What follows belongs to an exercise in optimizing a design on an open flow for small area, a short achievable clock period and few clock cycles per item; a production flow would make more cautious choices. Where RTL was checked, it was by simulation tests only, not by an equivalence proof against the original. The series may have gaps, and a smaller design here may also do less where the tests do not look. Function not checked in runs 6 to 10: the RTL went through the layout flow alone.

==> flow/design.v <==
`timescale 1ns/10ps
module ELA(clk, rst, in_data, data_rd, req, wen, addr, data_wr, done);
	input				clk;
	input				rst;
	input		[7:0]	in_data;
	input		[7:0]	data_rd;
	output				req;
	output				wen;
	output		[9:0]	addr;
	output		[7:0]	data_wr;
	output				done;
	reg ready, req, wen, done;
	reg [3:0] save_num;
	reg [4:0] count;
	reg [7:0] data_wr, a, b, c, d, e, f, d1, d2, d3, min, result;
	reg [9:0] addr, addr_count, addr_read;
	reg [1:0] currentstate, nextstate;
	parameter [1:0] req_high = 0, save_data = 1, read_data = 2, output_data = 3;
	always @(posedge clk or posedge rst) begin
		if (rst) begin
			currentstate <= req_high;
		end
		else begin
			currentstate <= nextstate;
		end
	end
	always @(*) begin
		case(currentstate)
			req_high: begin
				nextstate = save_data;
			end
			save_data: begin
				if(count == 31 && addr_count != 991)
					nextstate = req_high;
				else if (addr_count == 991)
					nextstate = read_data;
				else
					nextstate = save_data;
			end
			read_data: begin
				if (ready==1) begin
					nextstate = output_data;
				end
				else
					nextstate = read_data;
			end
			output_data:begin
				nextstate = read_data;
			end
		endcase
	end
	always @(posedge clk or posedge rst) begin
		if (rst) begin
			req <= 1'b0;
			wen <= 1'b0;
			done <= 1'b0;
			addr <= 10'b0;
			count <= 4'b0;
			save_num <= 0;
			addr_count <= 10'b0;
			addr_read <= 10'd32;
			data_wr <= 8'b0;
			ready <= 1'b0;
		end
		else begin
			case(currentstate)
				req_high: begin
					req <= 1'b1;
					wen <= 1'b0;
					done <= 1'b0;
					data_wr <= 8'b0;
					if(addr_count!=0)
						addr_count <= addr_count + 32;
				end
				save_data: begin
					req <= 1'b0;
					wen <= 1'b1;
					done <= 1'b0;
					data_wr <= in_data;
					addr <= addr_count;
					addr_count <= addr_count + 1;
					count <= count + 1;
				end
				read_data: begin
					wen <= 1'b0;
					req <= 1'b0;
					done <= 1'b0;
					if(count == 0) begin
						if (save_num == 0) begin
							ready <= 0;
							save_num <= 1;
							addr <= addr_read - 32;
						end
						else if (save_num == 1) begin
							ready <= 0;
							b <= data_rd;
							save_num <= 2;
							addr <= addr_read + 32;
						end
						else if (save_num == 2) begin
							ready <= 0;
							e <= data_rd;
							save_num <=3;
							addr <= addr_read - 31;
						end
						else if (save_num == 3) begin
							ready <= 1;
							c <= data_rd;
							save_num <= 4;
							addr <= addr_read + 33;
						end
						else if (save_num == 4) begin
							ready <= 0;
							f <= data_rd;
							save_num <= 0;
						end
					end
					else begin
						case(save_num)
							0: begin
								a <= b;
								d <= e;
								b <= c;
								e <= f;
								ready <= 0;
								save_num <= 1;
								addr <= addr_read - 31;
							end
							1: begin
								ready <= 1;
								c <= data_rd;
								save_num <= 2;
								addr <= addr_read + 33;
							end
							2:begin
								ready <= 0;
								f <= data_rd;
								save_num <= 0;
							end
						endcase
					end
				end
				output_data: begin
					req <= 1'b0;
					wen <= 1'b1;
					ready <= 1'b0;
					addr <= addr_read;
					if (addr_read > 959) begin
						done <= 1'b1;
					end
					if (count==0 || count==31)
						data_wr <= (b+e)/2;
					else begin
						data_wr <= result;
					end
					if (count == 31) begin
						addr_read <= addr_read + 33;
					end
					else begin
						addr_read <= addr_read + 1;
					end
					count <= count + 1;
				end
			endcase
		end
	end
always@(*) begin
	d1 = (a < f) ? f - a : a - f;
	d2 = (b < e) ? e - b : b - e;
	d3 = (c < d) ? d - c : c - d;
	min = d1<d2 ? d1<d3 ? d1:d3 : d2<d3 ? d2:d3;
	result = min == d2 ? (b+e) / 2 : min == d1 ? (a+f) / 2 : (c+d) / 2;
end
endmodule
==> flow/run.sh <==
#!/bin/bash
# synth_recipe.tcl (not shown) runs the flow's synth.tcl, then flattens the netlist and writes it again
# the make line also repeats each setting of config.mk as NAME=value (left out here)
make -C /OpenROAD-flow-scripts/flow DESIGN_CONFIG=/design/flow/config.mk WORK_HOME=/design/flow/orfs CLKGATE_MAP_FILE= SYNTH_SCRIPT=/design/flow/synth_recipe.tcl finish
==> flow/config.mk <==
export PLATFORM = sky130hd
export DESIGN_NAME = ELA
export DESIGN_NICKNAME = ELA
export VERILOG_FILES = /design/flow/design.v
export SDC_FILE = /design/flow/constraint.sdc
export NUM_CORES = 4
export LEC_CHECK = 0
export CAP_MARGIN = 20
export CORE_MARGIN = 2
export CORE_UTILIZATION = 40
export SLEW_MARGIN = 20
==> flow/constraint.sdc <==
create_clock -name core_clock -period 6.0 [get_ports {clk}]
set_input_delay 1.2000 -clock core_clock [delete_from_list [all_inputs] [get_ports {clk}]]
set_output_delay 1.2000 -clock core_clock [all_outputs]
set_load 0.01 [all_outputs]
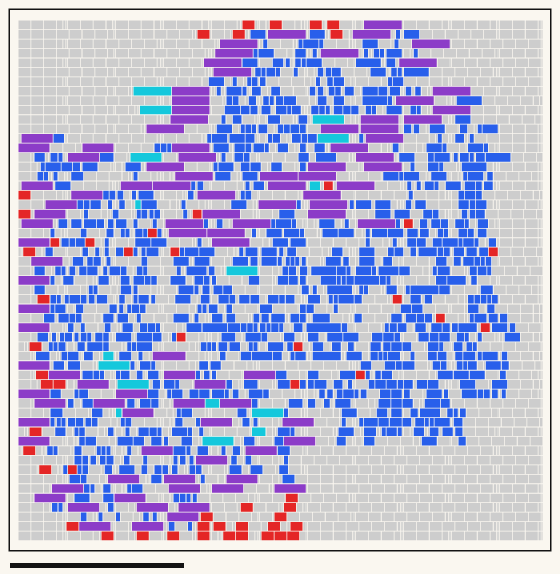
*Placement by cell class, run 1*
Bar = 50 µm. Fill, decap, tap and diode cells in gray.
[purple] flops | cells: 100
[red] other buffers and delay cells | cells: 55
[cyan] clock drivers and dummy loads | cells: 16
[blue] combinational and other logic | cells: 874
Core Util, Final: 0.448
Non-Filler Cell Area, Final: 10,100 µm²
Core Footprint: 22,600 µm²
Rows: 55
Seq area share: 0.271

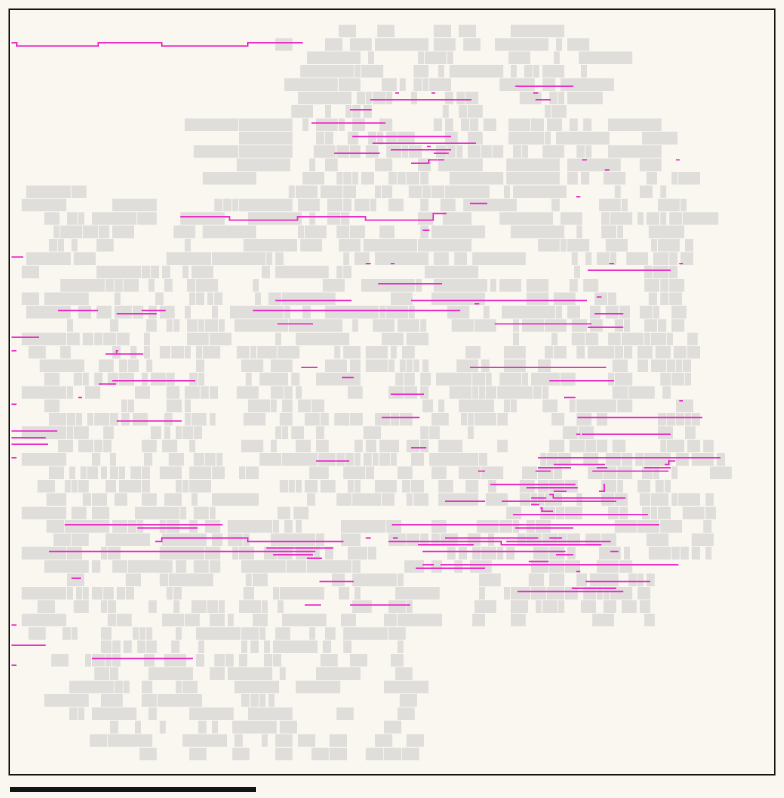
*The metal 3 layer, run 1*
Bar = 50 µm. Cells faint in the background.
main direction: horizontal
wire length on this layer: 1,340 µm
longest straight run: 54.1 µm
share of all routed wire: 5.4%
routed vias: 7,457
met3 Resource Use GR: 0.0376
Routed WL: 24,900 µm

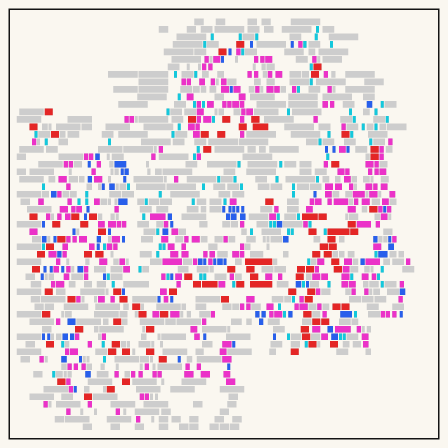
*Logic cells by family, run 1*
[magenta] inverting AOI/OAI gates | cells: 255 | most used: a21oi_1 | where: spread over the die
[red] XOR/XNOR gates | cells: 94 | most used: xnor2_1
[cyan] inverters | cells: 101 | most used: inv_1
[blue] NOR gates | cells: 91 | most used: nor2_1
fin cells: 1,330
commonest non-fill, non-tap cell in the layout: ha_1

==> summary.md, run 1 <==
| Metric | Value |
|---|---|
| Status | `complete, no violations` |
| Worst-path maximum fanout | `8` |
| GPL Wtd Cong | `0.972` |
| Synth area leaders | `edfxtp_1 (16%), ha_1 (14%), dfrtp_1 (14%), xnor2_1 (6.4%), inv_1 (4.1%)` |
| Setup Buffers After CTS | `0` |
| Vias in the first global route | `7,284` |
| Worst-margin pin slew | `1.05 ns` |
| ANT nets after route | `0` |
| Initial Util | `0.405` |
| Max Fclk | `178 MHz` |
| Chip height | `155 µm` |
| WP data arrival | `5.91 ns` |
| Setup TNS | `0 ns` |
| Hold Crit Class | `flop to flop` |
| Synth cell types | `84` |
| CTS sink cnt | `100` |
| Post-synth EDFFs | `48` |
| Final setup fails | `0` |
| Max-cap violations | `0` |
| Nature of the critical path startpoint | `flop` |
| Drt drc | `0` |
| Area leader, netlist | `edfxtp_1` |
| Syn_nets | `1,153` |
| Crit path required time | `6.28 ns` |
| Hold WS | `0.477 ns` |
| Mean routed wirelength per cell | `18.7 µm` |
| Clk Latency, worst-skew pair | `0.36 ns` |
| Worst Clk Skew | `0.0124 ns` |
| Post-cts sizing count | `0` |
| GRT Resource Usage Total | `0.211` |
| P&R area growth vs syn | `10.5%` |
| Drt first pass iters | `7` |
| Synthesized netlist cell count | `1,022` |
| Share of cells above drive strength 1 | `0.0622` |
| Part of the cycle the worst path needs | `0.938` |
| Synth Area in XOR/XNOR | `0.0975` |
| Final #Nets | `1,171` |
| Placed inst area | `9800 µm²` |
| H-tree lvl count | `3` |
| CTS tree | `built` |
| Worst Setup Path Type | `flop to flop` |
| Post-synth top flop | `dfrtp_1` |
| Unrepaired setup endpoints after global routing | `false` |
| Main combinational cell family by area after synthesis | `compound AO/OA/AOI/OAI gates` |
| Slew Viols, Final | `0` |
| Crit. End Element | `flop` |
| Synth Warn # | `1` |
| I/O Pins | `39` |
| Mux share of post-synthesis cell area | `0.0216` |
| First-pass GRT wire length | `39,800 µm` |
| Ys async rst share | `0.520` |
| Die ar. | `24,100 µm²` |
| Largest net degree at the start of global routing | `53` |
| Post-DP HPWL | `19,800 µm` |
| Yosys reg bits | `100` |
| Final Hold Viols | `0` |
| Number of diodes | `0` |
| Congestion Overflow GR | `0` |
| Die extent in x | `155 µm` |
| Total CTS buffers | `9` |
| Hold buffer count at CTS | `0` |
| Filler cells | `2,239` |
| # port buffers | `38` |
| DR iter-0 viols | `530` |
| Via density | `5.61` |
| CTS max path bufs | `2` |
| Yosys top cell area share | `0.158` |
| Reg clk slew, reported paths | `0.08 ns` |
| Compound-Gate Fraction of Synth Area | `0.219` |
| Synth Area in Adders | `0.163` |
| Period minus WS final | `5.63 ns` |
| Initial antenna violation count | `0` |
| Simple-gate share of the synthesized area | `0.133` |
| Sequential share of the synthesized area | `0.300` |
| CTS root buf | `clkbuf_16` |
| Max-slew headroom | `0.291` |
| Most frequent cells in the layout | `ha_1 (104), inv_1 (100), nand2_1 (81), a21oi_1 (74), o21ai_0 (68)` |
| Mapped Avg Cell Area | `8.95 µm²` |
| Synth Cell Area | `9150 µm²` |
Testbench counts for the RTL of run 1, summed over its fixed seeds: cycles 119,280, frames 48.
[run 1: sequential cells by signal, indices dropped and copies added (netlist names), 5 cells and up]
signal	count
e	8
d	8
addr_count	10
a	8
b	8
addr_read	10
c	8
addr	10
data_wr	8
f	8
count	5
[run 1: cells by family (layout without fill, tap and decap cells)]
group | Yosys count | after routing
buffers and inverters | 149 | 172
AND/OR/NAND/NOR | 248 | 248
XOR/XNOR | 94 | 94
flip-flops | 100 | 100
multiplexers | 19 | 19
AO/OA/AOI/OAI | 298 | 298
adder cells (fa/ha/maj) | 114 | 114
[run 1: through the flow]
stage,util,setup WS (ns),instances
after floorplan,-,1.08,1022
after global placement,0.434,0.568,1314
after detailed placement,0.434,0.482,1314
after CTS,0.448,0.432,1330
after global routing,0.448,0.0298,1330
final,0.448,0.373,1330
[run 1: final timing paths]
kind | from | endpoint | slack [ns] | depth (start not counted)
hold reg to reg | addr[2] | addr[2] | 0.48 | 2
min in group asynchronous | rst | addr_count[5] | 1.40 | 3
hold / removal | addr[2] | addr[2] | 0.48 | 2
setup / recovery | b[0] | data_wr[6] | 0.37 | 20
max in group asynchronous | rst | count[4] | 4.13 | 3
setup reg to reg | b[0] | data_wr[6] | 0.37 | 20
[run 1: final cells by class]
cell class,count,area [µm²],share of cell area
multi-input cells,773,5820,0.575
repair buffers,55,508,0.0502
well taps,285,357,0.0353
inverters,101,379,0.0375
clock inverters,7,80.1,0.00792
clock buffers,9,225,0.0223
flip-flops and latches,100,2740,0.271
[run 1: layer usage]
layer,track usage,part of all wire,up-vias
li1,-,-,3672
met1,0.277,0.44,3531
met2,0.339,0.47,210
met3,0.0376,0.054,44
met4,0.0965,0.043,0
met5,0,0,-
[run 1: worst max-delay path: stages, from the launching register on]
cell	delay (ns)
edfxtp_1	0.47
inv_1	0.09
ha_1	0.17
inv_1	0.05
fa_1	0.42
a211o_1	0.30
a21oi_2	0.22
a21o_1	0.34
mux2i_2	0.37
xnor2_4	0.14
ha_1	0.33
nand3_1	0.08
a21boi_0	0.19
o211ai_1	0.10
a21oi_1	0.56
mux2i_1	0.29
xnor2_1	0.08
o41a_1	0.50
or2_1	0.37
a2111o_1	0.40
nand3_1	0.08
[run 1: cell usage after synthesis, types with 12 or more instances]
master and count:
nand4_1 15, nor2_1 52, ha_1 104, xnor2_1 67, o21a_1 12, nor3_1 17, a21oi_1 74, a21o_1 13
nand3_1 19, mux2i_1 15, nand2_1 81, dfrtp_1 51, nor2b_1 12, o21ai_0 68, a211oi_1 12, clkbuf_1 28
edfxtp_1 48, xor2_1 21, o21bai_1 13, inv_1 101, a31oi_1 12
--- run 2 (diff from run 1) ---
==> flow/design.v (replaced) <==
`timescale 1ns/10ps
module ELA(clk, rst, in_data, data_rd, req, wen, addr, data_wr, done);
	input				clk;
	input				rst;
	input		[7:0]	in_data;
	input		[7:0]	data_rd;
	output	reg			req;
	output	reg			wen;
	output	reg	[9:0]	addr;
	output	reg	[7:0]	data_wr;
	output	reg			done;
	reg interp;		 
	reg rdD;		 
	reg [7:0] x;	 
	reg [7:0] a, b, d, e;	 
	wire [8:0] v = {addr[9:6], addr[4:0]};
	reg  [8:0] inc;
	always @(*) begin
		if (!interp)
			inc = (wen) ? 9'd1 : 9'd0;
		else if (wen)
			inc = 9'd2;			 
		else if (rdD)
			inc = 9'd479;		 
		else
			inc = 9'd32;		 
	end
	wire [9:0] vsum = {1'b0, v} + {1'b0, inc};
	wire [7:0] c = x;
	wire [7:0] f = data_rd;
	wire [7:0] d1 = (a < f) ? f - a : a - f;
	wire [7:0] d2 = (b < e) ? e - b : b - e;
	wire [7:0] d3 = (c < d) ? d - c : c - d;
	wire edge_col = (addr[4:1] == 4'd0);	 
	wire sel2 = edge_col || (d2 <= d1 && d2 <= d3);
	wire sel1 = d1 <= d3;
	wire [8:0] sum = sel2 ? {1'b0, b} + {1'b0, e} :
	                 sel1 ? {1'b0, a} + {1'b0, f} : {1'b0, c} + {1'b0, d};
	always @(posedge clk or posedge rst) begin
		if (rst) begin
			req <= 1'b0;
			wen <= 1'b0;
			interp <= 1'b0;
			rdD <= 1'b0;
			done <= 1'b0;
			addr <= 10'd0;
		end else begin
			req <= 1'b1;
			done <= done | (addr == 10'd959);
			if (!interp) begin
				if (req) wen <= 1'b1;
				addr <= {vsum[8:5], 1'b0, vsum[4:0]};
				if (vsum[9]) begin
					interp <= 1'b1;
					wen <= 1'b0;
				end
			end else begin
				addr <= {vsum[8:5], rdD, vsum[4:0]};
				wen <= rdD;
				rdD <= !wen && !rdD;
			end
		end
	end
	always @(posedge clk) begin
		x <= data_rd;
		data_wr <= interp ? sum[8:1] : in_data;
		if (rdD) begin
			a <= b;
			b <= x;
			d <= e;
			e <= data_rd;
		end
	end
endmodule
==> run 2 against run 1 <==
Net effect:
- register-to-register slack better by 0.48 ns
- still clean on timing, DRC and antenna
- routed wire length down 45%
- largest cell class unchanged
==> summary.md, run 2 <==
| Metric | Value |
|---|---|
| Synthesized netlist cell count | `583 (-43%)` |
| Unrepaired setup endpoints after global routing | `false` |
| Final setup fails | `0 (unchanged)` |
| Final WS setup | `0.509 ns (+0.135 ns)` |
| Post-cts sizing count | `0 (unchanged)` |
| Slew Viols, Final | `0 (unchanged)` |
| Initial antenna violation count | `0 (unchanged)` |
| Setup TNS | `0 ns (unchanged)` |
| Most frequent cells in the layout | `ha_1 (102), inv_1 (86), a21oi_1 (45), clkdlybuf4s50_1 (38), xnor2_1 (34)` |
| H-tree lvl count | `3 (unchanged)` |
| ANT nets after route | `0 (unchanged)` |
| Most common cell in the netlist | `ha_1` |
| DR iter-0 viols | `203 (-62%)` |
| Filler cells | `1,305 (-42%)` |
| Drt first pass iters | `4 (-3)` |
| Max reg flops | `10` |
| Crit path from | `data_rd[1]` |
| WHS Path Cells | `1 (-1)` |
| Hold buffer count at CTS | `0 (unchanged)` |
| GPL Wtd Cong | `0.873 (-10%)` |
| Largest Register | `addr` |
| Sequential share of the synthesized area | `0.293 (-0.00674)` |
| Drt drc | `0 (unchanged)` |
| Congestion Overflow GR | `0 (unchanged)` |
| RR Startpoint | `b[0]` |
| Synth Warn # | `1 (unchanged)` |
| Period minus WS final | `5.49 ns (-0.135 ns)` |
| First-pass GRT wire length | `22,500 µm (-44%)` |
| Worst-margin pin slew | `0.930 ns (-0.125 ns)` |
| Max-slew headroom | `0.377 (+0.0858)` |
| Crit. End Element | `flop` |
| Yosys reg bits | `63 (-37%)` |
| Final #Nets | `753 (-36%)` |
| Post-Place Worst Slack | `0.275 ns (-0.207 ns)` |
| Synth area leaders | `ha_1 (23%), edfxtp_1 (17%), dfrtp_1 (6.6%), inv_1 (5.7%), dfxtp_1 (5.7%)` |
| Syn_nets | `713 (-38%)` |
| Clk Latency, worst-skew pair | `0.34 ns (-0.02 ns)` |
| Part of the cycle the worst path needs | `0.915 (-0.0225)` |
| Setup Buffers After CTS | `0 (unchanged)` |
| Worst Setup Path Type | `input port to flop` |
| Max-cap violations | `0 (unchanged)` |
| P&R area growth vs syn | `15.7%` |
| Share of cells above drive strength 1 | `0.0589 (-0.00328)` |
| Post-synth EDFFs | `32 (-33%)` |
| CTS root buf | `clkbuf_16` |
| Nature of the critical path startpoint | `input port` |
| Number of diodes | `0 (unchanged)` |
| GRT Resource Usage Total | `0.196 (-0.0144)` |
| Mean routed wirelength per cell | `17.1 µm (-8.9%)` |
| Total CTS buffers | `9 (unchanged)` |
| Routed WL | `13,800 µm (-45%)` |
| Placed inst area | `6220 µm² (-37%)` |
| Worst Clk Skew | `0.00762 ns (-0.00483 ns)` |
| Post-DP HPWL | `11,200 µm (-44%)` |
| Reg clk slew, reported paths | `0.05 ns (-0.03 ns)` |
| Die ar. | `15,100 µm² (-37%)` |
| Max Fclk | `182 MHz (+2.5%)` |
| # port buffers | `38 (unchanged)` |
| Routed vias | `4,247 (-43%)` |
| Non-Filler Cell Area, Final | `6540 µm² (-35%)` |
| Commonest non-fill, non-tap cell in the layout | `ha_1` |
| Crit path required time | `6.22 ns (-0.06 ns)` |
| Via density | `5.26 (-6.3%)` |
| CTS tree | `built` |
| Hold Crit Class | `flop to flop` |
| Final Hold Viols | `0 (unchanged)` |
| Largest net degree at the start of global routing | `37 (-30%)` |
| Area leader, netlist | `ha_1` |
| CTS max path bufs | `2 (unchanged)` |
| Post-synth top flop | `edfxtp_1` |
| I/O Pins | `39 (unchanged)` |
| CTS sink cnt | `63 (-37%)` |
| Synth cell types | `51 (-39%)` |
| Vias in the first global route | `4,490 (-38%)` |
| Ys async rst share | `0.238 (-0.282)` |
| Synth Cell Area | `5650 µm² (-38%)` |
| Worst-path maximum fanout | `8 (unchanged)` |
| Mapped Avg Cell Area | `9.69 µm² (+8.3%)` |
| Post-synth top cells | `ha_1 (102), inv_1 (86), a21oi_1 (45)` |
| Hold Path Origin | `done` |
| Status | `complete, no violations` |
| Yosys top cell area share | `0.226 (+0.0683)` |
| WP data arrival | `5.72 ns (-0.19 ns)` |
| Hold WS | `0.466 ns (-0.0112 ns)` |
| R2R depth | `17 (-15%)` |
Testbench counts for the RTL of run 2, summed over its fixed seeds: cycles 93,984, frames 48.
-- run 2: cell types whose count changed after synthesis, sizes merged, moves of 19 or more --
cell / previous run / this run
a21oi: 79 / 47
dfrtp: 51 / 15
nand2: 82 / 18
nand3: 19 / 0
nor2: 52 / 27
o21ai: 70 / 17
xnor2: 71 / 34
-- run 2: final timing paths --
check	slack, ns	endpoint
setup / recovery	0.51	data_wr[7]
hold / removal	0.47	done
setup reg to reg	0.85	data_wr[7]
hold reg to reg	0.47	done
max in group asynchronous	4.35	addr[2]
min in group asynchronous	1.24	req
-- run 2: cell type report --
class,instances,area (µm²),area share
Tap cell,180,225,0.0345
Clock buffer,13,272,0.0415
Sequential cell,63,1660,0.253
Multi-Input combinational cell,422,3620,0.554
Clock inverter,3,38.8,0.00594
Timing Repair Buffer,41,403,0.0617
Inverter,86,323,0.0494
-- run 2: per-stage QoR --
stage / instances / utilization
finish: 808 / 0.473
detailed placement: 792 / 0.450
CTS: 808 / 0.473
global route: 808 / 0.473
global placement: 792 / 0.450
floorplan: 583 / -
-- run 2: cell families after synthesis --
group	count (synthesis)	synth area share
flip-flops	63	0.293
AND/OR/NAND/NOR	105	0.0937
XOR/XNOR	43	0.0667
AO/OA/AOI/OAI	136	0.173
adder cells (fa/ha/maj)	112	0.261
multiplexers	25	0.0450
buffers and inverters	98	0.0667
other	1	0.000664
-- run 2: critical path: stages --
cell and delay (ns):
clkdlybuf4s50_1 0.59, inv_1 0.15, fa_1 0.43, a21o_1 0.19, a21oi_2 0.20, o21ai_2 0.11, o41ai_4 0.20, buf_4 0.23
mux2i_1 0.32, xor2_1 0.19, ha_1 0.28, nand4_1 0.12, or2_2 0.11, o21ai_0 0.16, a211oi_1 0.80, o21ai_0 0.25
o221a_2 0.20
-- run 2: routing by layer --
metal	vias to the layer above	share of wire	track usage
li1	2114	-	-
met1	2046	0.48	0.264
met2	73	0.46	0.323
met3	14	0.040	0.0358
met4	0	0.016	0.0546
met5	-	0	0
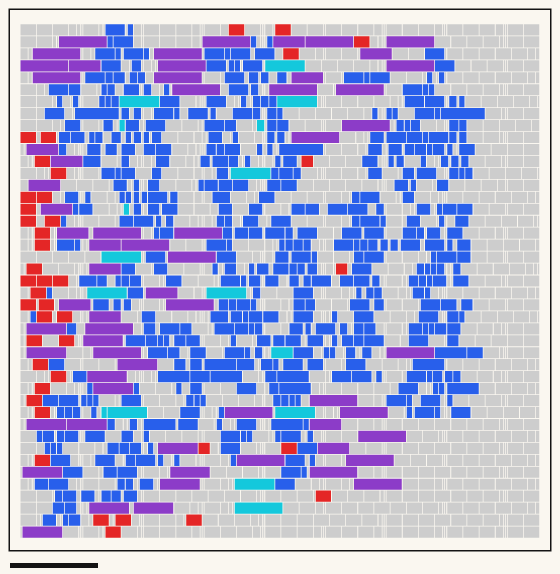
*Placement by cell class, run 2*
Bar = 20 µm. Fill, decap, tap and diode cells in gray.
[red] other buffers and delay cells | cells: 41
[cyan] clock drivers and dummy loads | cells: 16
[purple] flops | cells: 63
[blue] combinational and other logic | cells: 508
Rows: 43
Seq area share: 0.253

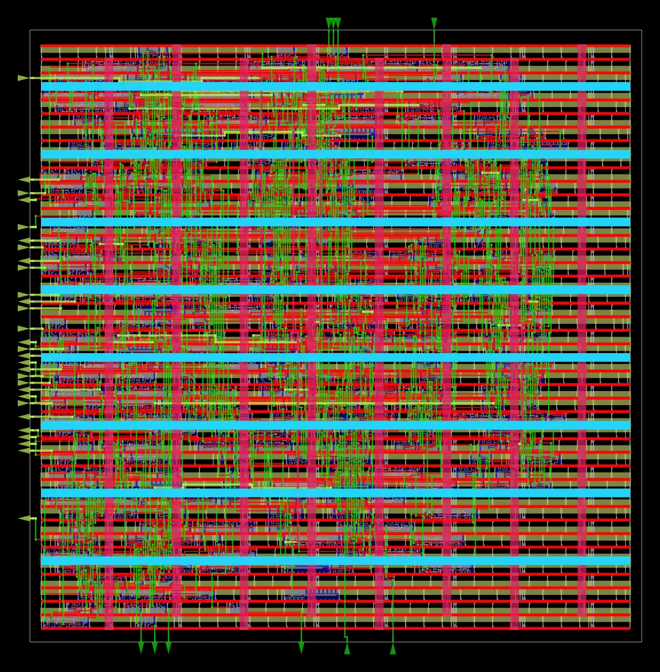
*Finished layout with every layer on, run 2*
die extent in x: 123 µm
Core Util, Final: 0.473

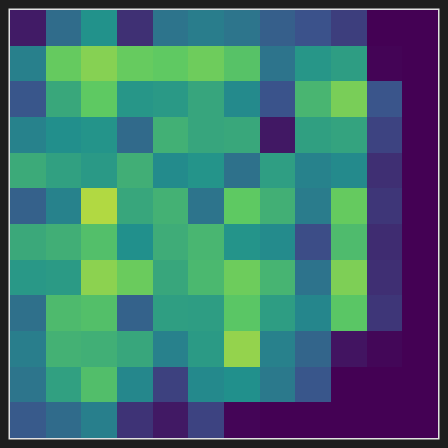
*Placement density heat map, run 2*
12 x 12 tiles, from dark purple (low) to yellow (high), 0 to 100% covered.
nearly empty tiles: 15%
tiles over 75% full: 9.0%
fullest tile: 88%
emptiest ninth of the die: lower right
mean over tiles: 42%
Initial Util: 0.409
Core Footprint: 13,800 µm²

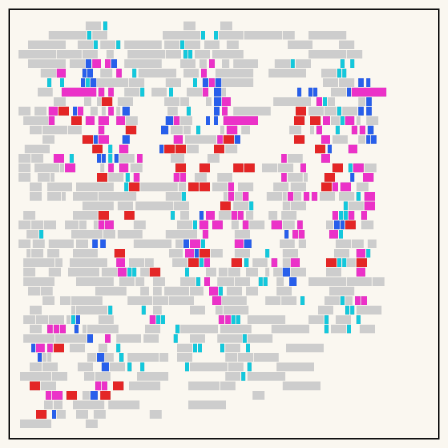
*Logic cells by family, run 2*
[red] XOR/XNOR gates | cells: 43 | most used: xnor2_1
[magenta] inverting AOI/OAI gates | cells: 106 | most used: a21oi_1
[cyan] inverters | cells: 86 | most used: inv_1
[blue] NOR gates | cells: 58 | most used: nor2_1 | where: spread over the die
fraction of area in multi-input gates: 0.554
fin cells: 808

--- run 3 (diff from run 2) ---
==> flow/design.v (replaced) <==
`timescale 1ns/10ps
module ELA(clk, rst, in_data, data_rd, req, wen, addr, data_wr, done);
	input				clk;
	input				rst;
	input		[7:0]	in_data;
	input		[7:0]	data_rd;
	output	reg			req;
	output	reg			wen;
	output	reg	[9:0]	addr;
	output	reg	[7:0]	data_wr;
	output	reg			done;
	reg interp;		 
	reg rdD;		 
	reg [7:0] x;	 
	reg [7:0] a, b, d, e, f;	 
	reg [7:0] m, hs;
	reg edg;		 
	wire ru = interp & ~wen & ~rdD;
	wire [8:0] v = {addr[9:6], addr[4:0]};
	reg  [8:0] inc;
	always @(*) begin
		if (!interp)
			inc = (!wen) ? 9'd0 : (&v) ? 9'd33 : 9'd1;
		else if (wen)
			inc = 9'd2;			 
		else if (rdD)
			inc = 9'd478;		 
		else
			inc = 9'd33;		 
	end
	wire [8:0] vn = v + inc;
	wire [7:0] P = wen ? b : rdD ? x : a;
	wire [7:0] Q = wen ? e : rdD ? d : f;
	wire [8:0] t = {1'b0, P} - {1'b0, Q};
	wire [7:0] ad = t[8] ? -t[7:0] : t[7:0];
	wire [8:0] sm = {1'b0, P} + {1'b0, Q};
	wire ge = ({1'b0, P} >= {1'b0, Q} + {1'b0, m}) | ({1'b0, Q} >= {1'b0, P} + {1'b0, m});	 
	wire le = ge | edg;
	wire edge_col = &addr[4:1];		 
	always @(posedge clk or posedge rst) begin
		if (rst) begin
			req <= 1'b0;
			wen <= 1'b0;
			interp <= 1'b0;
			rdD <= 1'b0;
			done <= 1'b0;
			addr <= 10'd0;
		end else begin
			req <= 1'b1;
			done <= done | (addr == 10'd959);
			if (!interp) begin
				if (req) wen <= 1'b1;
				addr <= {vn[8:5], 1'b0, vn[4:0]};
				if (wen && (&v)) begin
					interp <= 1'b1;
					wen <= 1'b0;
					rdD <= 1'b1;
				end
			end else begin
				addr <= {vn[8:5], rdD, vn[4:0]};
				wen <= rdD;
				rdD <= ru;
			end
		end
	end
	always @(posedge clk) begin
		x <= data_rd;
		data_wr <= !interp ? in_data : le ? hs : sm[8:1];
		if (wen || !le) begin
			m <= ad;
			hs <= sm[8:1];
		end
		if (wen) edg <= edge_col;
		if (rdD) begin
			a <= b;
			b <= x;
			d <= e;
			e <= f;
			f <= data_rd;
		end
	end
endmodule
--- a/flow/config.mk
+++ b/flow/config.mk
@@ -10,2 +10,3 @@
 export CORE_UTILIZATION = 40
+export SETUP_SLACK_MARGIN = 2.5
 export SLEW_MARGIN = 20
==> run 3 against run 2 <==
Net effect:
- largest cell class unchanged
- maximum frequency rose by 42%
- critical endpoint is now m[0]
- synthesized cell count down 18%
- clock-buffer cell count is 2 lower
- still clean
==> summary.md, run 3 <==
| Metric | Value |
|---|---|
| Status | `complete, no violations` |
| Final Hold Viols | `0 (unchanged)` |
| Setup TNS | `0 ns (unchanged)` |
| WP data arrival | `3.91 ns (-1.81 ns)` |
| Mean routed wirelength per cell | `15.8 µm (-7.2%)` |
| Max stage delay on crit path | `0.53 ns (-0.27 ns)` |
| Synth Cell Area | `5270 µm² (-6.7%)` |
| Max-slew headroom | `0.409 (+0.0323)` |
| Number of diodes | `0 (unchanged)` |
| CTS root buf | `clkbuf_16` |
| Slew Viols, Final | `0 (unchanged)` |
| Nature of the critical path startpoint | `flop` |
| Sequential share of the synthesized area | `0.457 (+0.164)` |
| P&R area growth vs syn | `24.7%` |
| Worst-margin pin slew | `0.887 ns (-0.0429 ns)` |
| Hold Path Origin | `x[2]` |
| Crit. End Element | `flop` |
| Reg2Reg Setup Slack | `2.14 ns (+1.29 ns)` |
| Max Fclk | `259 MHz (+42%)` |
| CTS tree | `built` |
| Synth cell types | `61 (+20%)` |
| CTS max path bufs | `2 (unchanged)` |
| Crit path required time | `6.05 ns (-0.17 ns)` |
| Most frequent CP cell | `and3_4` |
| Largest Register | `addr` |
| Unrepaired setup endpoints after global routing | `true` |
| Synth area leaders | `edfxtp_1 (32%), ha_1 (14%), dfrtp_1 (7.1%), dfxtp_1 (6.1%), xnor2_1 (3.7%)` |
| Synthesized netlist cell count | `477 (-18%)` |
| Worst Setup Path Type | `flop to flop` |
| H-tree lvl count | `3 (unchanged)` |
| CTS sink cnt | `88 (+40%)` |
| Total CTS buffers | `9 (unchanged)` |
| I/O Pins | `39 (unchanged)` |
| WHS Path Cells | `0 (-1)` |
| Mapped Avg Cell Area | `11.1 µm² (+14%)` |
| R2R Path End | `m[0]` |
| R2R depth | `17 (unchanged)` |
| Post-DP HPWL | `8240 µm (-26%)` |
| Clk Latency, worst-skew pair | `0.34 ns (about the same)` |
| First-pass GRT wire length | `18,600 µm (-17%)` |
| Ys async rst share | `0.170 (-0.0676)` |
| Worst Clk Skew | `0.00853 ns (+0.000914 ns)` |
| Placed inst area | `5830 µm² (-6.4%)` |
| Hold Path Sink | `b[2]` |
| Period minus WS final | `3.86 ns (-1.63 ns)` |
| Largest net degree at the start of global routing | `31 (-16%)` |
| Initial antenna violation count | `0 (unchanged)` |
| Synth Warn # | `1 (unchanged)` |
| Part of the cycle the worst path needs | `0.643 (-0.272)` |
| GRT Resource Usage Total | `0.171 (-0.0256)` |
| Max-cap violations | `0 (unchanged)` |
| Area leader, netlist | `edfxtp_1` |
| Final setup fails | `0 (unchanged)` |
| Most frequent cells in the layout | `edfxtp_1 (57), ha_1 (51), clkdlybuf4s50_1 (38), inv_1 (36), nand2_1 (32)` |
| Share of cells above drive strength 1 | `0.203 (+0.144)` |
| Die extent in x | `119 µm (-3.3%)` |
| Hold Crit Class | `flop to flop` |
Testbench counts for the RTL of run 3, summed over its fixed seeds: cycles 94,080, frames 48.
run 3: cell types whose count changed in the layout (fill, tap and decap cells not counted), sizes merged, moves of 6 or more:
cell    before  now
a21oi       47   21
nor3        19    8
ha         102   57
a21o        16    9
xnor2       34   22
mux2i       22   16
a221oi       8    1
nand3        0    9
o21bai      16    4
edfxtp      32   57
inv         86   42
o21a         2   16
buf          3   36
nand2       18   32
run 3: worst max path at each step:
stage / startpoint / end / cells past startpoint
floorplan: rdD / hs[0] / 18
CTS: rdD / m[0] / 17
finish: rdD / m[0] / 17
global route: rdD / hs[3] / 17
global placement: rdD / m[0] / 17
detailed placement: rdD / m[0] / 18
run 3: cell families (layout without fill, tap and decap cells):
| logic type | Yosys count | in the layout | synth area share |
|---|---|---|---|
| compound gates | 101 | 101 | 0.143 |
| xor+xnor | 33 | 33 | 0.0548 |
| fa+ha+maj | 62 | 62 | 0.154 |
| buf+inv | 57 | 132 | 0.0439 |
| flops | 88 | 88 | 0.457 |
| mux | 18 | 18 | 0.0347 |
| other cells | 1 | 1 | 0.000711 |
| simple gates | 117 | 118 | 0.112 |
run 3: worst max-delay path: cells and delay by family (launching register included):
family	cells	cell delay, ns
xor+xnor	1	0.18
fa+ha+maj	2	0.48
buf+inv	1	0.07
flops	1	0.53
mux	1	0.14
simple gates	5	0.80
compound gates	7	1.35
run 3: stage by stage:
stage,hold WS (ns),setup slack [ns],util
2_1_floorplan,0.408,1.76,-
3_3_place_gp,0.422,1.35,0.458
3_5_place_dp,0.429,1.19,0.458
4_1_cts,0.443,2.17,0.510
5_1_grt,0.452,1.97,0.517
6_report,0.434,2.14,0.517
run 3: what timing repair did:
action / 4_1_cts / 5_1_grt
pin swaps: 28 / 3
endpoints found under the hold margin: 0 / 0
buffers inserted: 27 / 8
endpoints found under the setup margin: 27 / 24
hold buffers: 0 / 0
resized for setup: 42 / 6
cloned: 1 / 0
run 3: cell type report:
class	count	area, µm²
fillers	1166	6150
flip-flops and latches	88	2410
repair buffers	74	679
multi-input cells	333	2820
clock inverters	5	31.3
inverters	42	160
clock buffers	11	253
well taps	172	215
run 3: per-layer routing:
layer / vias to the layer above / part of all wire / wire length, µm / GRT usage
met5: - / 0 / 0 / 0
met4: 0 / 0.022 / 257 / 0.0692
met1: 1755 / 0.47 / 5390 / 0.221
met3: 15 / 0.021 / 247 / 0.0352
li1: 1846 / - / - / -
met2: 43 / 0.49 / 5590 / 0.280
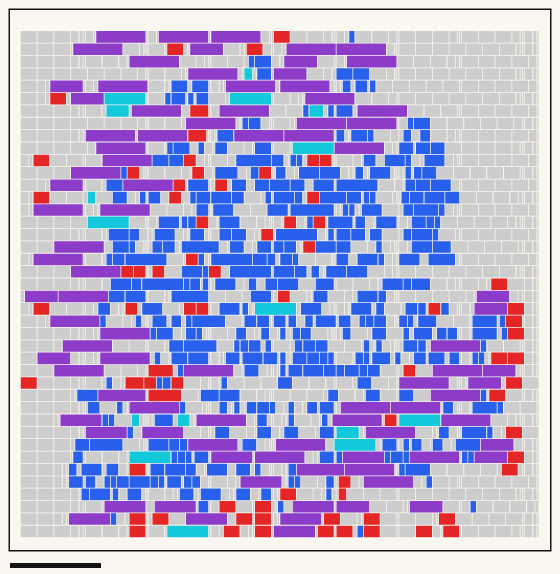
*Placement by cell class, run 3*
Bar = 20 µm. Fill, decap, tap and diode cells in gray.
[blue] combinational and other logic | cells: 375
[red] other buffers and delay cells | cells: 74
[cyan] clock drivers and dummy loads | cells: 16
[purple] flops | cells: 88
Rows: 41
Non-Filler Cell Area, Final: 6570 µm²
Core Util, Final: 0.517
Core Footprint: 12,700 µm²

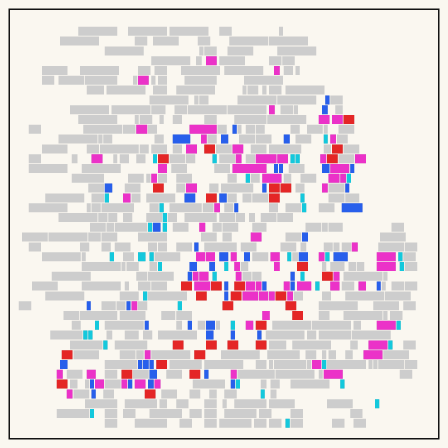
*Logic cells by family, run 3*
[magenta] inverting AOI/OAI gates | cells: 73 | most used: a21oi_1
[cyan] inverters | cells: 42 | most used: inv_1
[blue] NOR gates | cells: 52 | most used: nor2_1
[red] XOR/XNOR gates | cells: 33 | most used: xnor2_1
fin cells: 725
commonest non-fill, non-tap cell in the layout: edfxtp_1
fraction of area in multi-input gates: 0.429

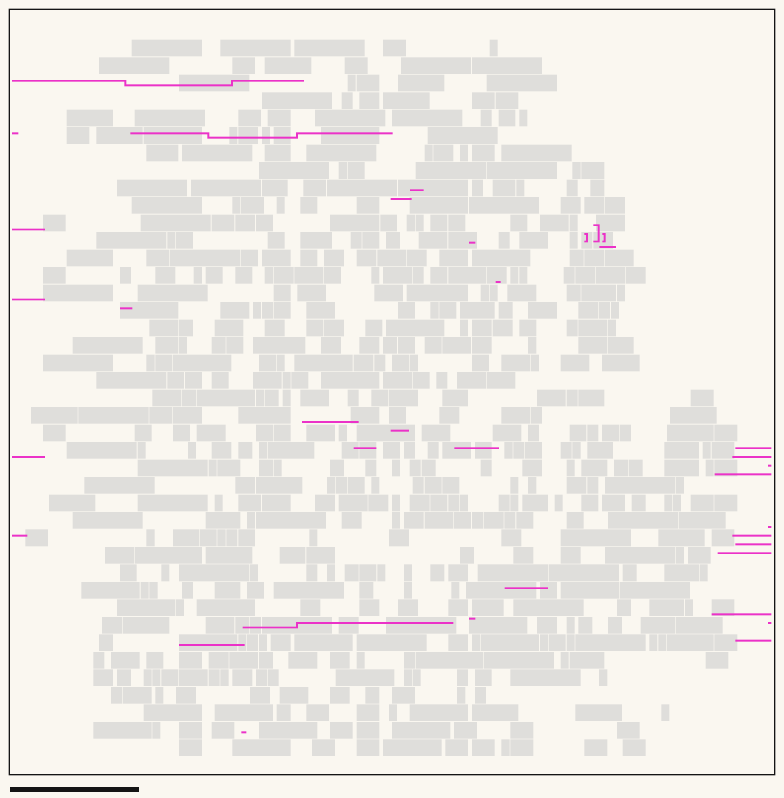
*The metal 3 layer, run 3*
Bar = 20 µm. Cells faint in the background.
main direction: horizontal
wire length on this layer: 247 µm
share of all routed wire: 2.2%
nets with wire on the layer: 25
longest straight run: 24.2 µm
met3 Resource Use GR: 0.0352
routed vias: 3,659
Routed WL: 11,500 µm

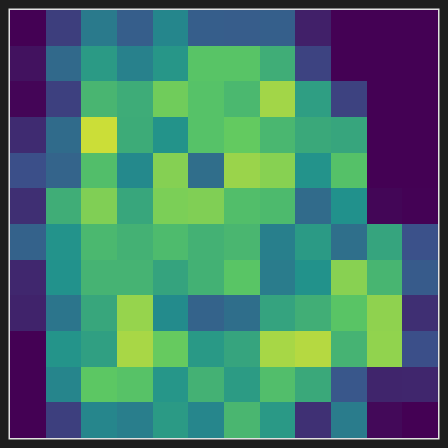
*Placement density heat map, run 3*
12 x 12 tiles, from dark purple (low) to yellow (high), 0 to 100% covered.
fullest tile: 92%
emptiest ninth of the die: upper right
densest ninth of the die: center
nearly empty tiles: 14%
Initial Util: 0.414

--- run 4 (diff from run 3) ---
--- a/flow/config.mk
+++ b/flow/config.mk
@@ -10,3 +10,3 @@
 export CORE_UTILIZATION = 40
-export SETUP_SLACK_MARGIN = 2.5
+export SETUP_SLACK_MARGIN = 3.5
 export SLEW_MARGIN = 20
==> run 4 against run 3 <==
Net effect:
- sequential share of layout area fell by 2.6 points
- routed wire length grew 6.4%
- flip-flop and latch count is the same
- largest cell class unchanged
- critical path depth stayed put
- critical path type unchanged
- first-iteration DRC count is 20% lower
- maximum frequency decreased by 0.95%
- setup slack got worse by 0.037 ns
- synthesized cell count stayed put
==> summary.md, run 4 <==
| Metric | Value |
|---|---|
| Max Fclk | `257 MHz (-0.95%)` |
| Final WS setup | `2.10 ns (-0.0370 ns)` |
| Crit path required time | `6.06 ns (about the same)` |
| Filler cells | `1,136 (-2.6%)` |
| WP data arrival | `3.95 ns (+0.04 ns)` |
| P&R area growth vs syn | `34.7%` |
| Commonest non-fill, non-tap cell in the layout | `edfxtp_1` |
| Core Footprint | `12,700 µm² (unchanged)` |
| Die extent in x | `119 µm (unchanged)` |
| Synthesized netlist cell count | `477 (unchanged)` |
| Largest Register | `addr` |
| GRT Resource Usage Total | `0.180 (+0.00894)` |
| Clk Latency, worst-skew pair | `0.35 ns (about the same)` |
| CTS root buf | `clkbuf_16` |
| Hold buffer count at CTS | `0 (unchanged)` |
| Most frequent CP cell | `and3_4` |
| Drt first pass iters | `4` |
| Final Hold Viols | `0 (unchanged)` |
| Synth cell types | `61 (unchanged)` |
| Ys async rst share | `0.170 (unchanged)` |
| Sequential share of the synthesized area | `0.457 (unchanged)` |
| CTS sink cnt | `88 (unchanged)` |
| Worst-margin pin slew | `0.718 ns (-0.169 ns)` |
| CTS max path bufs | `2 (unchanged)` |
| First-pass GRT wire length | `19,600 µm (+5.5%)` |
| Worst Setup Path Type | `flop to flop` |
| Setup TNS | `0 ns (unchanged)` |
| Part of the cycle the worst path needs | `0.650 (+0.00617)` |
| Crit. End Element | `flop` |
| Initial antenna violation count | `0 (unchanged)` |
| CTS tree | `built` |
| Largest net degree at the start of global routing | `31 (unchanged)` |
| Period minus WS final | `3.90 ns (+0.0370 ns)` |
| Routed vias | `3,811 (+4.2%)` |
| Slew Viols, Final | `0 (unchanged)` |
| Mapped Avg Cell Area | `11.1 µm² (unchanged)` |
| Max-slew headroom | `0.516 (+0.108)` |
| Rows | `41 (unchanged)` |
| Worst Clk Skew | `0.00919 ns (+0.000664 ns)` |
| Synth Warn # | `1 (unchanged)` |
| Hold Crit Class | `flop to flop` |
| H-tree lvl count | `3 (unchanged)` |
| Max-cap violations | `0 (unchanged)` |
| Synth Cell Area | `5270 µm² (unchanged)` |
| Share of cells above drive strength 1 | `0.315 (+0.112)` |
| Most frequent cells in the layout | `edfxtp_1 (57), buf_4 (51), ha_1 (45), inv_1 (32), nand2_1 (31)` |
| Mean routed wirelength per cell | `16.3 µm (+2.9%)` |
| Number of diodes | `0 (unchanged)` |
| Status | `complete, no violations` |
run 4: worst max-delay path: cells and delay by family (launching register included):
family                     cells  cell delay [ns]
muxes                          1             0.14
buffers and inverters          1             0.08
and+or+nand+nor                5             0.83
AOI/OAI and AO/OA              7             1.37
adders and majority gates      2             0.47
xor gates and xnor gates       1             0.19
DFF                            1             0.53
run 4: cell type report:
type	count	area (µm²)	area share
inverters	42	160	0.0226
clock inverters	6	35.0	0.00494
clock buffers	10	239	0.0337
flip-flops and latches	88	2420	0.341
repair buffers	99	923	0.130
multi-input cells	333	3110	0.438
well taps	172	215	0.0303
run 4: cell families (layout without fill, tap and decap cells):
logic type               Yosys count  count (layout)  share of synthesized area
multiplexers                      18              18                     0.0347
buffers and inverters             57             157                     0.0439
other                              1               1                   0.000711
XOR/XNOR                          33              33                     0.0548
flip-flops                        88              88                      0.457
adder cells (fa/ha/maj)           62              62                      0.154
AND/OR/NAND/NOR                  117             118                      0.112
AO/OA/AOI/OAI                    101             101                      0.143
run 4: metrics by stage:
stage	hold slack [ns]	std cells
2_1_floorplan	0.408	477
3_3_place_gp	0.418	673
3_5_place_dp	0.422	673
4_1_cts	0.438	736
5_1_grt	0.454	750
6_report	0.437	750
run 4: what timing repair did:
action,in CTS,in global routing
setup buffers,46,14
gates cloned,1,0
hold endpoints to repair,0,0
endpoints found under the setup margin,48,50
pin swaps,47,20
resized for setup,98,35
run 4: path summary, 6_finish.rpt:
check	from	to	depth (start not counted)	slack, ns
worst max-delay path	rdD	m[0]	17	2.10
worst min-delay path	x[7]	b[7]	0	0.44
worst max register to register	rdD	m[0]	17	2.10
worst min register to register	x[7]	b[7]	0	0.44
max in group asynchronous	rst	rdD	2	4.30
min in group asynchronous	rst	done	2	1.23
run 4: layer usage:
layer	vias up	wire length, µm	share of wire	global-route usage
met5	-	0	0	0
met4	0	348	0.028	0.0841
met3	21	456	0.037	0.0391
met2	59	5870	0.48	0.288
met1	1836	5550	0.45	0.232
li1	1895	-	-	-
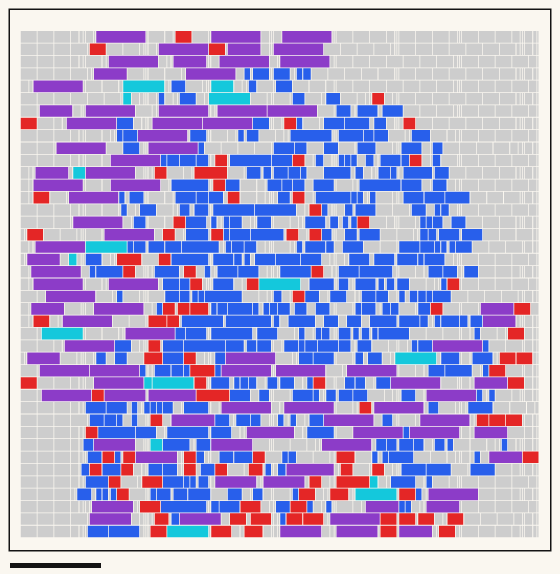
*Placement by cell class, run 4*
Bar = 20 µm. Fill, decap, tap and diode cells in gray.
[cyan] clock drivers and dummy loads | cells: 16
[blue] combinational and other logic | cells: 375
[purple] flops | cells: 88
[red] other buffers and delay cells | cells: 99
Seq area share: 0.341
Core Util, Final: 0.558
Non-Filler Cell Area, Final: 7100 µm²

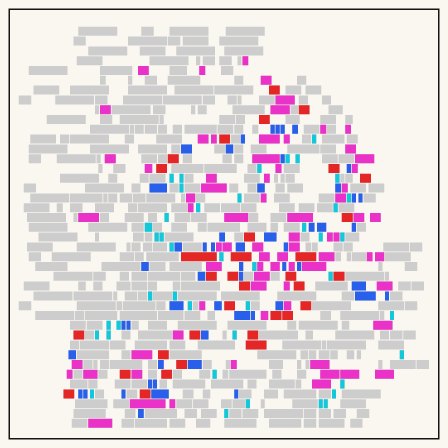
*Logic cells by family, run 4*
[magenta] inverting AOI/OAI gates | cells: 73 | most used: a21oi_2
[cyan] inverters | cells: 42 | most used: inv_1
[red] XOR/XNOR gates | cells: 33 | most used: xnor2_1
[blue] NOR gates | cells: 52 | most used: nor2_1
fin cells: 750
fraction of area in multi-input gates: 0.438

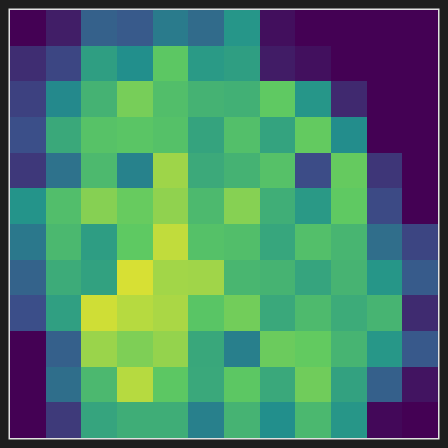
*Placement density heat map, run 4*
12 x 12 tiles, from dark purple (low) to yellow (high), 0 to 100% covered.
emptiest ninth of the die: upper right
densest ninth of the die: center
fullest tile: 94%
mean over tiles: 49%

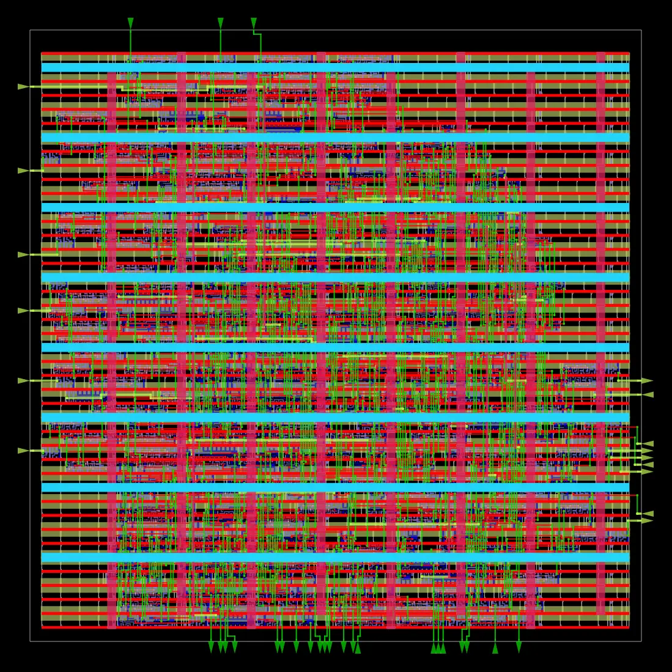
*Finished layout with every layer on, run 4*
I/O Pins: 39
Routed WL: 12,200 µm
chip height: 119 µm

--- run 5 (diff from run 4) ---
--- a/flow/config.mk
+++ b/flow/config.mk
@@ -10,3 +10,2 @@
 export CORE_UTILIZATION = 40
-export SETUP_SLACK_MARGIN = 3.5
 export SLEW_MARGIN = 20
==> run 5 against run 4 <==
Net effect:
- first-iteration DRC count is 10% higher
- synthesized cell count unchanged
- via count is 8.1% lower
- global-route usage shrank 1.7 points
- critical path type unchanged
- critical endpoint is now m[3]
==> summary.md, run 5 <==
| Metric | Value |
|---|---|
| Synth Area in Adders | `0.154 (unchanged)` |
| Main combinational cell family by area after synthesis | `adder cells` |
| Sequential share of the synthesized area | `0.457 (unchanged)` |
| Multi-input logic area | `2630 µm² (-15%)` |
| Most frequent cells in the layout | `ha_1 (57), edfxtp_1 (57), inv_1 (42), clkdlybuf4s50_1 (38), nand2_1 (32)` |
| Worst-margin pin slew | `0.874 ns (+0.156 ns)` |
| GRT Resource Usage Total | `0.163 (-0.0167)` |
| Setup TNS | `0 ns (unchanged)` |
| DR top layer | `met4` |
| Rows | `41 (unchanged)` |
| Mean routed wirelength per cell | `15.3 µm (-5.9%)` |
| Met2 wire len | `4840 µm (-18%)` |
| Register area | `2410 µm² (-0.47%)` |
| Mux share of post-synthesis cell area | `0.0347 (unchanged)` |
| Simple-gate share of the synthesized area | `0.112 (unchanged)` |
| Initial antenna violation count | `0 (unchanged)` |
| Final Hold Viols | `0 (unchanged)` |
| Compound-Gate Fraction of Synth Area | `0.143 (unchanged)` |
| Synth Area in XOR/XNOR | `0.0548 (unchanged)` |
| P&R area growth vs syn | `16.7%` |
| WHS Path Cells | `0 (unchanged)` |
| Synthesized netlist cell count | `477 (unchanged)` |
| Crit path required time | `5.98 ns (-0.08 ns)` |
| CTS root buf | `clkbuf_16` |
| Largest Register | `addr` |
| Crit. End Element | `flop` |
| Largest net degree at the start of global routing | `31 (unchanged)` |
| I/O Pins | `39 (unchanged)` |
| Number of diodes | `0 (unchanged)` |
| Max-cap violations | `0 (unchanged)` |
| Core Footprint | `12,700 µm² (unchanged)` |
| H-tree lvl count | `3 (unchanged)` |
| Max Fclk | `199 MHz (-22%)` |
| Status | `complete, no violations` |
| Met3 WL post-DR | `307 µm (-33%)` |
| Final WS setup | `0.987 ns (-1.12 ns)` |
| Period minus WS final | `5.01 ns (+1.12 ns)` |
| WP data arrival | `4.99 ns (+1.04 ns)` |
| CTS sink cnt | `88 (unchanged)` |
| Placed insts | `678 (+0.74%)` |
| Part of the cycle the worst path needs | `0.836 (+0.186)` |
| Post-cts sizing count | `0 (-100%)` |
| Synth Warn # | `1 (unchanged)` |
-- run 5: cell count changes in the layout (fill, tap and decap cells not counted), sizes merged --
cell	previous run	this run
bufinv	0	2
clkinvlp	2	1
dlygate4sd2	2	0
dlymetal6s2s	6	0
clkdlybuf4s50	29	38
or2	3	2
clkinv	4	3
buf	62	6
-- run 5: final cells by class --
cell class	count	share of cell area
inverter	42	0.0256
multi-input combinational	332	0.428
clock inverter	6	0.0136
clock buffer	10	0.0372
timing repair buffer	44	0.0691
tap	172	0.0350
sequential	88	0.391
-- run 5: kinds of logic (layout without fill, tap and decap cells) --
family | Yosys count | after routing
other cells | 1 | 1
mux | 18 | 18
compound gates | 101 | 101
simple gates | 117 | 117
xor+xnor | 33 | 33
flops | 88 | 88
buf+inv | 57 | 102
fa+ha+maj | 62 | 62
-- run 5: per-layer routing --
| layer | vias to the layer above | global-route usage |
|---|---|---|
| met5 | - | 0 |
| met4 | 0 | 0.0789 |
| met3 | 23 | 0.0396 |
| met2 | 47 | 0.256 |
| met1 | 1649 | 0.210 |
| li1 | 1783 | - |
-- run 5: path summary, 6_finish.rpt --
| path | startpoint | endpoint | slack (ns) |
|---|---|---|---|
| max | rdD | m[3] | 0.99 |
| min | x[4] | b[4] | 0.44 |
| max reg2reg | rdD | m[3] | 0.99 |
| min reg2reg | x[4] | b[4] | 0.44 |
| max in group asynchronous | rst | rdD | 4.33 |
| min in group asynchronous | rst | done | 1.23 |
-- run 5: worst max-delay path: stages, from the launching register on --
cell	delay [ns]
dfrtp_2	0.60
mux2i_1	0.23
o21a_1	0.31
inv_1	0.14
ha_1	0.29
a21o_1	0.18
a21oi_1	0.23
nor2b_1	0.08
o21a_1	0.20
o41ai_2	0.26
xor2_1	0.18
ha_1	0.27
and3_1	0.21
a221oi_2	0.23
o21ai_1	0.13
and3_4	0.22
nor2_4	0.25
or2_1	0.62
-- run 5: metrics by stage --
stage,utilization,hold WS (ns),cell area [µm²]
after global placement,0.459,0.430,5840
after global routing,0.484,0.451,6150
final,0.484,0.438,6150
after floorplan,-,0.408,5270
after detailed placement,0.459,0.430,5840
after CTS,0.484,0.444,6150
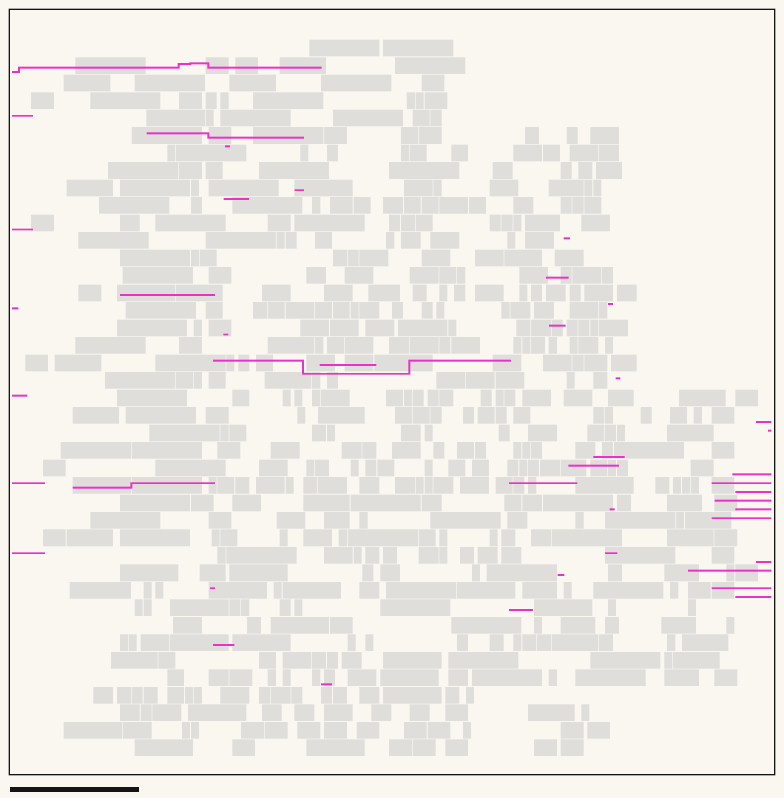
*The metal 3 layer, run 5*
Bar = 20 µm. Cells faint in the background.
nets with wire on the layer: 29
wire length on this layer: 308 µm
longest straight run: 24.8 µm
share of all routed wire: 2.9%
met3 Resource Use GR: 0.0396
Routed WL: 10,600 µm

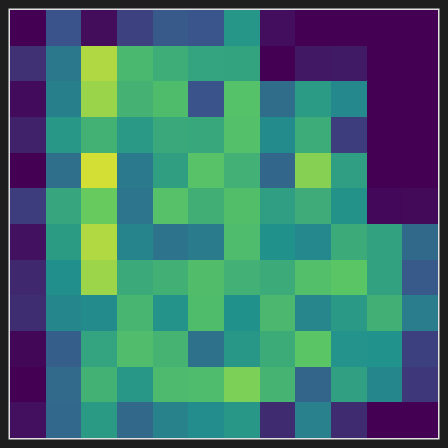
*Placement density heat map, run 5*
12 x 12 tiles, from dark purple (low) to yellow (high), 0 to 100% covered.
fullest tile: 93%
tiles over 75% full: 5.6%
emptiest ninth of the die: upper right
nearly empty tiles: 13%
mean over tiles: 42%
Core Util, Final: 0.484

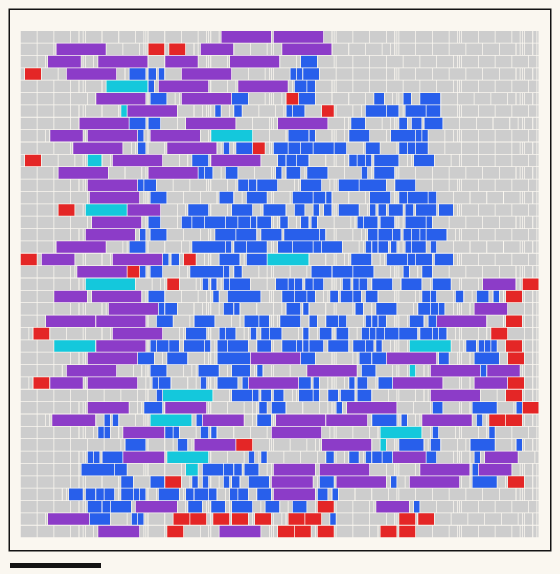
*Placement by cell class, run 5*
Bar = 20 µm. Fill, decap, tap and diode cells in gray.
[cyan] clock drivers and dummy loads | cells: 16
[blue] combinational and other logic | cells: 374
[red] other buffers and delay cells | cells: 44
[purple] flops | cells: 88
Seq area share: 0.391
Non-Filler Cell Area, Final: 6150 µm²

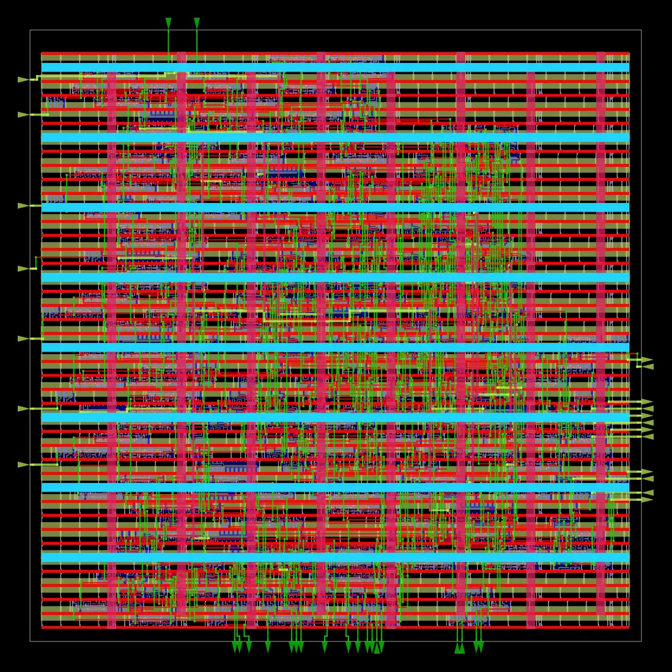
*Finished layout with every layer on, run 5*
die extent in x: 119 µm
Die ar.: 14,100 µm²
fin cells: 694

--- run 6 (diff from run 5) ---
--- a/flow/design.v
+++ b/flow/design.v
@@ -17,3 +17,3 @@
 	reg edg;		 
-	wire ru = interp & ~wen & ~rdD;
+	reg ru;			 
 	wire [8:0] v = {addr[9:6], addr[4:0]};
@@ -31,4 +31,4 @@
 	wire [8:0] vn = v + inc;
-	wire [7:0] P = wen ? b : rdD ? x : a;
-	wire [7:0] Q = wen ? e : rdD ? d : f;
+	wire [7:0] P = ({8{wen}} & b) | ({8{ru}} & a) | ({8{rdD}} & x);
+	wire [7:0] Q = ({8{wen}} & e) | ({8{ru}} & f) | ({8{rdD}} & d);
 	wire [8:0] t = {1'b0, P} - {1'b0, Q};
@@ -36,3 +36,8 @@
 	wire [8:0] sm = {1'b0, P} + {1'b0, Q};
-	wire ge = ({1'b0, P} >= {1'b0, Q} + {1'b0, m}) | ({1'b0, Q} >= {1'b0, P} + {1'b0, m});	 
+	wire [7:0] cs_s = P ^ Q ^ m;
+	wire [7:0] cs_1 = (P & ~Q) | (P & ~m) | (~Q & ~m);
+	wire [7:0] cs_2 = (Q & ~P) | (Q & ~m) | (~P & ~m);
+	wire [9:0] r1 = {2'b0, cs_s} + {1'b0, cs_1, 1'b0} + 10'd2;
+	wire [9:0] r2 = {2'b0, cs_s} + {1'b0, cs_2, 1'b0} + 10'd2;
+	wire ge = r1[9] | r2[9];
 	wire le = ge | edg;
@@ -45,2 +50,3 @@
 			rdD <= 1'b0;
+			ru <= 1'b0;
 			done <= 1'b0;
@@ -62,2 +68,3 @@
 				rdD <= ru;
+				ru <= wen;
 			end
--- a/flow/config.mk
+++ b/flow/config.mk
@@ -10,2 +10,3 @@
 export CORE_UTILIZATION = 40
+export SETUP_SLACK_MARGIN = 3.5
 export SLEW_MARGIN = 20
==> run 6 against run 5 <==
Net effect:
- non-clock buffer count rose by 74
- still clean on timing, DRC and antenna
- utilization rose by 9.3 points
- hold slack improved by 0.0059 ns
- highest routed layer unchanged
- critical endpoint is now data_wr[2]
- via count rose by 3.0%
- maximum frequency rose by 35%
- flip-flop and latch count rose by 1
- clock-buffer cell count rose by 1
- critical path type unchanged
- largest cell class unchanged
- critical path depth fell by 2
==> summary.md, run 6 <==
| Metric | Value |
|---|---|
| Setup TNS | `0 ns (unchanged)` |
| Crit path required time | `6.23 ns (+0.25 ns)` |
| GRT Resource Usage Total | `0.183 (+0.0203)` |
| Congestion Overflow GR | `0` |
| CP Depth | `15 (-2)` |
| H-tree lvl count | `3 (unchanged)` |
| Chip height | `115 µm` |
| Period minus WS final | `3.72 ns (-1.30 ns)` |
| Main combinational cell family by area after synthesis | `adder cells` |
| Synth Warn # | `1 (unchanged)` |
| Number of diodes | `0 (unchanged)` |
| P&R area growth vs syn | `41.0%` |
| Worst path bufs/invs | `3 (+2)` |
| Synth area leaders | `edfxtp_1 (35%), ha_1 (12%), dfrtp_1 (8.2%), dfxtp_1 (6.5%), fa_1 (4.1%)` |
| Unrepaired setup endpoints after global routing | `true` |
| Die ar. | `13,200 µm² (-6.6%)` |
| R2R depth | `15` |
| Max stage delay on crit path | `0.52 ns (-0.10 ns)` |
| Area leader, netlist | `edfxtp_1` |
| Synth Area in Adders | `0.166 (+0.0114)` |
| Post-Place Worst Slack | `1.11 ns` |
| CP max-delay cell | `dfrtp_4` |
| Worst-margin pin slew | `0.620 ns (-0.254 ns)` |
| Synthesized netlist cell count | `421 (-12%)` |
| Most common cell in the netlist | `edfxtp_1` |
| Slew Viols, Final | `0` |
| Cell Chain, Critical Path | `a222oi_1 > inv_1 > buf_4 > nand2_1 > a21oi_2 > ha_1 > ha_1 > o21a_1 > o211ai_1 > nor2_1 > o31a_1 > nor3_4 > buf_12 > mux2_4 > mux2_4` |
| CP delay by family, top | `compound AO/OA/AOI/OAI gates` |
| Post-synth top cells | `edfxtp_1 (57), ha_1 (49), inv_1 (45)` |
| Post-synth top flop | `edfxtp_1` |
| GPL Wtd Cong | `0.812` |
| Compound-Gate Fraction of Synth Area | `0.139 (-0.00424)` |
| Hold buffer count at CTS | `0` |
| Status | `complete, no violations` |
| # port buffers | `38` |
| Synth Cell Area | `4910 µm²` |
| DR iter-0 viols | `239` |
| WHS Path Cells | `0 (unchanged)` |
| Largest net degree at the start of global routing | `31 (unchanged)` |
| Synth cell types | `53` |
| First-pass GRT wire length | `18,500 µm` |
| Yosys reg bits | `89` |
| Worst-path maximum fanout | `6` |
| Sequential share of the synthesized area | `0.495 (+0.0387)` |
| CTS tree | `built` |
| Die extent in x | `115 µm (-3.4%)` |
| Post-synth EDFFs | `57` |
| Mapped Avg Cell Area | `11.7 µm²` |
| Final WS setup | `2.28 ns (+1.30 ns)` |
| Worst Setup Path Type | `flop to flop` |
| I/O Pins | `39 (unchanged)` |
| ANT nets after route | `0` |
| Most frequent cells in the layout | `buf_4 (63), edfxtp_1 (57), inv_1 (42), ha_1 (38), clkdlybuf4s50_1 (32)` |
| CTS max path bufs | `2` |
| GR Util met2 | `0.294 (+0.0378)` |
| Syn_nets | `498` |
| Nature of the critical path startpoint | `flop` |
| Grt met1 use | `0.255 (+0.0447)` |
| Global routing's busiest layer | `met2` |
| Post-DP HPWL | `7350 µm` |
| Final setup fails | `0` |
| Share of cells above drive strength 1 | `0.335` |
| Vias in the first global route | `3,610` |
| Final #Nets | `619` |
| Hold Crit Class | `flop to flop` |
| Via density | `5.20` |
| Final Hold Viols | `0 (unchanged)` |
| Initial antenna violation count | `0 (unchanged)` |
| Synth Area in XOR/XNOR | `0.0517 (-0.00310)` |
| Clk Latency, worst-skew pair | `0.34 ns` |
| Mux share of post-synthesis cell area | `0.0222 (-0.0125)` |
| Worst Clk Skew | `0.00749 ns` |
| Yosys top cell area share | `0.349` |
| Part of the cycle the worst path needs | `0.619 (-0.216)` |
| WP data arrival | `3.95 ns (-1.04 ns)` |
| Crit. End Element | `flop` |
| Max Fclk | `269 MHz (+35%)` |
| Mean routed wirelength per cell | `16.6 µm (+8.1%)` |
| Reg clk slew, reported paths | `0.07 ns` |
| CTS root buf | `clkbuf_16` |
| Largest Register | `addr` |
| Max-slew headroom | `0.586` |
| Max-cap violations | `0 (unchanged)` |
| Simple-gate share of the synthesized area | `0.0803 (-0.0315)` |
| Filler cells | `977` |
| CTS sink cnt | `89 (+1.1%)` |
| Drt first pass iters | `5` |
| Drt drc | `0` |
| Max reg flops | `10` |
[run 6: cell count changes after synthesis, moves of 6 or more]
| cell | delta |
|---|---|
| nand2_1 | -18 |
| o21a_1 | -13 |
| a222oi_1 | +12 |
| mux2i_1 | -10 |
| ha_1 | -8 |
| a21o_1 | -6 |
| nand4_1 | -6 |
| o221ai_2 | -6 |
[run 6: metal layers]
metal | wire, µm | up-vias | share of wire
met4 | 145 | 0 | 0.013
li1 | - | 1754 | -
met3 | 379 | 12 | 0.033
met5 | 0 | - | 0
met2 | 5690 | 74 | 0.50
met1 | 5280 | 1767 | 0.46
[run 6: worst paths after layout]
path	from	endpoint	slack, ns
setup / recovery	rdD	data_wr[2]	2.28
hold / removal	x[2]	b[2]	0.44
max in group asynchronous	rst	rdD	4.30
min in group asynchronous	rst	req	1.23
setup reg to reg	rdD	data_wr[2]	2.28
hold reg to reg	x[2]	b[2]	0.44
[run 6: logic make-up (layout without fill, tap and decap cells)]
| family | after synthesis | after routing |
|---|---|---|
| compound gates | 95 | 95 |
| flops | 89 | 89 |
| simple gates | 82 | 83 |
| fa+ha+maj | 59 | 59 |
| buf+inv | 56 | 181 |
| xor+xnor | 29 | 29 |
| mux | 10 | 10 |
| other cells | 1 | 1 |
[run 6: stage by stage]
| stage | hold slack [ns] | cell area, µm² | std cells |
|---|---|---|---|
| after floorplan | 0.408 | 5040 | 421 |
| after global placement | 0.427 | 5580 | 600 |
| after detailed placement | 0.422 | 5580 | 600 |
| after CTS | 0.444 | 6630 | 676 |
| after global routing | 0.466 | 6920 | 694 |
| final | 0.444 | 6920 | 694 |
[run 6: final cells by class]
| class | count | area [µm²] | area share |
|---|---|---|---|
| Multi-Input combinational cell | 277 | 2710 | 0.392 |
| Sequential cell | 89 | 2440 | 0.352 |
| Timing Repair Buffer | 118 | 1080 | 0.156 |
| Clock buffer | 11 | 233 | 0.0336 |
| Inverter | 47 | 186 | 0.0269 |
| Tap cell | 147 | 184 | 0.0266 |
| Clock inverter | 5 | 87.6 | 0.0127 |
[run 6: timing repair]
action,in CTS,in global routing
endpoints found under the hold margin,0,0
cloned,1,0
pin swaps,60,35
resized for setup,66,36
endpoints found under the setup margin,46,47
buffers inserted,59,18
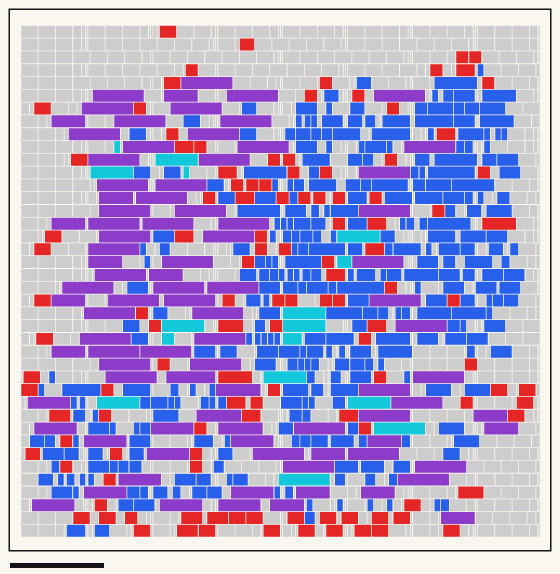
*Placement by cell class, run 6*
Bar = 20 µm. Fill, decap, tap and diode cells in gray.
[blue] combinational and other logic | cells: 324
[red] other buffers and delay cells | cells: 118
[cyan] clock drivers and dummy loads | cells: 16
[purple] flops | cells: 89
Core Util, Final: 0.576
Seq area share: 0.352
Rows: 40

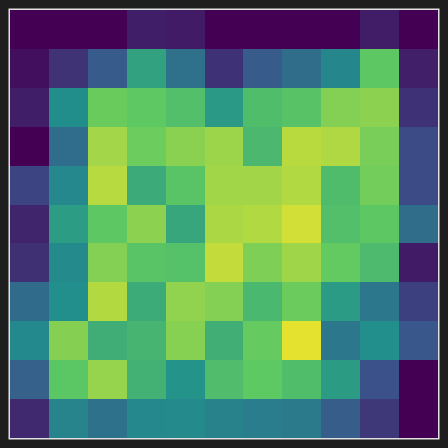
*Placement density heat map, run 6*
11 x 11 tiles, from dark purple (low) to yellow (high), 0 to 100% covered.
nearly empty tiles: 9.1%
fullest tile: 96%
mean over tiles: 51%
densest ninth of the die: center
tiles over 75% full: 27%
Initial Util: 0.409
Core Footprint: 12,000 µm²

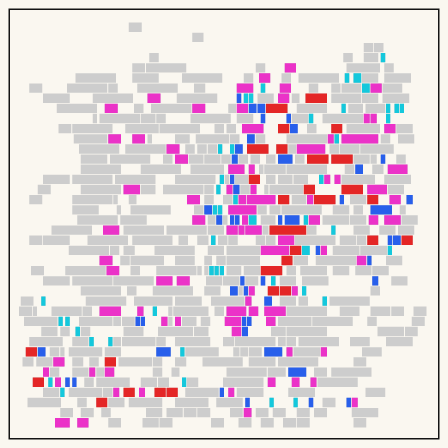
*Logic cells by family, run 6*
[magenta] inverting AOI/OAI gates | cells: 83 | most used: a21oi_1
[cyan] inverters | cells: 47 | most used: inv_1 | where: spread over the die
[red] XOR/XNOR gates | cells: 29 | most used: xnor2_1
[blue] NOR gates | cells: 48 | most used: nor2_1
fraction of area in multi-input gates: 0.392
commonest non-fill, non-tap cell in the layout: buf_4

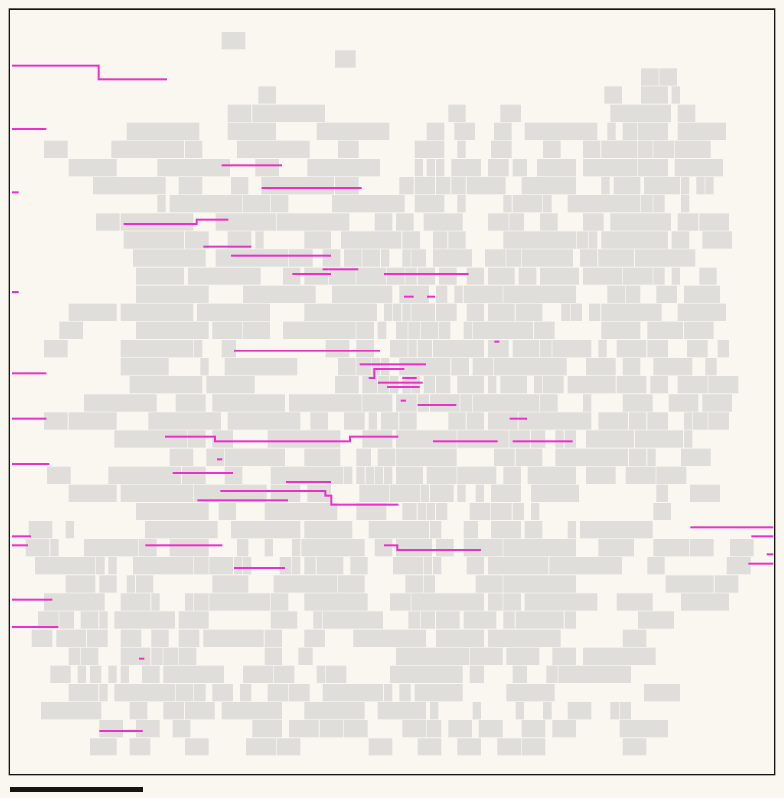
*The metal 3 layer, run 6*
Bar = 20 µm. Cells faint in the background.
share of all routed wire: 3.3%
longest straight run: 21.6 µm
main direction: horizontal
nets with wire on the layer: 34
met3 Resource Use GR: 0.0332
Routed WL: 11,500 µm
routed vias: 3,607

--- run 7 (diff from run 6) ---
--- a/flow/config.mk
+++ b/flow/config.mk
@@ -10,3 +10,3 @@
 export CORE_UTILIZATION = 40
-export SETUP_SLACK_MARGIN = 3.5
+export SETUP_SLACK_MARGIN = 2.5
 export SLEW_MARGIN = 20
==> run 7 against run 6 <==
Net effect:
- synthesized cell count unchanged
- setup slack worse by 0.024 ns
- utilization down 3.9 points
- cell count down 3.6%
- hold slack worse by 0.0023 ns
- sequential share of layout area up 2.6 points
- via count down 2.8%
- critical path depth up 2
- non-clock buffer count down 25
- critical path type unchanged
- critical endpoint is now data_wr[4]
- highest routed layer unchanged
==> summary.md, run 7 <==
| Metric | Value |
|---|---|
| Status | `complete, no violations` |
| Register area | `2440 µm² (+0.10%)` |
| Synthesized netlist cell count | `421 (unchanged)` |
| Routed vias | `3,506 (-2.8%)` |
| Vias in the first global route | `3,549 (-1.7%)` |
| Multi-input logic area | `2490 µm² (-8.1%)` |
| I/O Pins | `39 (unchanged)` |
| Max Fclk | `267 MHz (-0.64%)` |
| Clk Latency, worst-skew pair | `0.35 ns (about the same)` |
| ANT nets after route | `0 (unchanged)` |
| Max reg flops | `10 (unchanged)` |
| Drt drc | `0 (unchanged)` |
| Mapped Avg Cell Area | `11.7 µm² (unchanged)` |
| Hold WS | `0.442 ns (-0.00233 ns)` |
| Worst Clk Skew | `0.00614 ns (-0.00135 ns)` |
| DR iter-0 viols | `183 (-23%)` |
| Max stage delay on crit path | `0.52 ns (about the same)` |
| Crit path required time | `6.23 ns (about the same)` |
| Most frequent cells in the layout | `edfxtp_1 (57), buf_4 (45), inv_1 (44), ha_1 (43), clkdlybuf4s50_1 (38)` |
| Post-DP HPWL | `7270 µm (-1.0%)` |
| Hold Crit Class | `flop to flop` |
| GRT Resource Usage Total | `0.173 (-0.0104)` |
| Core Footprint | `12,000 µm² (unchanged)` |
| Yosys top cell area share | `0.349 (unchanged)` |
| Post-synth EDFFs | `57 (unchanged)` |
| RR Startpoint | `rdD` |
| Drt first pass iters | `7 (+2)` |
| Number of diodes | `0 (unchanged)` |
| Crit. End Element | `flop` |
| Nature of the critical path startpoint | `flop` |
| P&R area growth vs syn | `31.3%` |
| Final setup fails | `0 (unchanged)` |
| Unrepaired setup endpoints after global routing | `true` |
| Period minus WS final | `3.74 ns (+0.0238 ns)` |
| Post-synth top flop | `edfxtp_1` |
| Sequential share of the synthesized area | `0.495 (unchanged)` |
| Cell Chain, Critical Path | `a222oi_1 > inv_1 > ha_4 > inv_4 > o31ai_4 > xnor2_1 > buf_4 > buf_6 > xnor2_2 > ha_1 > o21a_1 > o2111ai_1 > a21oi_1 > nor3_2 > buf_6 > mux2_4 > mux2_4` |
| GPL Wtd Cong | `0.827 (+1.8%)` |
| Worst Setup Path Type | `flop to flop` |
| Filler cells | `1,042 (+6.7%)` |
| Congestion Overflow GR | `0 (unchanged)` |
| Post-synth top cells | `edfxtp_1 (57), ha_1 (49), inv_1 (45)` |
| Share of cells above drive strength 1 | `0.230 (-0.105)` |
| Worst-margin pin slew | `0.614 ns (-0.00584 ns)` |
| Initial Util | `0.409 (unchanged)` |
| WP data arrival | `3.97 ns (+0.02 ns)` |
| Via density | `5.24 (+0.83%)` |
| CTS tree | `built` |
| Final #Nets | `594 (-4.0%)` |
| Final Hold Viols | `0 (unchanged)` |
| Setup TNS | `0 ns (unchanged)` |
| Worst-path maximum fanout | `7 (+1)` |
| Largest Register | `addr` |
| Die extent in x | `115 µm (unchanged)` |
| Reg clk slew, reported paths | `0.07 ns (about the same)` |
| Crit path from | `rdD` |
| Yosys reg bits | `89 (unchanged)` |
| First-pass GRT wire length | `17,600 µm (-4.7%)` |
| Reg2Reg Setup Slack | `2.26 ns (-0.02 ns)` |
| Slew Viols, Final | `0 (unchanged)` |
| Mean routed wirelength per cell | `15.9 µm (-4.1%)` |
| Max-cap violations | `0 (unchanged)` |
| CTS root buf | `clkbuf_16` |
| Hold Path Origin | `x[2]` |
| Final WS setup | `2.26 ns (-0.0238 ns)` |
| Largest net degree at the start of global routing | `31 (unchanged)` |
| Max-slew headroom | `0.590 (+0.00390)` |
| Synth area leaders | `edfxtp_1 (35%), ha_1 (12%), dfrtp_1 (8.2%), dfxtp_1 (6.5%), fa_1 (4.1%)` |
| Synth Cell Area | `4910 µm² (unchanged)` |
[run 7: cell counts after synthesis]
No cell type changed its count.
[run 7: layer usage]
| layer | track usage | up-vias | share of wire |
|---|---|---|---|
| met1 | 0.229 | 1729 | 0.47 |
| met4 | 0.0498 | 0 | 0.0094 |
| met3 | 0.0395 | 10 | 0.031 |
| met2 | 0.287 | 59 | 0.49 |
| li1 | - | 1708 | - |
| met5 | 0 | - | 0 |
[run 7: cells by family after synthesis]
group | Yosys count | share of synthesized area
other | 1 | 0.000764
adders and majority gates | 59 | 0.166
and+or+nand+nor | 82 | 0.0803
muxes | 10 | 0.0222
xor gates and xnor gates | 29 | 0.0517
buffers and inverters | 56 | 0.0451
AOI/OAI and AO/OA | 95 | 0.139
DFF | 89 | 0.495
[run 7: timing repair]
item	4_1_cts	5_1_grt
hold buffers	0	0
setup buffers	44	7
endpoints found under the setup margin	31	33
gates cloned	1	0
gates resized for setup	35	13
pin swaps	34	19
[run 7: final timing paths]
kind / cells past startpoint / to
max in group asynchronous: 2 / rdD
min in group asynchronous: 2 / ru
min: 0 / b[2]
min reg2reg: 0 / b[2]
max reg2reg: 17 / data_wr[4]
max: 17 / data_wr[4]
[run 7: final cells by class]
| class | count | share of cell area |
|---|---|---|
| Multi-Input combinational cell | 277 | 0.387 |
| Sequential cell | 89 | 0.379 |
| Clock buffer | 11 | 0.0394 |
| Inverter | 47 | 0.0277 |
| Timing Repair Buffer | 93 | 0.132 |
| Clock inverter | 5 | 0.00660 |
| Tap cell | 147 | 0.0285 |
[run 7: metrics by stage]
stage	utilization	instance area [µm²]
final	0.537	6450
after detailed placement	0.462	5550
after global routing	0.537	6450
after global placement	0.462	5550
after CTS	0.527	6330
after floorplan	-	5000
[run 7: worst max-delay path: cells and delay by family, from the launching register on]
| kind | cells | cell delay (ns) |
|---|---|---|
| simple gates | 1 | 0.26 |
| fa+ha+maj | 2 | 0.48 |
| mux | 2 | 0.54 |
| buf+inv | 5 | 0.68 |
| xor+xnor | 2 | 0.26 |
| flops | 1 | 0.52 |
| compound gates | 5 | 0.88 |
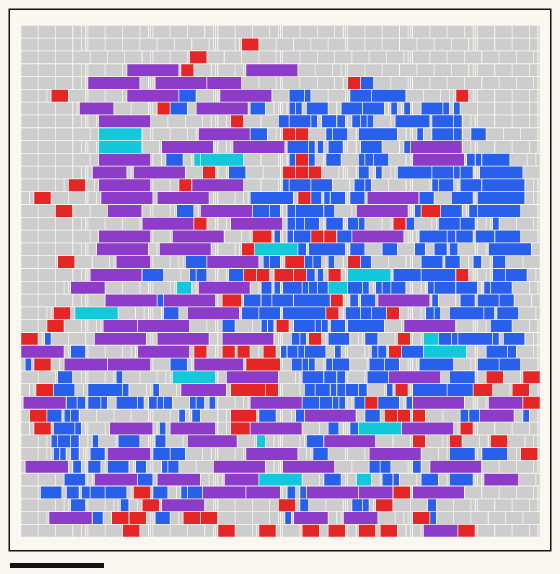
*Placement by cell class, run 7*
Bar = 20 µm. Fill, decap, tap and diode cells in gray.
[red] other buffers and delay cells | cells: 93
[cyan] clock drivers and dummy loads | cells: 16
[purple] flops | cells: 89
[blue] combinational and other logic | cells: 324
Seq area share: 0.379
Non-Filler Cell Area, Final: 6450 µm²
Core Util, Final: 0.537

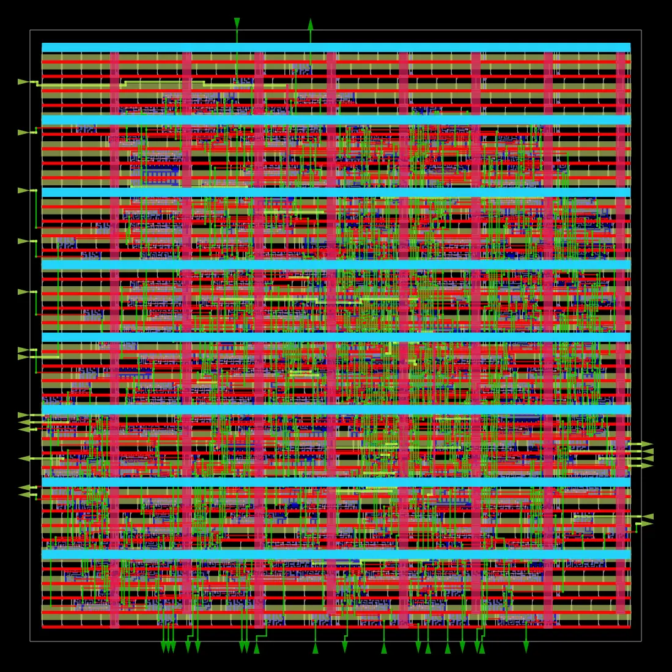
*Finished layout with every layer on, run 7*
chip height: 115 µm
fin cells: 669
Routed WL: 10,600 µm
Die ar.: 13,200 µm²

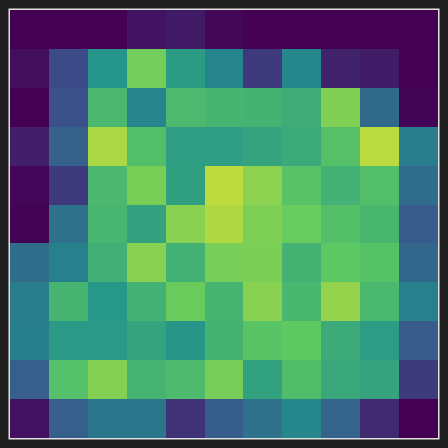
*Placement density heat map, run 7*
11 x 11 tiles, from dark purple (low) to yellow (high), 0 to 100% covered.
densest ninth of the die: center
mean over tiles: 48%
fullest tile: 90%
tiles over 75% full: 17%
nearly empty tiles: 12%

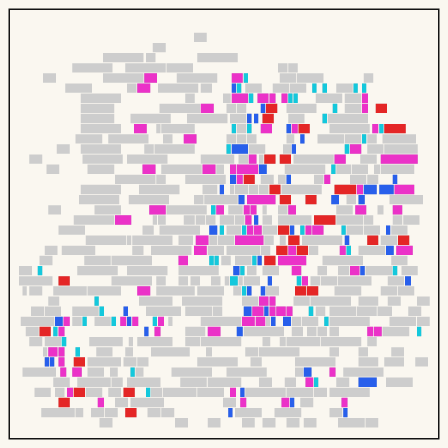
*Logic cells by family, run 7*
[red] XOR/XNOR gates | cells: 29 | most used: xnor2_1 | where: spread over the die
[magenta] inverting AOI/OAI gates | cells: 83 | most used: a21oi_1 | where: spread over the die
[blue] NOR gates | cells: 48 | most used: nor2_1
[cyan] inverters | cells: 47 | most used: inv_1
fraction of area in multi-input gates: 0.387
commonest non-fill, non-tap cell in the layout: edfxtp_1

--- run 8 (diff from run 7) ---
--- a/flow/design.v
+++ b/flow/design.v
@@ -13,7 +13,7 @@
 	reg rdD;		 
-	reg [7:0] x;	 
+	reg ru;			 
 	reg [7:0] a, b, d, e, f;	 
+	reg [7:0] P, Q;	 
 	reg [7:0] m, hs;
 	reg edg;		 
-	reg ru;			 
 	wire [8:0] v = {addr[9:6], addr[4:0]};
@@ -31,4 +31,2 @@
 	wire [8:0] vn = v + inc;
-	wire [7:0] P = ({8{wen}} & b) | ({8{ru}} & a) | ({8{rdD}} & x);
-	wire [7:0] Q = ({8{wen}} & e) | ({8{ru}} & f) | ({8{rdD}} & d);
 	wire [8:0] t = {1'b0, P} - {1'b0, Q};
@@ -41,4 +39,3 @@
 	wire [9:0] r2 = {2'b0, cs_s} + {1'b0, cs_2, 1'b0} + 10'd2;
-	wire ge = r1[9] | r2[9];
-	wire le = ge | edg;
+	wire le = r1[9] | r2[9] | edg;
 	wire edge_col = &addr[4:1];		 
@@ -57,3 +54,4 @@
 			if (!interp) begin
-				if (req) wen <= 1'b1;
+				ru <= req;
+				wen <= ru;
 				addr <= {vn[8:5], 1'b0, vn[4:0]};
@@ -63,2 +61,3 @@
 					rdD <= 1'b1;
+					ru <= 1'b0;
 				end
@@ -73,12 +72,19 @@
 	always @(posedge clk) begin
-		x <= data_rd;
-		data_wr <= !interp ? in_data : le ? hs : sm[8:1];
-		if (wen || !le) begin
+		data_wr <= le ? hs : sm[8:1];
+		if (wen || !interp || !le) begin
 			m <= ad;
-			hs <= sm[8:1];
+			hs <= interp ? sm[8:1] : in_data;
 		end
-		if (wen) edg <= edge_col;
+		if (!interp)
+			edg <= 1'b1;
+		else if (wen)
+			edg <= edge_col;
+		if (ru)
+			P <= data_rd;
+		else if (wen)
+			P <= a;
+		Q <= ru ? d : f;
 		if (rdD) begin
 			a <= b;
-			b <= x;
+			b <= P;
 			d <= e;
--- a/flow/config.mk
+++ b/flow/config.mk
@@ -10,3 +10,3 @@
 export CORE_UTILIZATION = 40
-export SETUP_SLACK_MARGIN = 2.5
+export SETUP_SLACK_MARGIN = 3.8
 export SLEW_MARGIN = 20
==> run 8 against run 7 <==
Net effect:
- synthesized cell count decreased by 4.0%
- flip-flop and latch count increased by 8
- critical path type unchanged
- routed wire length increased by 3.7%
==> summary.md, run 8 <==
| Metric | Value |
|---|---|
| Post-synth EDFFs | `64 (+12%)` |
| Hold Crit Class | `flop to flop` |
| Synth area leaders | `edfxtp_1 (37%), ha_1 (13%), dfrtp_1 (7.8%), dfxtp_1 (6.6%), fa_1 (6.6%)` |
| Hold buffer count at CTS | `0 (unchanged)` |
| Met3 WL post-DR | `385 µm (+15%)` |
| Post-synth top cells | `edfxtp_1 (64), ha_1 (53), inv_1 (48)` |
| Reg2Reg Setup Slack | `3.14 ns (+0.88 ns)` |
| Mean routed wirelength per cell | `16.2 µm (+1.9%)` |
| DR top layer | `met4` |
| Worst-path maximum fanout | `3 (-4)` |
| Via density | `4.79 (-8.5%)` |
| Chip height | `117 µm (+2.3%)` |
| Worst Clk Skew | `0.0108 ns (+0.00463 ns)` |
| RR Startpoint | `P[7]` |
| Max reg flops | `10 (unchanged)` |
| Crit. End Element | `flop` |
| P&R area growth vs syn | `33.8%` |
| Vias in the first global route | `3,291 (-7.3%)` |
| CP delay by family, top | `adder cells` |
| Max-cap violations | `0 (unchanged)` |
| ANT nets after route | `0 (unchanged)` |
| Drt first pass iters | `4 (-3)` |
| Mapped Avg Cell Area | `12.7 µm² (+9.3%)` |
| Cell Chain, Critical Path | `inv_2 > fa_2 > ha_4 > ha_4 > nand3_1 > nand4_1 > a221oi_4 > o21ai_2 > a31oi_4 > buf_6 > mux2_4` |
| WL met1 | `4950 µm (-0.76%)` |
| Worst Setup Path Type | `flop to flop` |
| WP data arrival | `3.11 ns (-0.86 ns)` |
| Synth Cell Area | `5150 µm² (+4.8%)` |
| Hold Path Origin | `e[4]` |
| Unrepaired setup endpoints after global routing | `true` |
| Final setup fails | `0 (unchanged)` |
| Largest net degree at the start of global routing | `23 (-26%)` |
| Die extent in x | `117 µm (+2.3%)` |
| Number of diodes | `0 (unchanged)` |
| Max Fclk | `349 MHz (+31%)` |
| Met2 wire len | `5470 µm (+5.0%)` |
| WHS Path Cells | `0 (unchanged)` |
| Period minus WS final | `2.86 ns (-0.878 ns)` |
| DR iter-0 viols | `238 (+30%)` |
| Filler cells | `1,068 (+2.5%)` |
| Slew Viols, Final | `0 (unchanged)` |
| Nature of the critical path startpoint | `flop` |
| Final Hold Viols | `0 (unchanged)` |
| Congestion Overflow GR | `0 (unchanged)` |
| Commonest non-fill, non-tap cell in the layout | `edfxtp_1` |
| Status | `complete, no violations` |
| Most frequent cells in the layout | `edfxtp_1 (64), buf_4 (48), ha_1 (40), inv_1 (38), nor2_1 (27)` |
| CTS root buf | `clkbuf_16` |
| Synthesized netlist cell count | `404 (-4.0%)` |
| I/O Pins | `39 (unchanged)` |
| GPL Wtd Cong | `0.881 (+6.5%)` |
| Crit path required time | `6.25 ns (+0.02 ns)` |
[run 8: cell type report]
class	instances	area (µm²)	area share
multi-input combinational	254	2730	0.396
inverter	48	183	0.0265
clock inverter	2	11.3	0.00164
timing repair buffer	94	798	0.116
tap	172	215	0.0312
clock buffer	14	275	0.0400
sequential	97	2670	0.388
[run 8: metrics by stage]
step | hold slack (ns) | setup WS, ns | instance area, µm² | utilization
4_1_cts | 0.420 | 3.15 | 6550 | 0.521
3_5_place_dp | 0.406 | 2.71 | 5780 | 0.460
6_report | 0.419 | 3.14 | 6890 | 0.548
3_3_place_gp | 0.404 | 2.77 | 5780 | 0.460
5_1_grt | 0.424 | 3.04 | 6890 | 0.548
2_1_floorplan | 0.400 | 3.03 | 5210 | -
[run 8: per-layer routing]
metal | global-route usage | vias up
met5 | 0 | -
met4 | 0.0648 | 0
met3 | 0.0438 | 15
met2 | 0.267 | 44
met1 | 0.205 | 1626
li1 | - | 1580
[run 8: cell families (layout without fill, tap and decap cells)]
family          Yosys count  after routing  synth area share
xor+xnor                 29             29            0.0493
simple gates             67             68            0.0625
other cells               1              1          0.000729
compound gates           59             59            0.0775
flops                    97             97             0.517
fa+ha+maj                70             70             0.195
buf+inv                  54            158            0.0399
mux                      27             27            0.0579
[run 8: repair_timing]
action,CTS,global route
setup endpoints to repair,62,50
pin swaps,19,33
resized for setup,73,53
gates cloned,1,0
setup buffers,40,16
[run 8: worst max-delay path by stage]
stage          from         end  cells past startpoint
5_1_grt        P[6]  data_wr[6]                     11
4_1_cts        m[6]  data_wr[6]                      9
6_report       P[7]  data_wr[6]                     11
3_5_place_dp   P[7]        m[3]                     10
3_3_place_gp   P[7]        m[3]                     10
2_1_floorplan  P[7]       hs[0]                      9
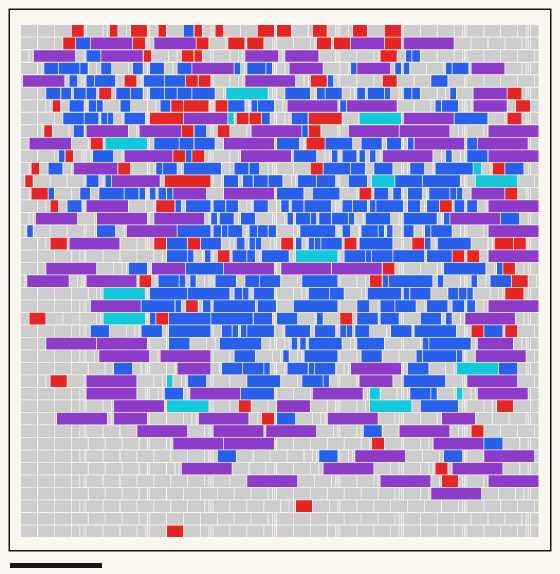
*Placement by cell class, run 8*
Bar = 20 µm. Fill, decap, tap and diode cells in gray.
[blue] combinational and other logic | cells: 302
[purple] flops | cells: 97
[cyan] clock drivers and dummy loads | cells: 16
[red] other buffers and delay cells | cells: 94
Non-Filler Cell Area, Final: 6890 µm²
Core Util, Final: 0.548
Rows: 41
Core Footprint: 12,600 µm²

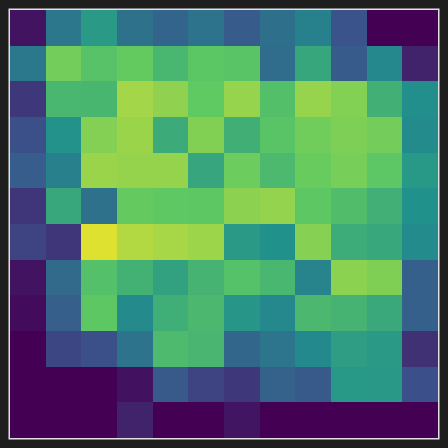
*Placement density heat map, run 8*
12 x 12 tiles, from dark purple (low) to yellow (high), 0 to 100% covered.
tiles over 75% full: 21%
fullest tile: 95%
mean over tiles: 48%
nearly empty tiles: 11%
Initial Util: 0.410

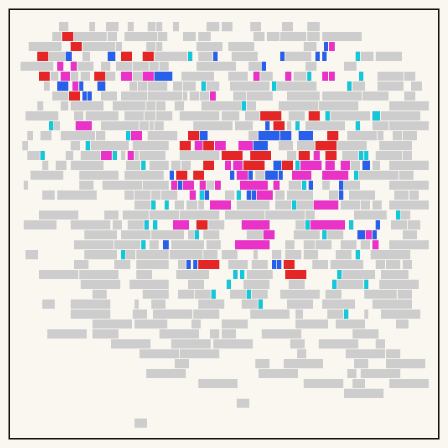
*Logic cells by family, run 8*
[cyan] inverters | cells: 48 | most used: inv_1
[blue] NOR gates | cells: 42 | most used: nor2_1
[magenta] inverting AOI/OAI gates | cells: 45 | most used: a21oi_1
[red] XOR/XNOR gates | cells: 29 | most used: xnor2_1
fraction of area in multi-input gates: 0.396
fin cells: 681

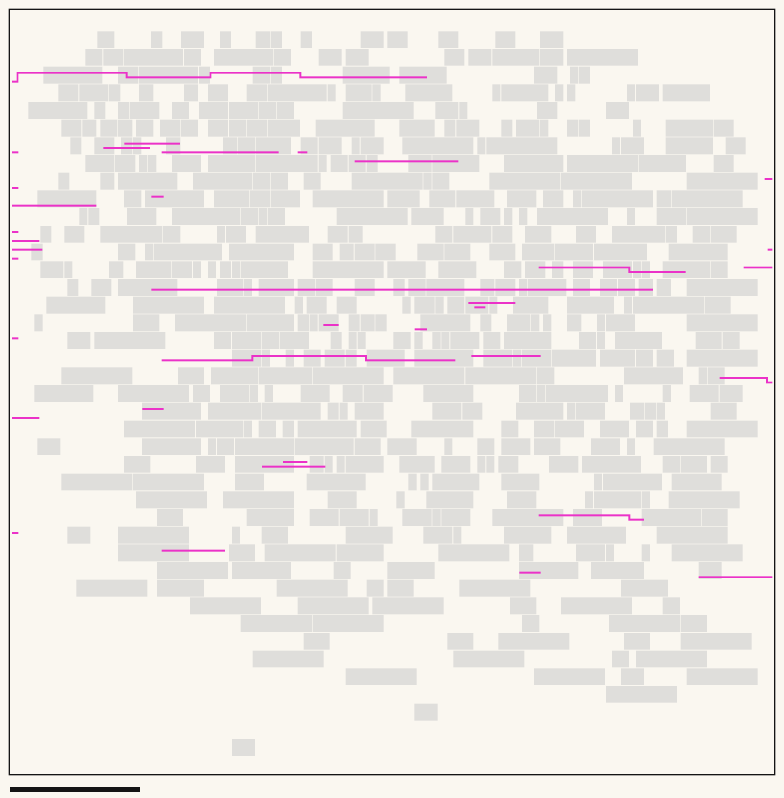
*The metal 3 layer, run 8*
Bar = 20 µm. Cells faint in the background.
longest straight run: 76.8 µm
share of all routed wire: 3.5%
wire length on this layer: 385 µm
routed vias: 3,265
met3 Resource Use GR: 0.0438
Routed WL: 11,000 µm

--- run 9 (diff from run 8) ---
--- a/flow/config.mk
+++ b/flow/config.mk
@@ -10,3 +10,3 @@
 export CORE_UTILIZATION = 40
-export SETUP_SLACK_MARGIN = 3.8
+export SETUP_SLACK_MARGIN = 3.0
 export SLEW_MARGIN = 20
==> run 9 against run 8 <==
Net effect:
- area after synthesis did not move
- utilization is 5.0 points lower
- critical path depth grew 1
- first-iteration DRC count down 43%
- global-route usage is 1.3 points lower
- synthesized cell count unchanged
- cell count fell by 6.5%
- non-clock buffer count shrank 44
- register-to-register slack worse by 0.03 ns
- maximum frequency fell by 1.2%
- highest routed layer unchanged
==> summary.md, run 9 <==
| Metric | Value |
|---|---|
| Status | `complete, no violations` |
| Slew Viols, Final | `0 (unchanged)` |
| Unrepaired setup endpoints after global routing | `false` |
| Final setup fails | `0 (unchanged)` |
| Post-DP HPWL | `6890 µm` |
| GPL Wtd Cong | `0.846 (-4.0%)` |
| Hold Path Sink | `a[4]` |
| RR Startpoint | `P[6]` |
| Drt first pass iters | `4 (unchanged)` |
| Hold Path Origin | `b[4]` |
| Number of diodes | `0 (unchanged)` |
| Worst Setup Path Type | `flop to flop` |
| Congestion Overflow GR | `0 (unchanged)` |
| Yosys reg bits | `97` |
| Crit path required time | `6.24 ns (about the same)` |
| DR iter-0 viols | `136 (-43%)` |
| Mean routed wirelength per cell | `15.0 µm (-7.3%)` |
| Worst Clk Skew | `0.00884 ns (-0.00194 ns)` |
| Vias in the first global route | `3,285 (-0.18%)` |
| CTS root buf | `clkbuf_16` |
| Reg2Reg Setup Slack | `3.10 ns (-0.03 ns)` |
| Hold Crit Class | `flop to flop` |
| Nature of the critical path startpoint | `flop` |
| Hold buffer count at CTS | `0 (unchanged)` |
| WP data arrival | `3.14 ns (+0.03 ns)` |
| Crit. End Element | `flop` |
| Max reg flops | `10 (unchanged)` |
| R2R depth | `12` |
| Synth Cell Area | `5150 µm² (unchanged)` |
| Final Hold Viols | `0 (unchanged)` |
| Synth area leaders | `edfxtp_1 (37%), ha_1 (13%), dfrtp_1 (7.8%), dfxtp_1 (6.6%), fa_1 (6.6%)` |
| Yosys top cell area share | `0.373` |
| Max-cap violations | `0 (unchanged)` |
| Initial Util | `0.410 (unchanged)` |
| Rows | `41 (unchanged)` |
| Via density | `4.78 (-0.33%)` |
| Commonest non-fill, non-tap cell in the layout | `edfxtp_1` |
| Max Fclk | `345 MHz (-1.2%)` |
| Post-synth EDFFs | `64 (unchanged)` |
| CTS tree | `built` |
| Post-synth top cells | `edfxtp_1 (64), ha_1 (53), inv_1 (48)` |
| Mapped Avg Cell Area | `12.7 µm² (unchanged)` |
| WHS Path Cells | `0 (unchanged)` |
| ANT nets after route | `0 (unchanged)` |
| Total CTS buffers | `9` |
| Largest net degree at the start of global routing | `46 (+100%)` |
| Most frequent cells in the layout | `edfxtp_1 (64), ha_1 (50), inv_1 (44), clkdlybuf4s50_1 (38), nor2_1 (31)` |
| Period minus WS final | `2.90 ns (+0.0333 ns)` |
| P&R area growth vs syn | `21.5%` |
| I/O Pins | `39 (unchanged)` |
| Core Footprint | `12,600 µm² (unchanged)` |
| Worst-path maximum fanout | `5 (+2)` |
| Synthesized netlist cell count | `404 (unchanged)` |
-- run 9: cell counts after synthesis --
Identical to the previous run, type by type.
-- run 9: worst max-delay path by stage --
| stage | startpoint | end | slack (ns) | depth (start not counted) |
|---|---|---|---|---|
| floorplan | rdD | addr[7] | 3.00 | 10 |
| global placement | P[3] | hs[0] | 2.78 | 10 |
| detailed placement | P[3] | hs[0] | 2.71 | 10 |
| CTS | P[6] | data_wr[6] | 3.00 | 10 |
| global route | P[6] | data_wr[6] | 2.98 | 12 |
| finish | P[6] | data_wr[6] | 3.10 | 12 |
-- run 9: worst max-delay path, stage by stage (launching register included) --
cell and delay (ns):
edfxtp_1 0.40, buf_4 0.17, fa_2 0.39, inv_1 0.07, ha_1 0.23, ha_1 0.30
nand3_1 0.09, nand4_1 0.13, a221oi_4 0.22, o21ai_2 0.10, a31oi_4 0.23, buf_6 0.17
mux2_4 0.29
-- run 9: stage by stage --
| stage | cell area, µm² | worst slack, ns | hold slack (ns) | util |
|---|---|---|---|---|
| floorplan | 5180 | 3.00 | 0.400 | - |
| global placement | 5760 | 2.78 | 0.401 | 0.458 |
| detailed placement | 5760 | 2.71 | 0.412 | 0.458 |
| CTS | 6110 | 3.00 | 0.423 | 0.486 |
| global route | 6250 | 2.98 | 0.429 | 0.498 |
| finish | 6250 | 3.10 | 0.421 | 0.498 |
-- run 9: cell type report --
type / count / area, µm²
fill: 1114 / 6310
sequential: 97 / 2670
multi-input combinational: 254 / 2380
timing repair buffer: 50 / 490
clock buffer: 9 / 225
tap: 172 / 215
inverter: 48 / 180
clock inverter: 7 / 93.8
-- run 9: metal layers --
metal  vias up  part of all wire  routed length [µm]  global-route usage
met1      1481              0.44                4180               0.180
li1       1500                 -                   -                   -
met3        11             0.039                 369              0.0511
met5         -                 0                   0                   0
met4         0             0.018                 172              0.0452
met2        52              0.51                4840               0.255
-- run 9: logic make-up after synthesis --
kind of cell	after synthesis	share of synthesized area
fa+ha+maj	70	0.195
flops	97	0.517
buf+inv	54	0.0399
mux	27	0.0579
simple gates	67	0.0625
compound gates	59	0.0775
xor+xnor	29	0.0493
other cells	1	0.000729
-- run 9: repair_timing --
item,CTS,global route
endpoints found under the setup margin,17,27
cloned,0,1
resized for setup,0,15
setup buffers,4,7
pin swaps,0,2
hold endpoints to repair,0,0
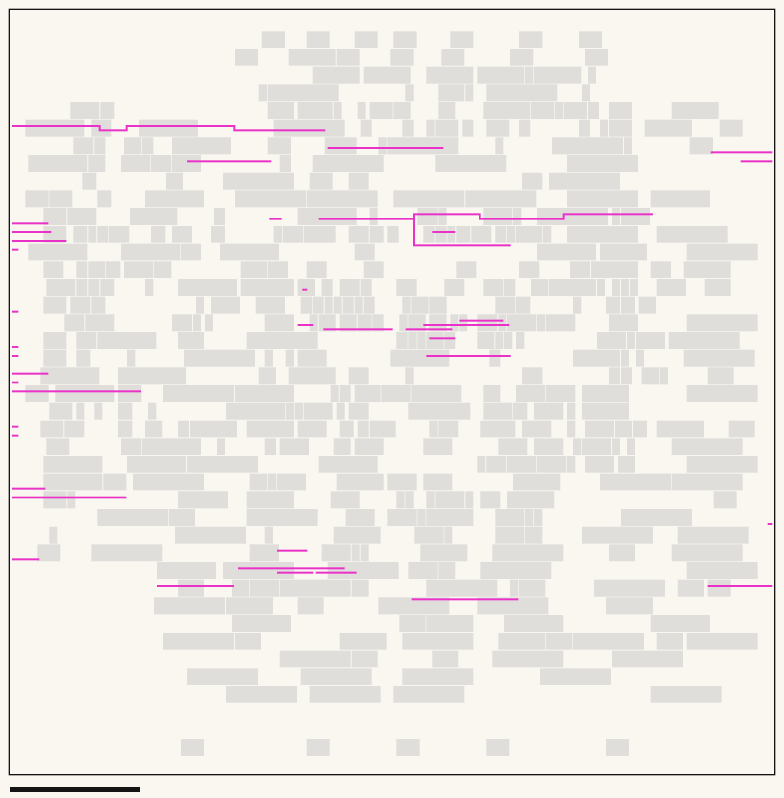
*The metal 3 layer, run 9*
Bar = 20 µm. Cells faint in the background.
share of all routed wire: 3.9%
wire length on this layer: 370 µm
nets with wire on the layer: 31
Routed WL: 9560 µm
met3 Resource Use GR: 0.0511
routed vias: 3,044

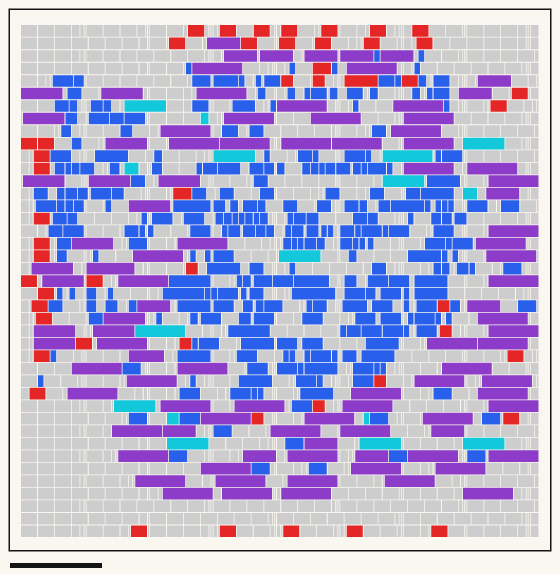
*Placement by cell class, run 9*
Bar = 20 µm. Fill, decap, tap and diode cells in gray.
[red] other buffers and delay cells | cells: 50
[purple] flops | cells: 97
[blue] combinational and other logic | cells: 302
[cyan] clock drivers and dummy loads | cells: 16
Core Util, Final: 0.498
Seq area share: 0.427

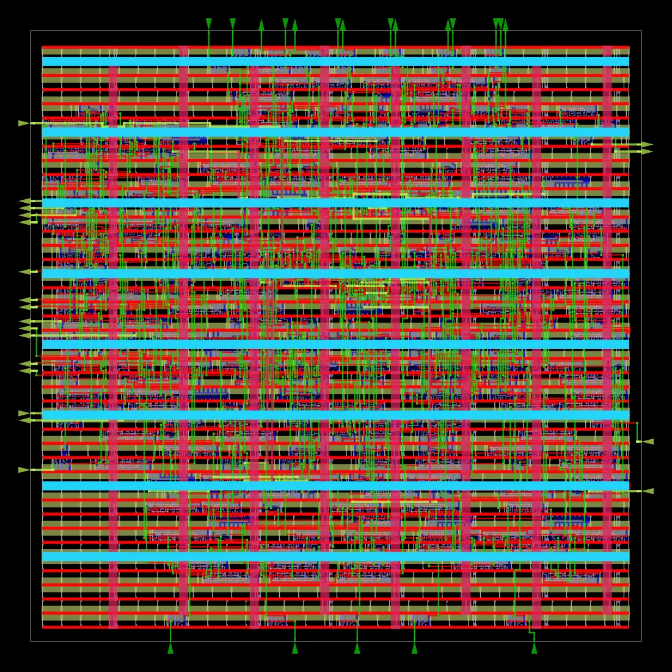
*Finished layout with every layer on, run 9*
Die ar.: 13,800 µm²
die extent in x: 117 µm
Non-Filler Cell Area, Final: 6250 µm²
chip height: 117 µm
fin cells: 637

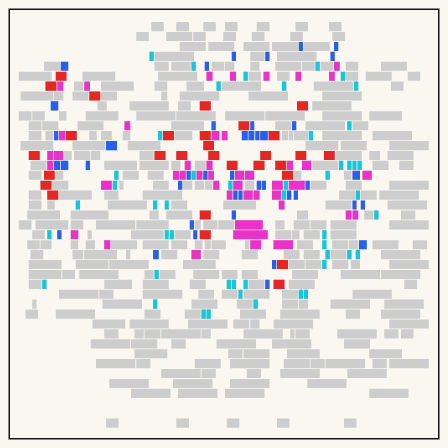
*Logic cells by family, run 9*
[red] XOR/XNOR gates | cells: 29 | most used: xnor2_1
[cyan] inverters | cells: 48 | most used: inv_1
[blue] NOR gates | cells: 42 | most used: nor2_1
[magenta] inverting AOI/OAI gates | cells: 45 | most used: a21oi_1
fraction of area in multi-input gates: 0.381

--- run 10 (diff from run 9) ---
--- a/flow/design.v
+++ b/flow/design.v
@@ -16,3 +16,4 @@
 	reg [7:0] P, Q;	 
-	reg [7:0] m, hs;
+	reg [8:0] m;
+	reg [7:0] hs;
 	reg edg;		 
@@ -32,10 +33,22 @@
 	wire [8:0] t = {1'b0, P} - {1'b0, Q};
-	wire [7:0] ad = t[8] ? -t[7:0] : t[7:0];
 	wire [8:0] sm = {1'b0, P} + {1'b0, Q};
-	wire [7:0] cs_s = P ^ Q ^ m;
-	wire [7:0] cs_1 = (P & ~Q) | (P & ~m) | (~Q & ~m);
-	wire [7:0] cs_2 = (Q & ~P) | (Q & ~m) | (~P & ~m);
-	wire [9:0] r1 = {2'b0, cs_s} + {1'b0, cs_1, 1'b0} + 10'd2;
-	wire [9:0] r2 = {2'b0, cs_s} + {1'b0, cs_2, 1'b0} + 10'd2;
-	wire le = r1[9] | r2[9] | edg;
+	wire [7:0] X = m[8] ? m[7:0] : ~m[7:0];
+	wire [7:0] cs_s = P ^ ~Q ^ X;
+	wire [7:0] cs_1 = (P & ~Q) | (P & X) | (~Q & X);
+	wire [7:0] cs_2 = (~P & Q) | (~P & X) | (Q & X);
+	wire [8:0] y1 = {cs_1, ~m[8]};
+	wire [8:0] y2 = {cs_2, ~m[8]};
+	reg c1, c2;
+	integer i;
+	always @(*) begin
+		c1 = 1'b1;
+		c2 = 1'b1;
+		for (i = 0; i < 8; i = i + 1) begin
+			c1 = (cs_s[i] & y1[i]) | ((cs_s[i] | y1[i]) & c1);
+			c2 = (cs_s[i] & y2[i]) | ((cs_s[i] | y2[i]) & c2);
+		end
+		c1 = y1[8] & c1;
+		c2 = y2[8] & c2;
+	end
+	wire le = c1 | c2 | edg;
 	wire edge_col = &addr[4:1];		 
@@ -74,3 +87,3 @@
 		if (wen || !interp || !le) begin
-			m <= ad;
+			m <= t;
 			hs <= interp ? sm[8:1] : in_data;
--- a/flow/config.mk
+++ b/flow/config.mk
@@ -10,3 +10,3 @@
 export CORE_UTILIZATION = 40
-export SETUP_SLACK_MARGIN = 3.0
+export SETUP_SLACK_MARGIN = 3.4
 export SLEW_MARGIN = 20
==> run 10 against run 9 <==
Net effect:
- hold slack worse by 0.0031 ns
- area after synthesis down 4.6%
- synthesized cell count down 8.4%
- critical endpoint is now m[0]
- critical path depth down 4
==> summary.md, run 10 <==
| Metric | Value |
|---|---|
| Synth cell types | `51` |
| Commonest non-fill, non-tap cell in the layout | `edfxtp_1` |
| DR iter-0 viols | `178 (+31%)` |
| H-tree lvl count | `3` |
| Congestion Overflow GR | `0 (unchanged)` |
| Period minus WS final | `3.06 ns (+0.162 ns)` |
| Register area | `2700 µm² (+1.3%)` |
| Vias in the first global route | `3,085 (-6.1%)` |
| Part of the cycle the worst path needs | `0.510` |
| Mapped Avg Cell Area | `13.3 µm² (+4.2%)` |
| Final Hold Viols | `0 (unchanged)` |
| Synthesized netlist cell count | `370 (-8.4%)` |
| ANT nets after route | `0 (unchanged)` |
| Crit path required time | `6.05 ns (-0.19 ns)` |
| Reg2Reg Setup Slack | `2.94 ns (-0.16 ns)` |
| Filler cells | `1,043 (-6.4%)` |
| Mean routed wirelength per cell | `15.9 µm (+5.7%)` |
| Largest net degree at the start of global routing | `23 (-50%)` |
| Hold Path Sink | `a[6]` |
| Yosys reg bits | `98 (+1.0%)` |
| I/O Pins | `39 (unchanged)` |
| Post-synth top cells | `edfxtp_1 (65), inv_1 (47), ha_1 (32)` |
| Biggest regs | `addr x10, m x9` |
| CTS tree | `built` |
| GPL Wtd Cong | `0.896 (+5.9%)` |
| Nature of the critical path startpoint | `flop` |
| Worst Setup Path Type | `flop to flop` |
| WP data arrival | `3.11 ns (-0.03 ns)` |
| Post-DP HPWL | `6430 µm (-6.7%)` |
| Via density | `4.87 (+2.0%)` |
| P&R area growth vs syn | `23.5%` |
| Routed vias | `2,846 (-6.5%)` |
| CTS root buf | `clkbuf_16` |
| RR Startpoint | `m[8]` |
| Max Fclk | `327 MHz (-5.3%)` |
| Max reg flops | `10 (unchanged)` |
| Status | `complete, no violations` |
| Number of diodes | `0 (unchanged)` |
| Unrepaired setup endpoints after global routing | `true` |
| Slew Viols, Final | `0 (unchanged)` |
| Worst-path maximum fanout | `9 (+4)` |
| Final setup fails | `0 (unchanged)` |
| Post-synth top flop | `edfxtp_1` |
| Yosys top cell area share | `0.397 (+0.0241)` |
| Multi-input logic area | `2150 µm² (-9.8%)` |
| Worst Clk Skew | `0.0103 ns (+0.00143 ns)` |
| Hold Path Origin | `b[6]` |
| Drt first pass iters | `4 (unchanged)` |
| Placed inst area | `5540 µm² (-3.8%)` |
| Post-synth EDFFs | `65 (+1.6%)` |
| Most frequent cells in the layout | `edfxtp_1 (65), inv_1 (46), clkdlybuf4s50_1 (38), ha_1 (31)` |
| Total CTS buffers | `9 (unchanged)` |
| Initial Util | `0.409 (-0.000703)` |
| Ys async rst share | `0.163` |
| Synth Warn # | `1` |
| WHS Path Cells | `0 (unchanged)` |
| Max-cap violations | `0 (unchanged)` |
| Synth area leaders | `edfxtp_1 (40%), dfrtp_1 (8.2%), ha_1 (8.2%), fa_1 (7.7%), dfxtp_1 (6.9%)` |
| Synth Cell Area | `4910 µm² (-4.6%)` |
| R2R depth | `8 (-4)` |
| Crit. End Element | `flop` |
| Hold Crit Class | `flop to flop` |
| Die extent in x | `115 µm (-2.2%)` |
| Hold buffer count at CTS | `0 (unchanged)` |
[run 10: what timing repair did]
| action | CTS | global route |
|---|---|---|
| resized for setup | 10 | 10 |
| setup endpoints to repair | 30 | 31 |
| gates cloned | 1 | 0 |
| buffers inserted | 12 | 5 |
| pin swaps | 1 | 3 |
[run 10: worst max-delay path by stage]
stage          start    endpoint  slack (ns)  cells past startpoint
2_1_floorplan   m[8]       hs[0]        2.82                      9
3_3_place_gp    m[8]       hs[0]        2.10                      7
3_5_place_dp    m[8]        m[1]        2.05                      8
4_1_cts         m[8]        m[0]        2.94                      9
5_1_grt         m[8]  data_wr[0]        2.79                     11
6_report        m[8]        m[0]        2.94                      8
[run 10: cells by family after synthesis]
| family | Yosys count | synth area share |
|---|---|---|
| AOI/OAI and AO/OA | 61 | 0.0841 |
| adders and majority gates | 53 | 0.163 |
| muxes | 27 | 0.0617 |
| xor gates and xnor gates | 25 | 0.0446 |
| DFF | 98 | 0.548 |
| other | 1 | 0.000764 |
| and+or+nand+nor | 53 | 0.0561 |
| buffers and inverters | 52 | 0.0413 |
[run 10: area by class of cell]
| type | count | area share |
|---|---|---|
| Tap cell | 147 | 0.0303 |
| Clock inverter | 7 | 0.0116 |
| Timing Repair Buffer | 55 | 0.0924 |
| Clock buffer | 9 | 0.0371 |
| Multi-Input combinational cell | 221 | 0.354 |
| Sequential cell | 98 | 0.445 |
| Inverter | 47 | 0.0291 |
[run 10: per-stage QoR]
stage           util  worst slack, ns  hold WS (ns)
2_1_floorplan      -             2.82         0.400
3_3_place_gp   0.461             2.10         0.402
3_5_place_dp   0.461             2.05         0.405
4_1_cts        0.500             2.94         0.421
5_1_grt        0.505             2.79         0.425
6_report       0.505             2.94         0.418
[run 10: routing by layer]
layer	part of all wire	GRT usage
met4	0.015	0.0426
met2	0.50	0.260
met1	0.45	0.199
met5	0	0
met3	0.038	0.0501
[run 10: worst max-delay path, stage by stage (launching register included)]
cell and delay [ns]:
edfxtp_1 0.42, buf_12 0.19, xnor2_2 0.22, fa_1 0.52, a222oi_1 0.29, o21ai_1 0.13
a221o_1 0.35, a221oi_4 0.35, nand2b_4 0.27
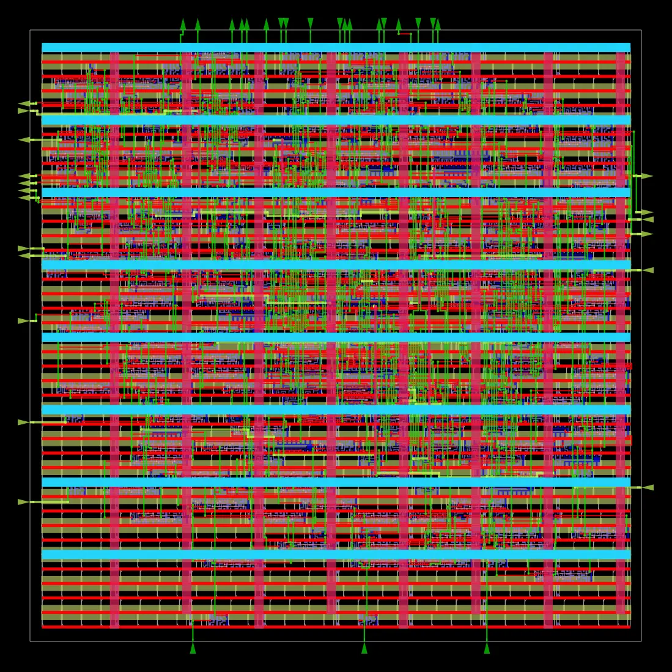
*Finished layout with every layer on, run 10*
Rows: 40
Die ar.: 13,200 µm²
chip height: 115 µm
Non-Filler Cell Area, Final: 6070 µm²

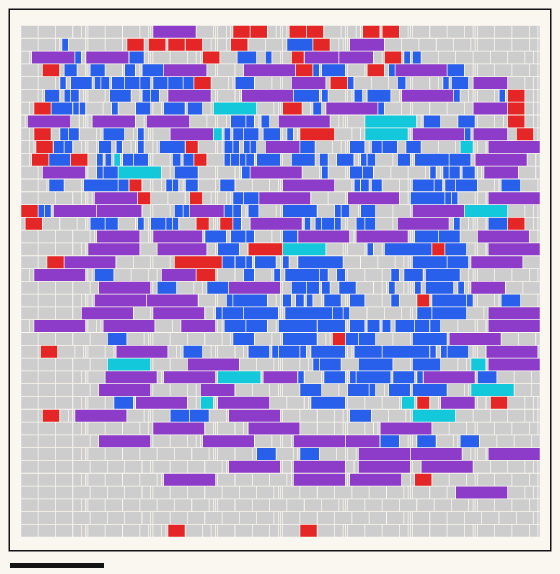
*Placement by cell class, run 10*
Bar = 20 µm. Fill, decap, tap and diode cells in gray.
[cyan] clock drivers and dummy loads | cells: 16
[red] other buffers and delay cells | cells: 55
[purple] flops | cells: 98
[blue] combinational and other logic | cells: 268
Seq area share: 0.445
Core Footprint: 12,000 µm²

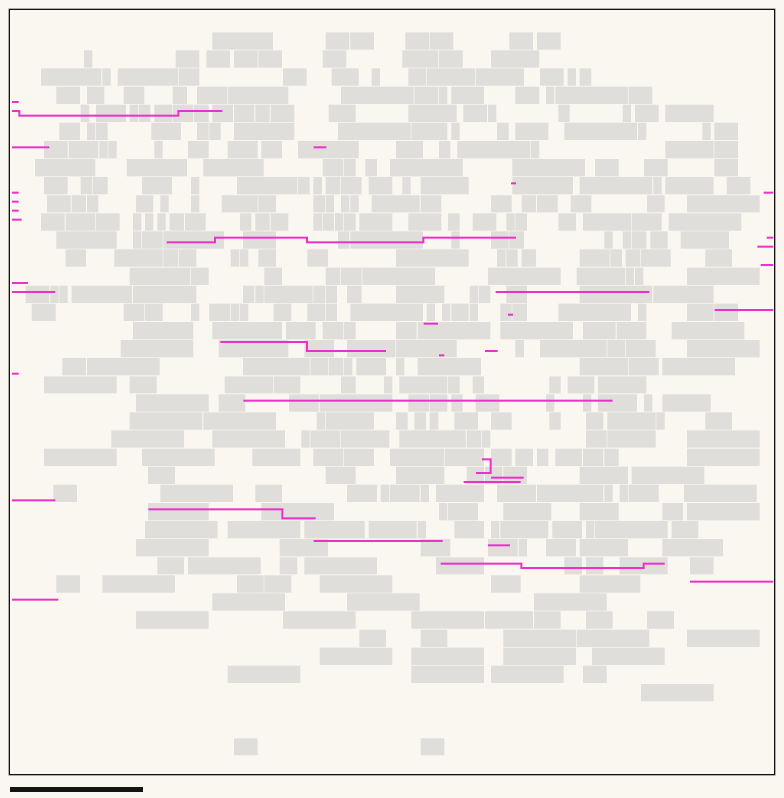
*The metal 3 layer, run 10*
Bar = 20 µm. Cells faint in the background.
nets with wire on the layer: 25
longest straight run: 55.2 µm
main direction: horizontal
share of all routed wire: 3.8%
wire length on this layer: 355 µm
Routed WL: 9270 µm
met3 Resource Use GR: 0.0501

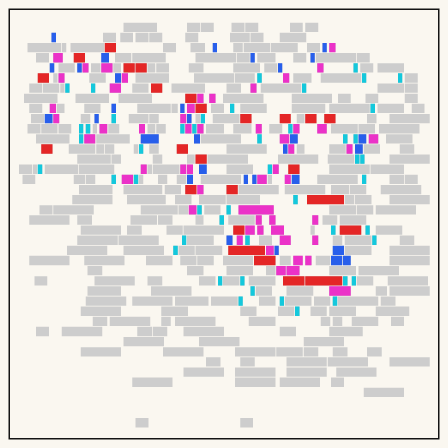
*Logic cells by family, run 10*
[red] XOR/XNOR gates | cells: 25 | most used: xnor2_1
[cyan] inverters | cells: 47 | most used: inv_1
[blue] NOR gates | cells: 31 | most used: nor2_1
[magenta] inverting AOI/OAI gates | cells: 53 | most used: a21oi_1
fin cells: 584
fraction of area in multi-input gates: 0.354


## Gallery

The metal 3 layer.
Bar = 20 µm. Cells faint in the background.
picture 1
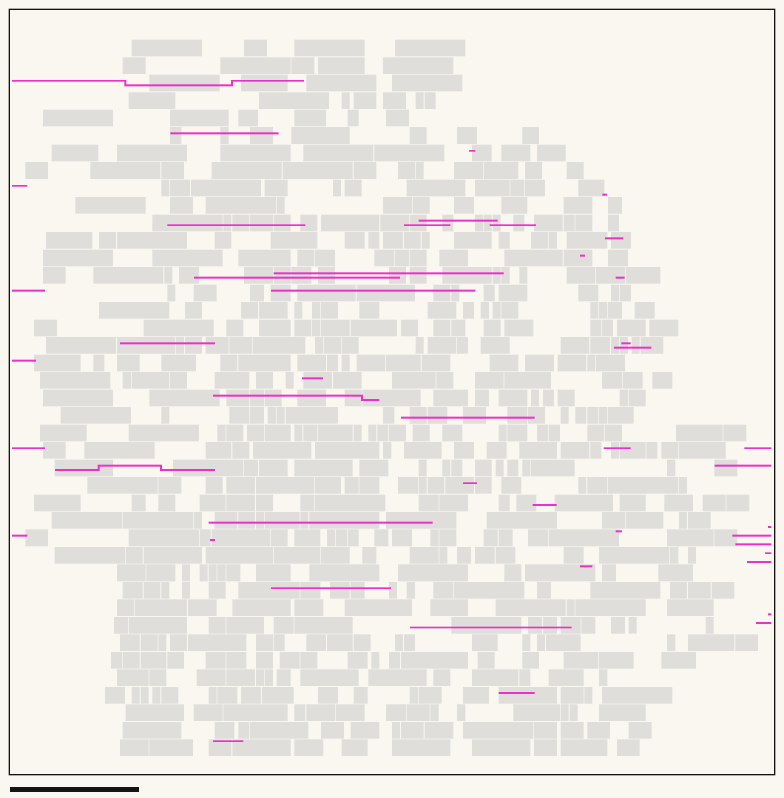
picture 2
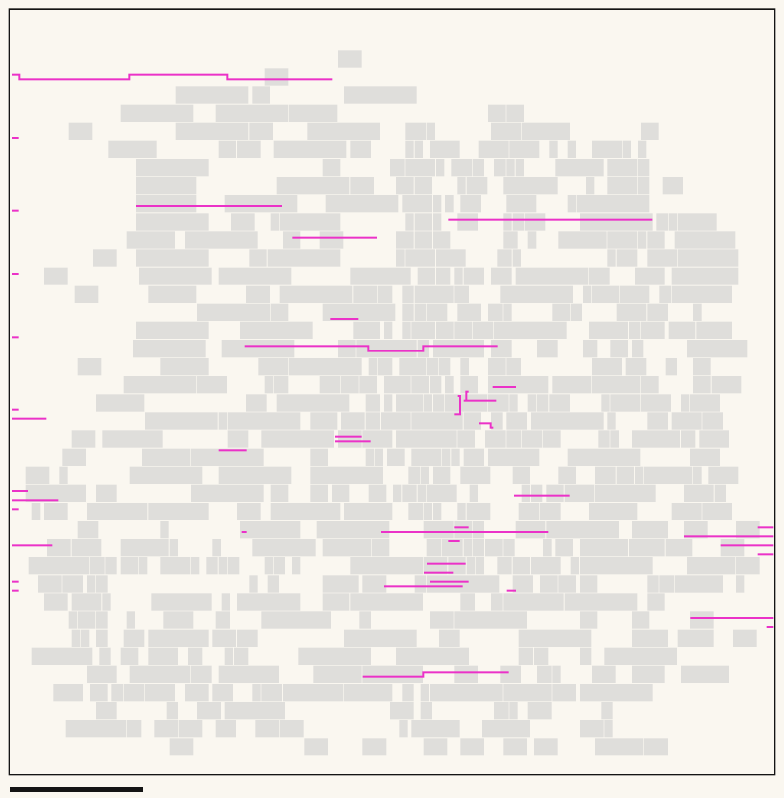
picture 3
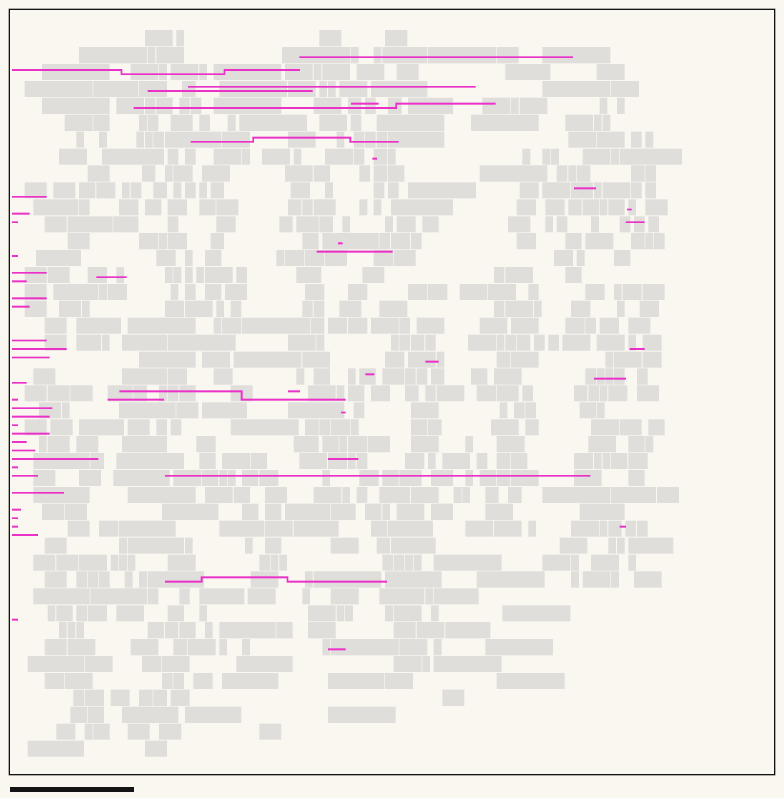
| picture | from |
|---|---|
| picture 2 | run 7 |
| picture 3 | run 2 |
| picture 1 | run 4 |

Key to picture 1:
share of all routed wire: 3.7%
wire length on this layer: 457 µm
main direction: horizontal
nets with wire on the layer: 31


## Gallery

Finished layout with every layer on.
Plate I
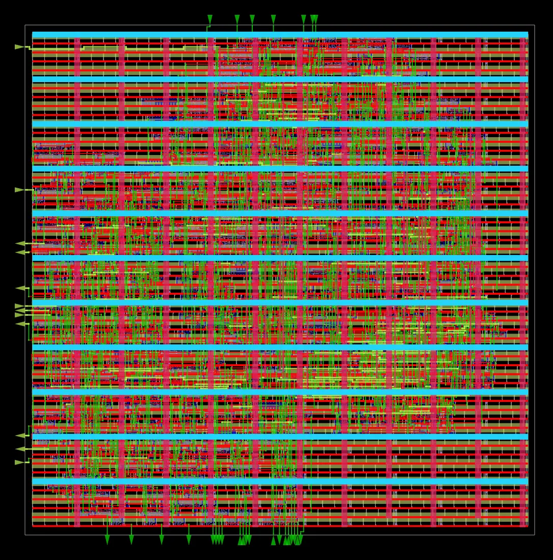
Plate II
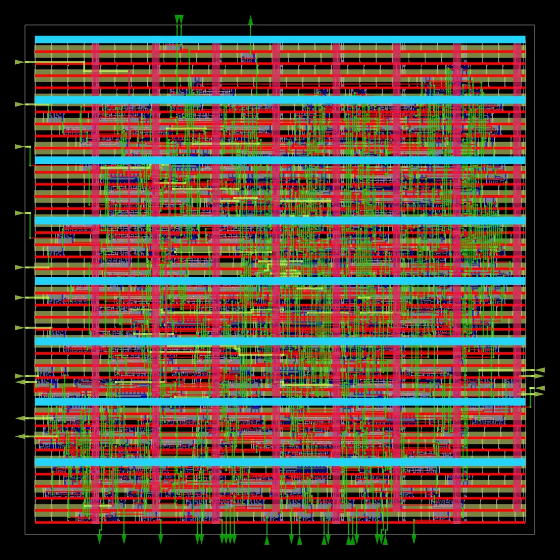
Plate III
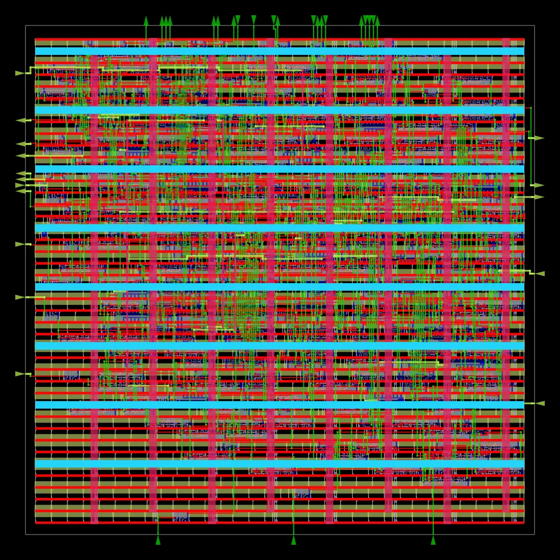
| picture | from |
|---|---|
| Plate III | run 8 |
| Plate I | run 1 |
| Plate II | run 6 |
- largest die: Plate I
- most wire: Plate I

==> static timing again, ports no longer ideal <==
Ports are ideal in the flow. The routed layouts listed here were re-timed in OpenROAD.
Step 1 assumes that a clkbuf_16 drives the clock port and a buf_2 every other input.
Step 2 times the ports against the registers' clock, not the clock port: input delays grow and output delays shrink by t, the midpoint of the rising clock arrivals with the driver on.
a / b / c = ideal / step 1 / step 2; a / b = the first two.
| run | t, ns | setup WS [ns] | worst register clock-pin slew, ns |
|---|---|---|---|
| run 1 | 0.393 | 0.373 / 0.373 / 0.373 | 0.08 / 0.08 |
| run 2 | 0.374 | 0.509 / 0.516 / 0.141 | 0.06 / 0.06 |
| run 3 | 0.381 | 2.140 / 2.140 / 2.140 | 0.06 / 0.06 |
| run 4 | 0.387 | 2.103 / 2.103 / 2.103 | 0.07 / 0.07 |
| run 5 | 0.382 | 0.987 / 0.987 / 0.987 | 0.06 / 0.06 |
| run 6 | 0.377 | 2.284 / 2.284 / 2.284 | 0.07 / 0.07 |
| run 7 | 0.379 | 2.260 / 2.260 / 2.260 | 0.07 / 0.07 |
| run 8 | 0.392 | 3.138 / 3.138 / 3.138 | 0.07 / 0.07 |
| run 9 | 0.384 | 3.104 / 3.104 / 3.104 | 0.07 / 0.07 |
| run 10 | 0.386 | 2.943 / 2.943 / 2.943 | 0.07 / 0.07 |
After both steps setup and hold are still met in every run listed. The setup slack of run 2, which loses most, moves by +0.007 ns with the drivers and by -0.368 ns with both steps.
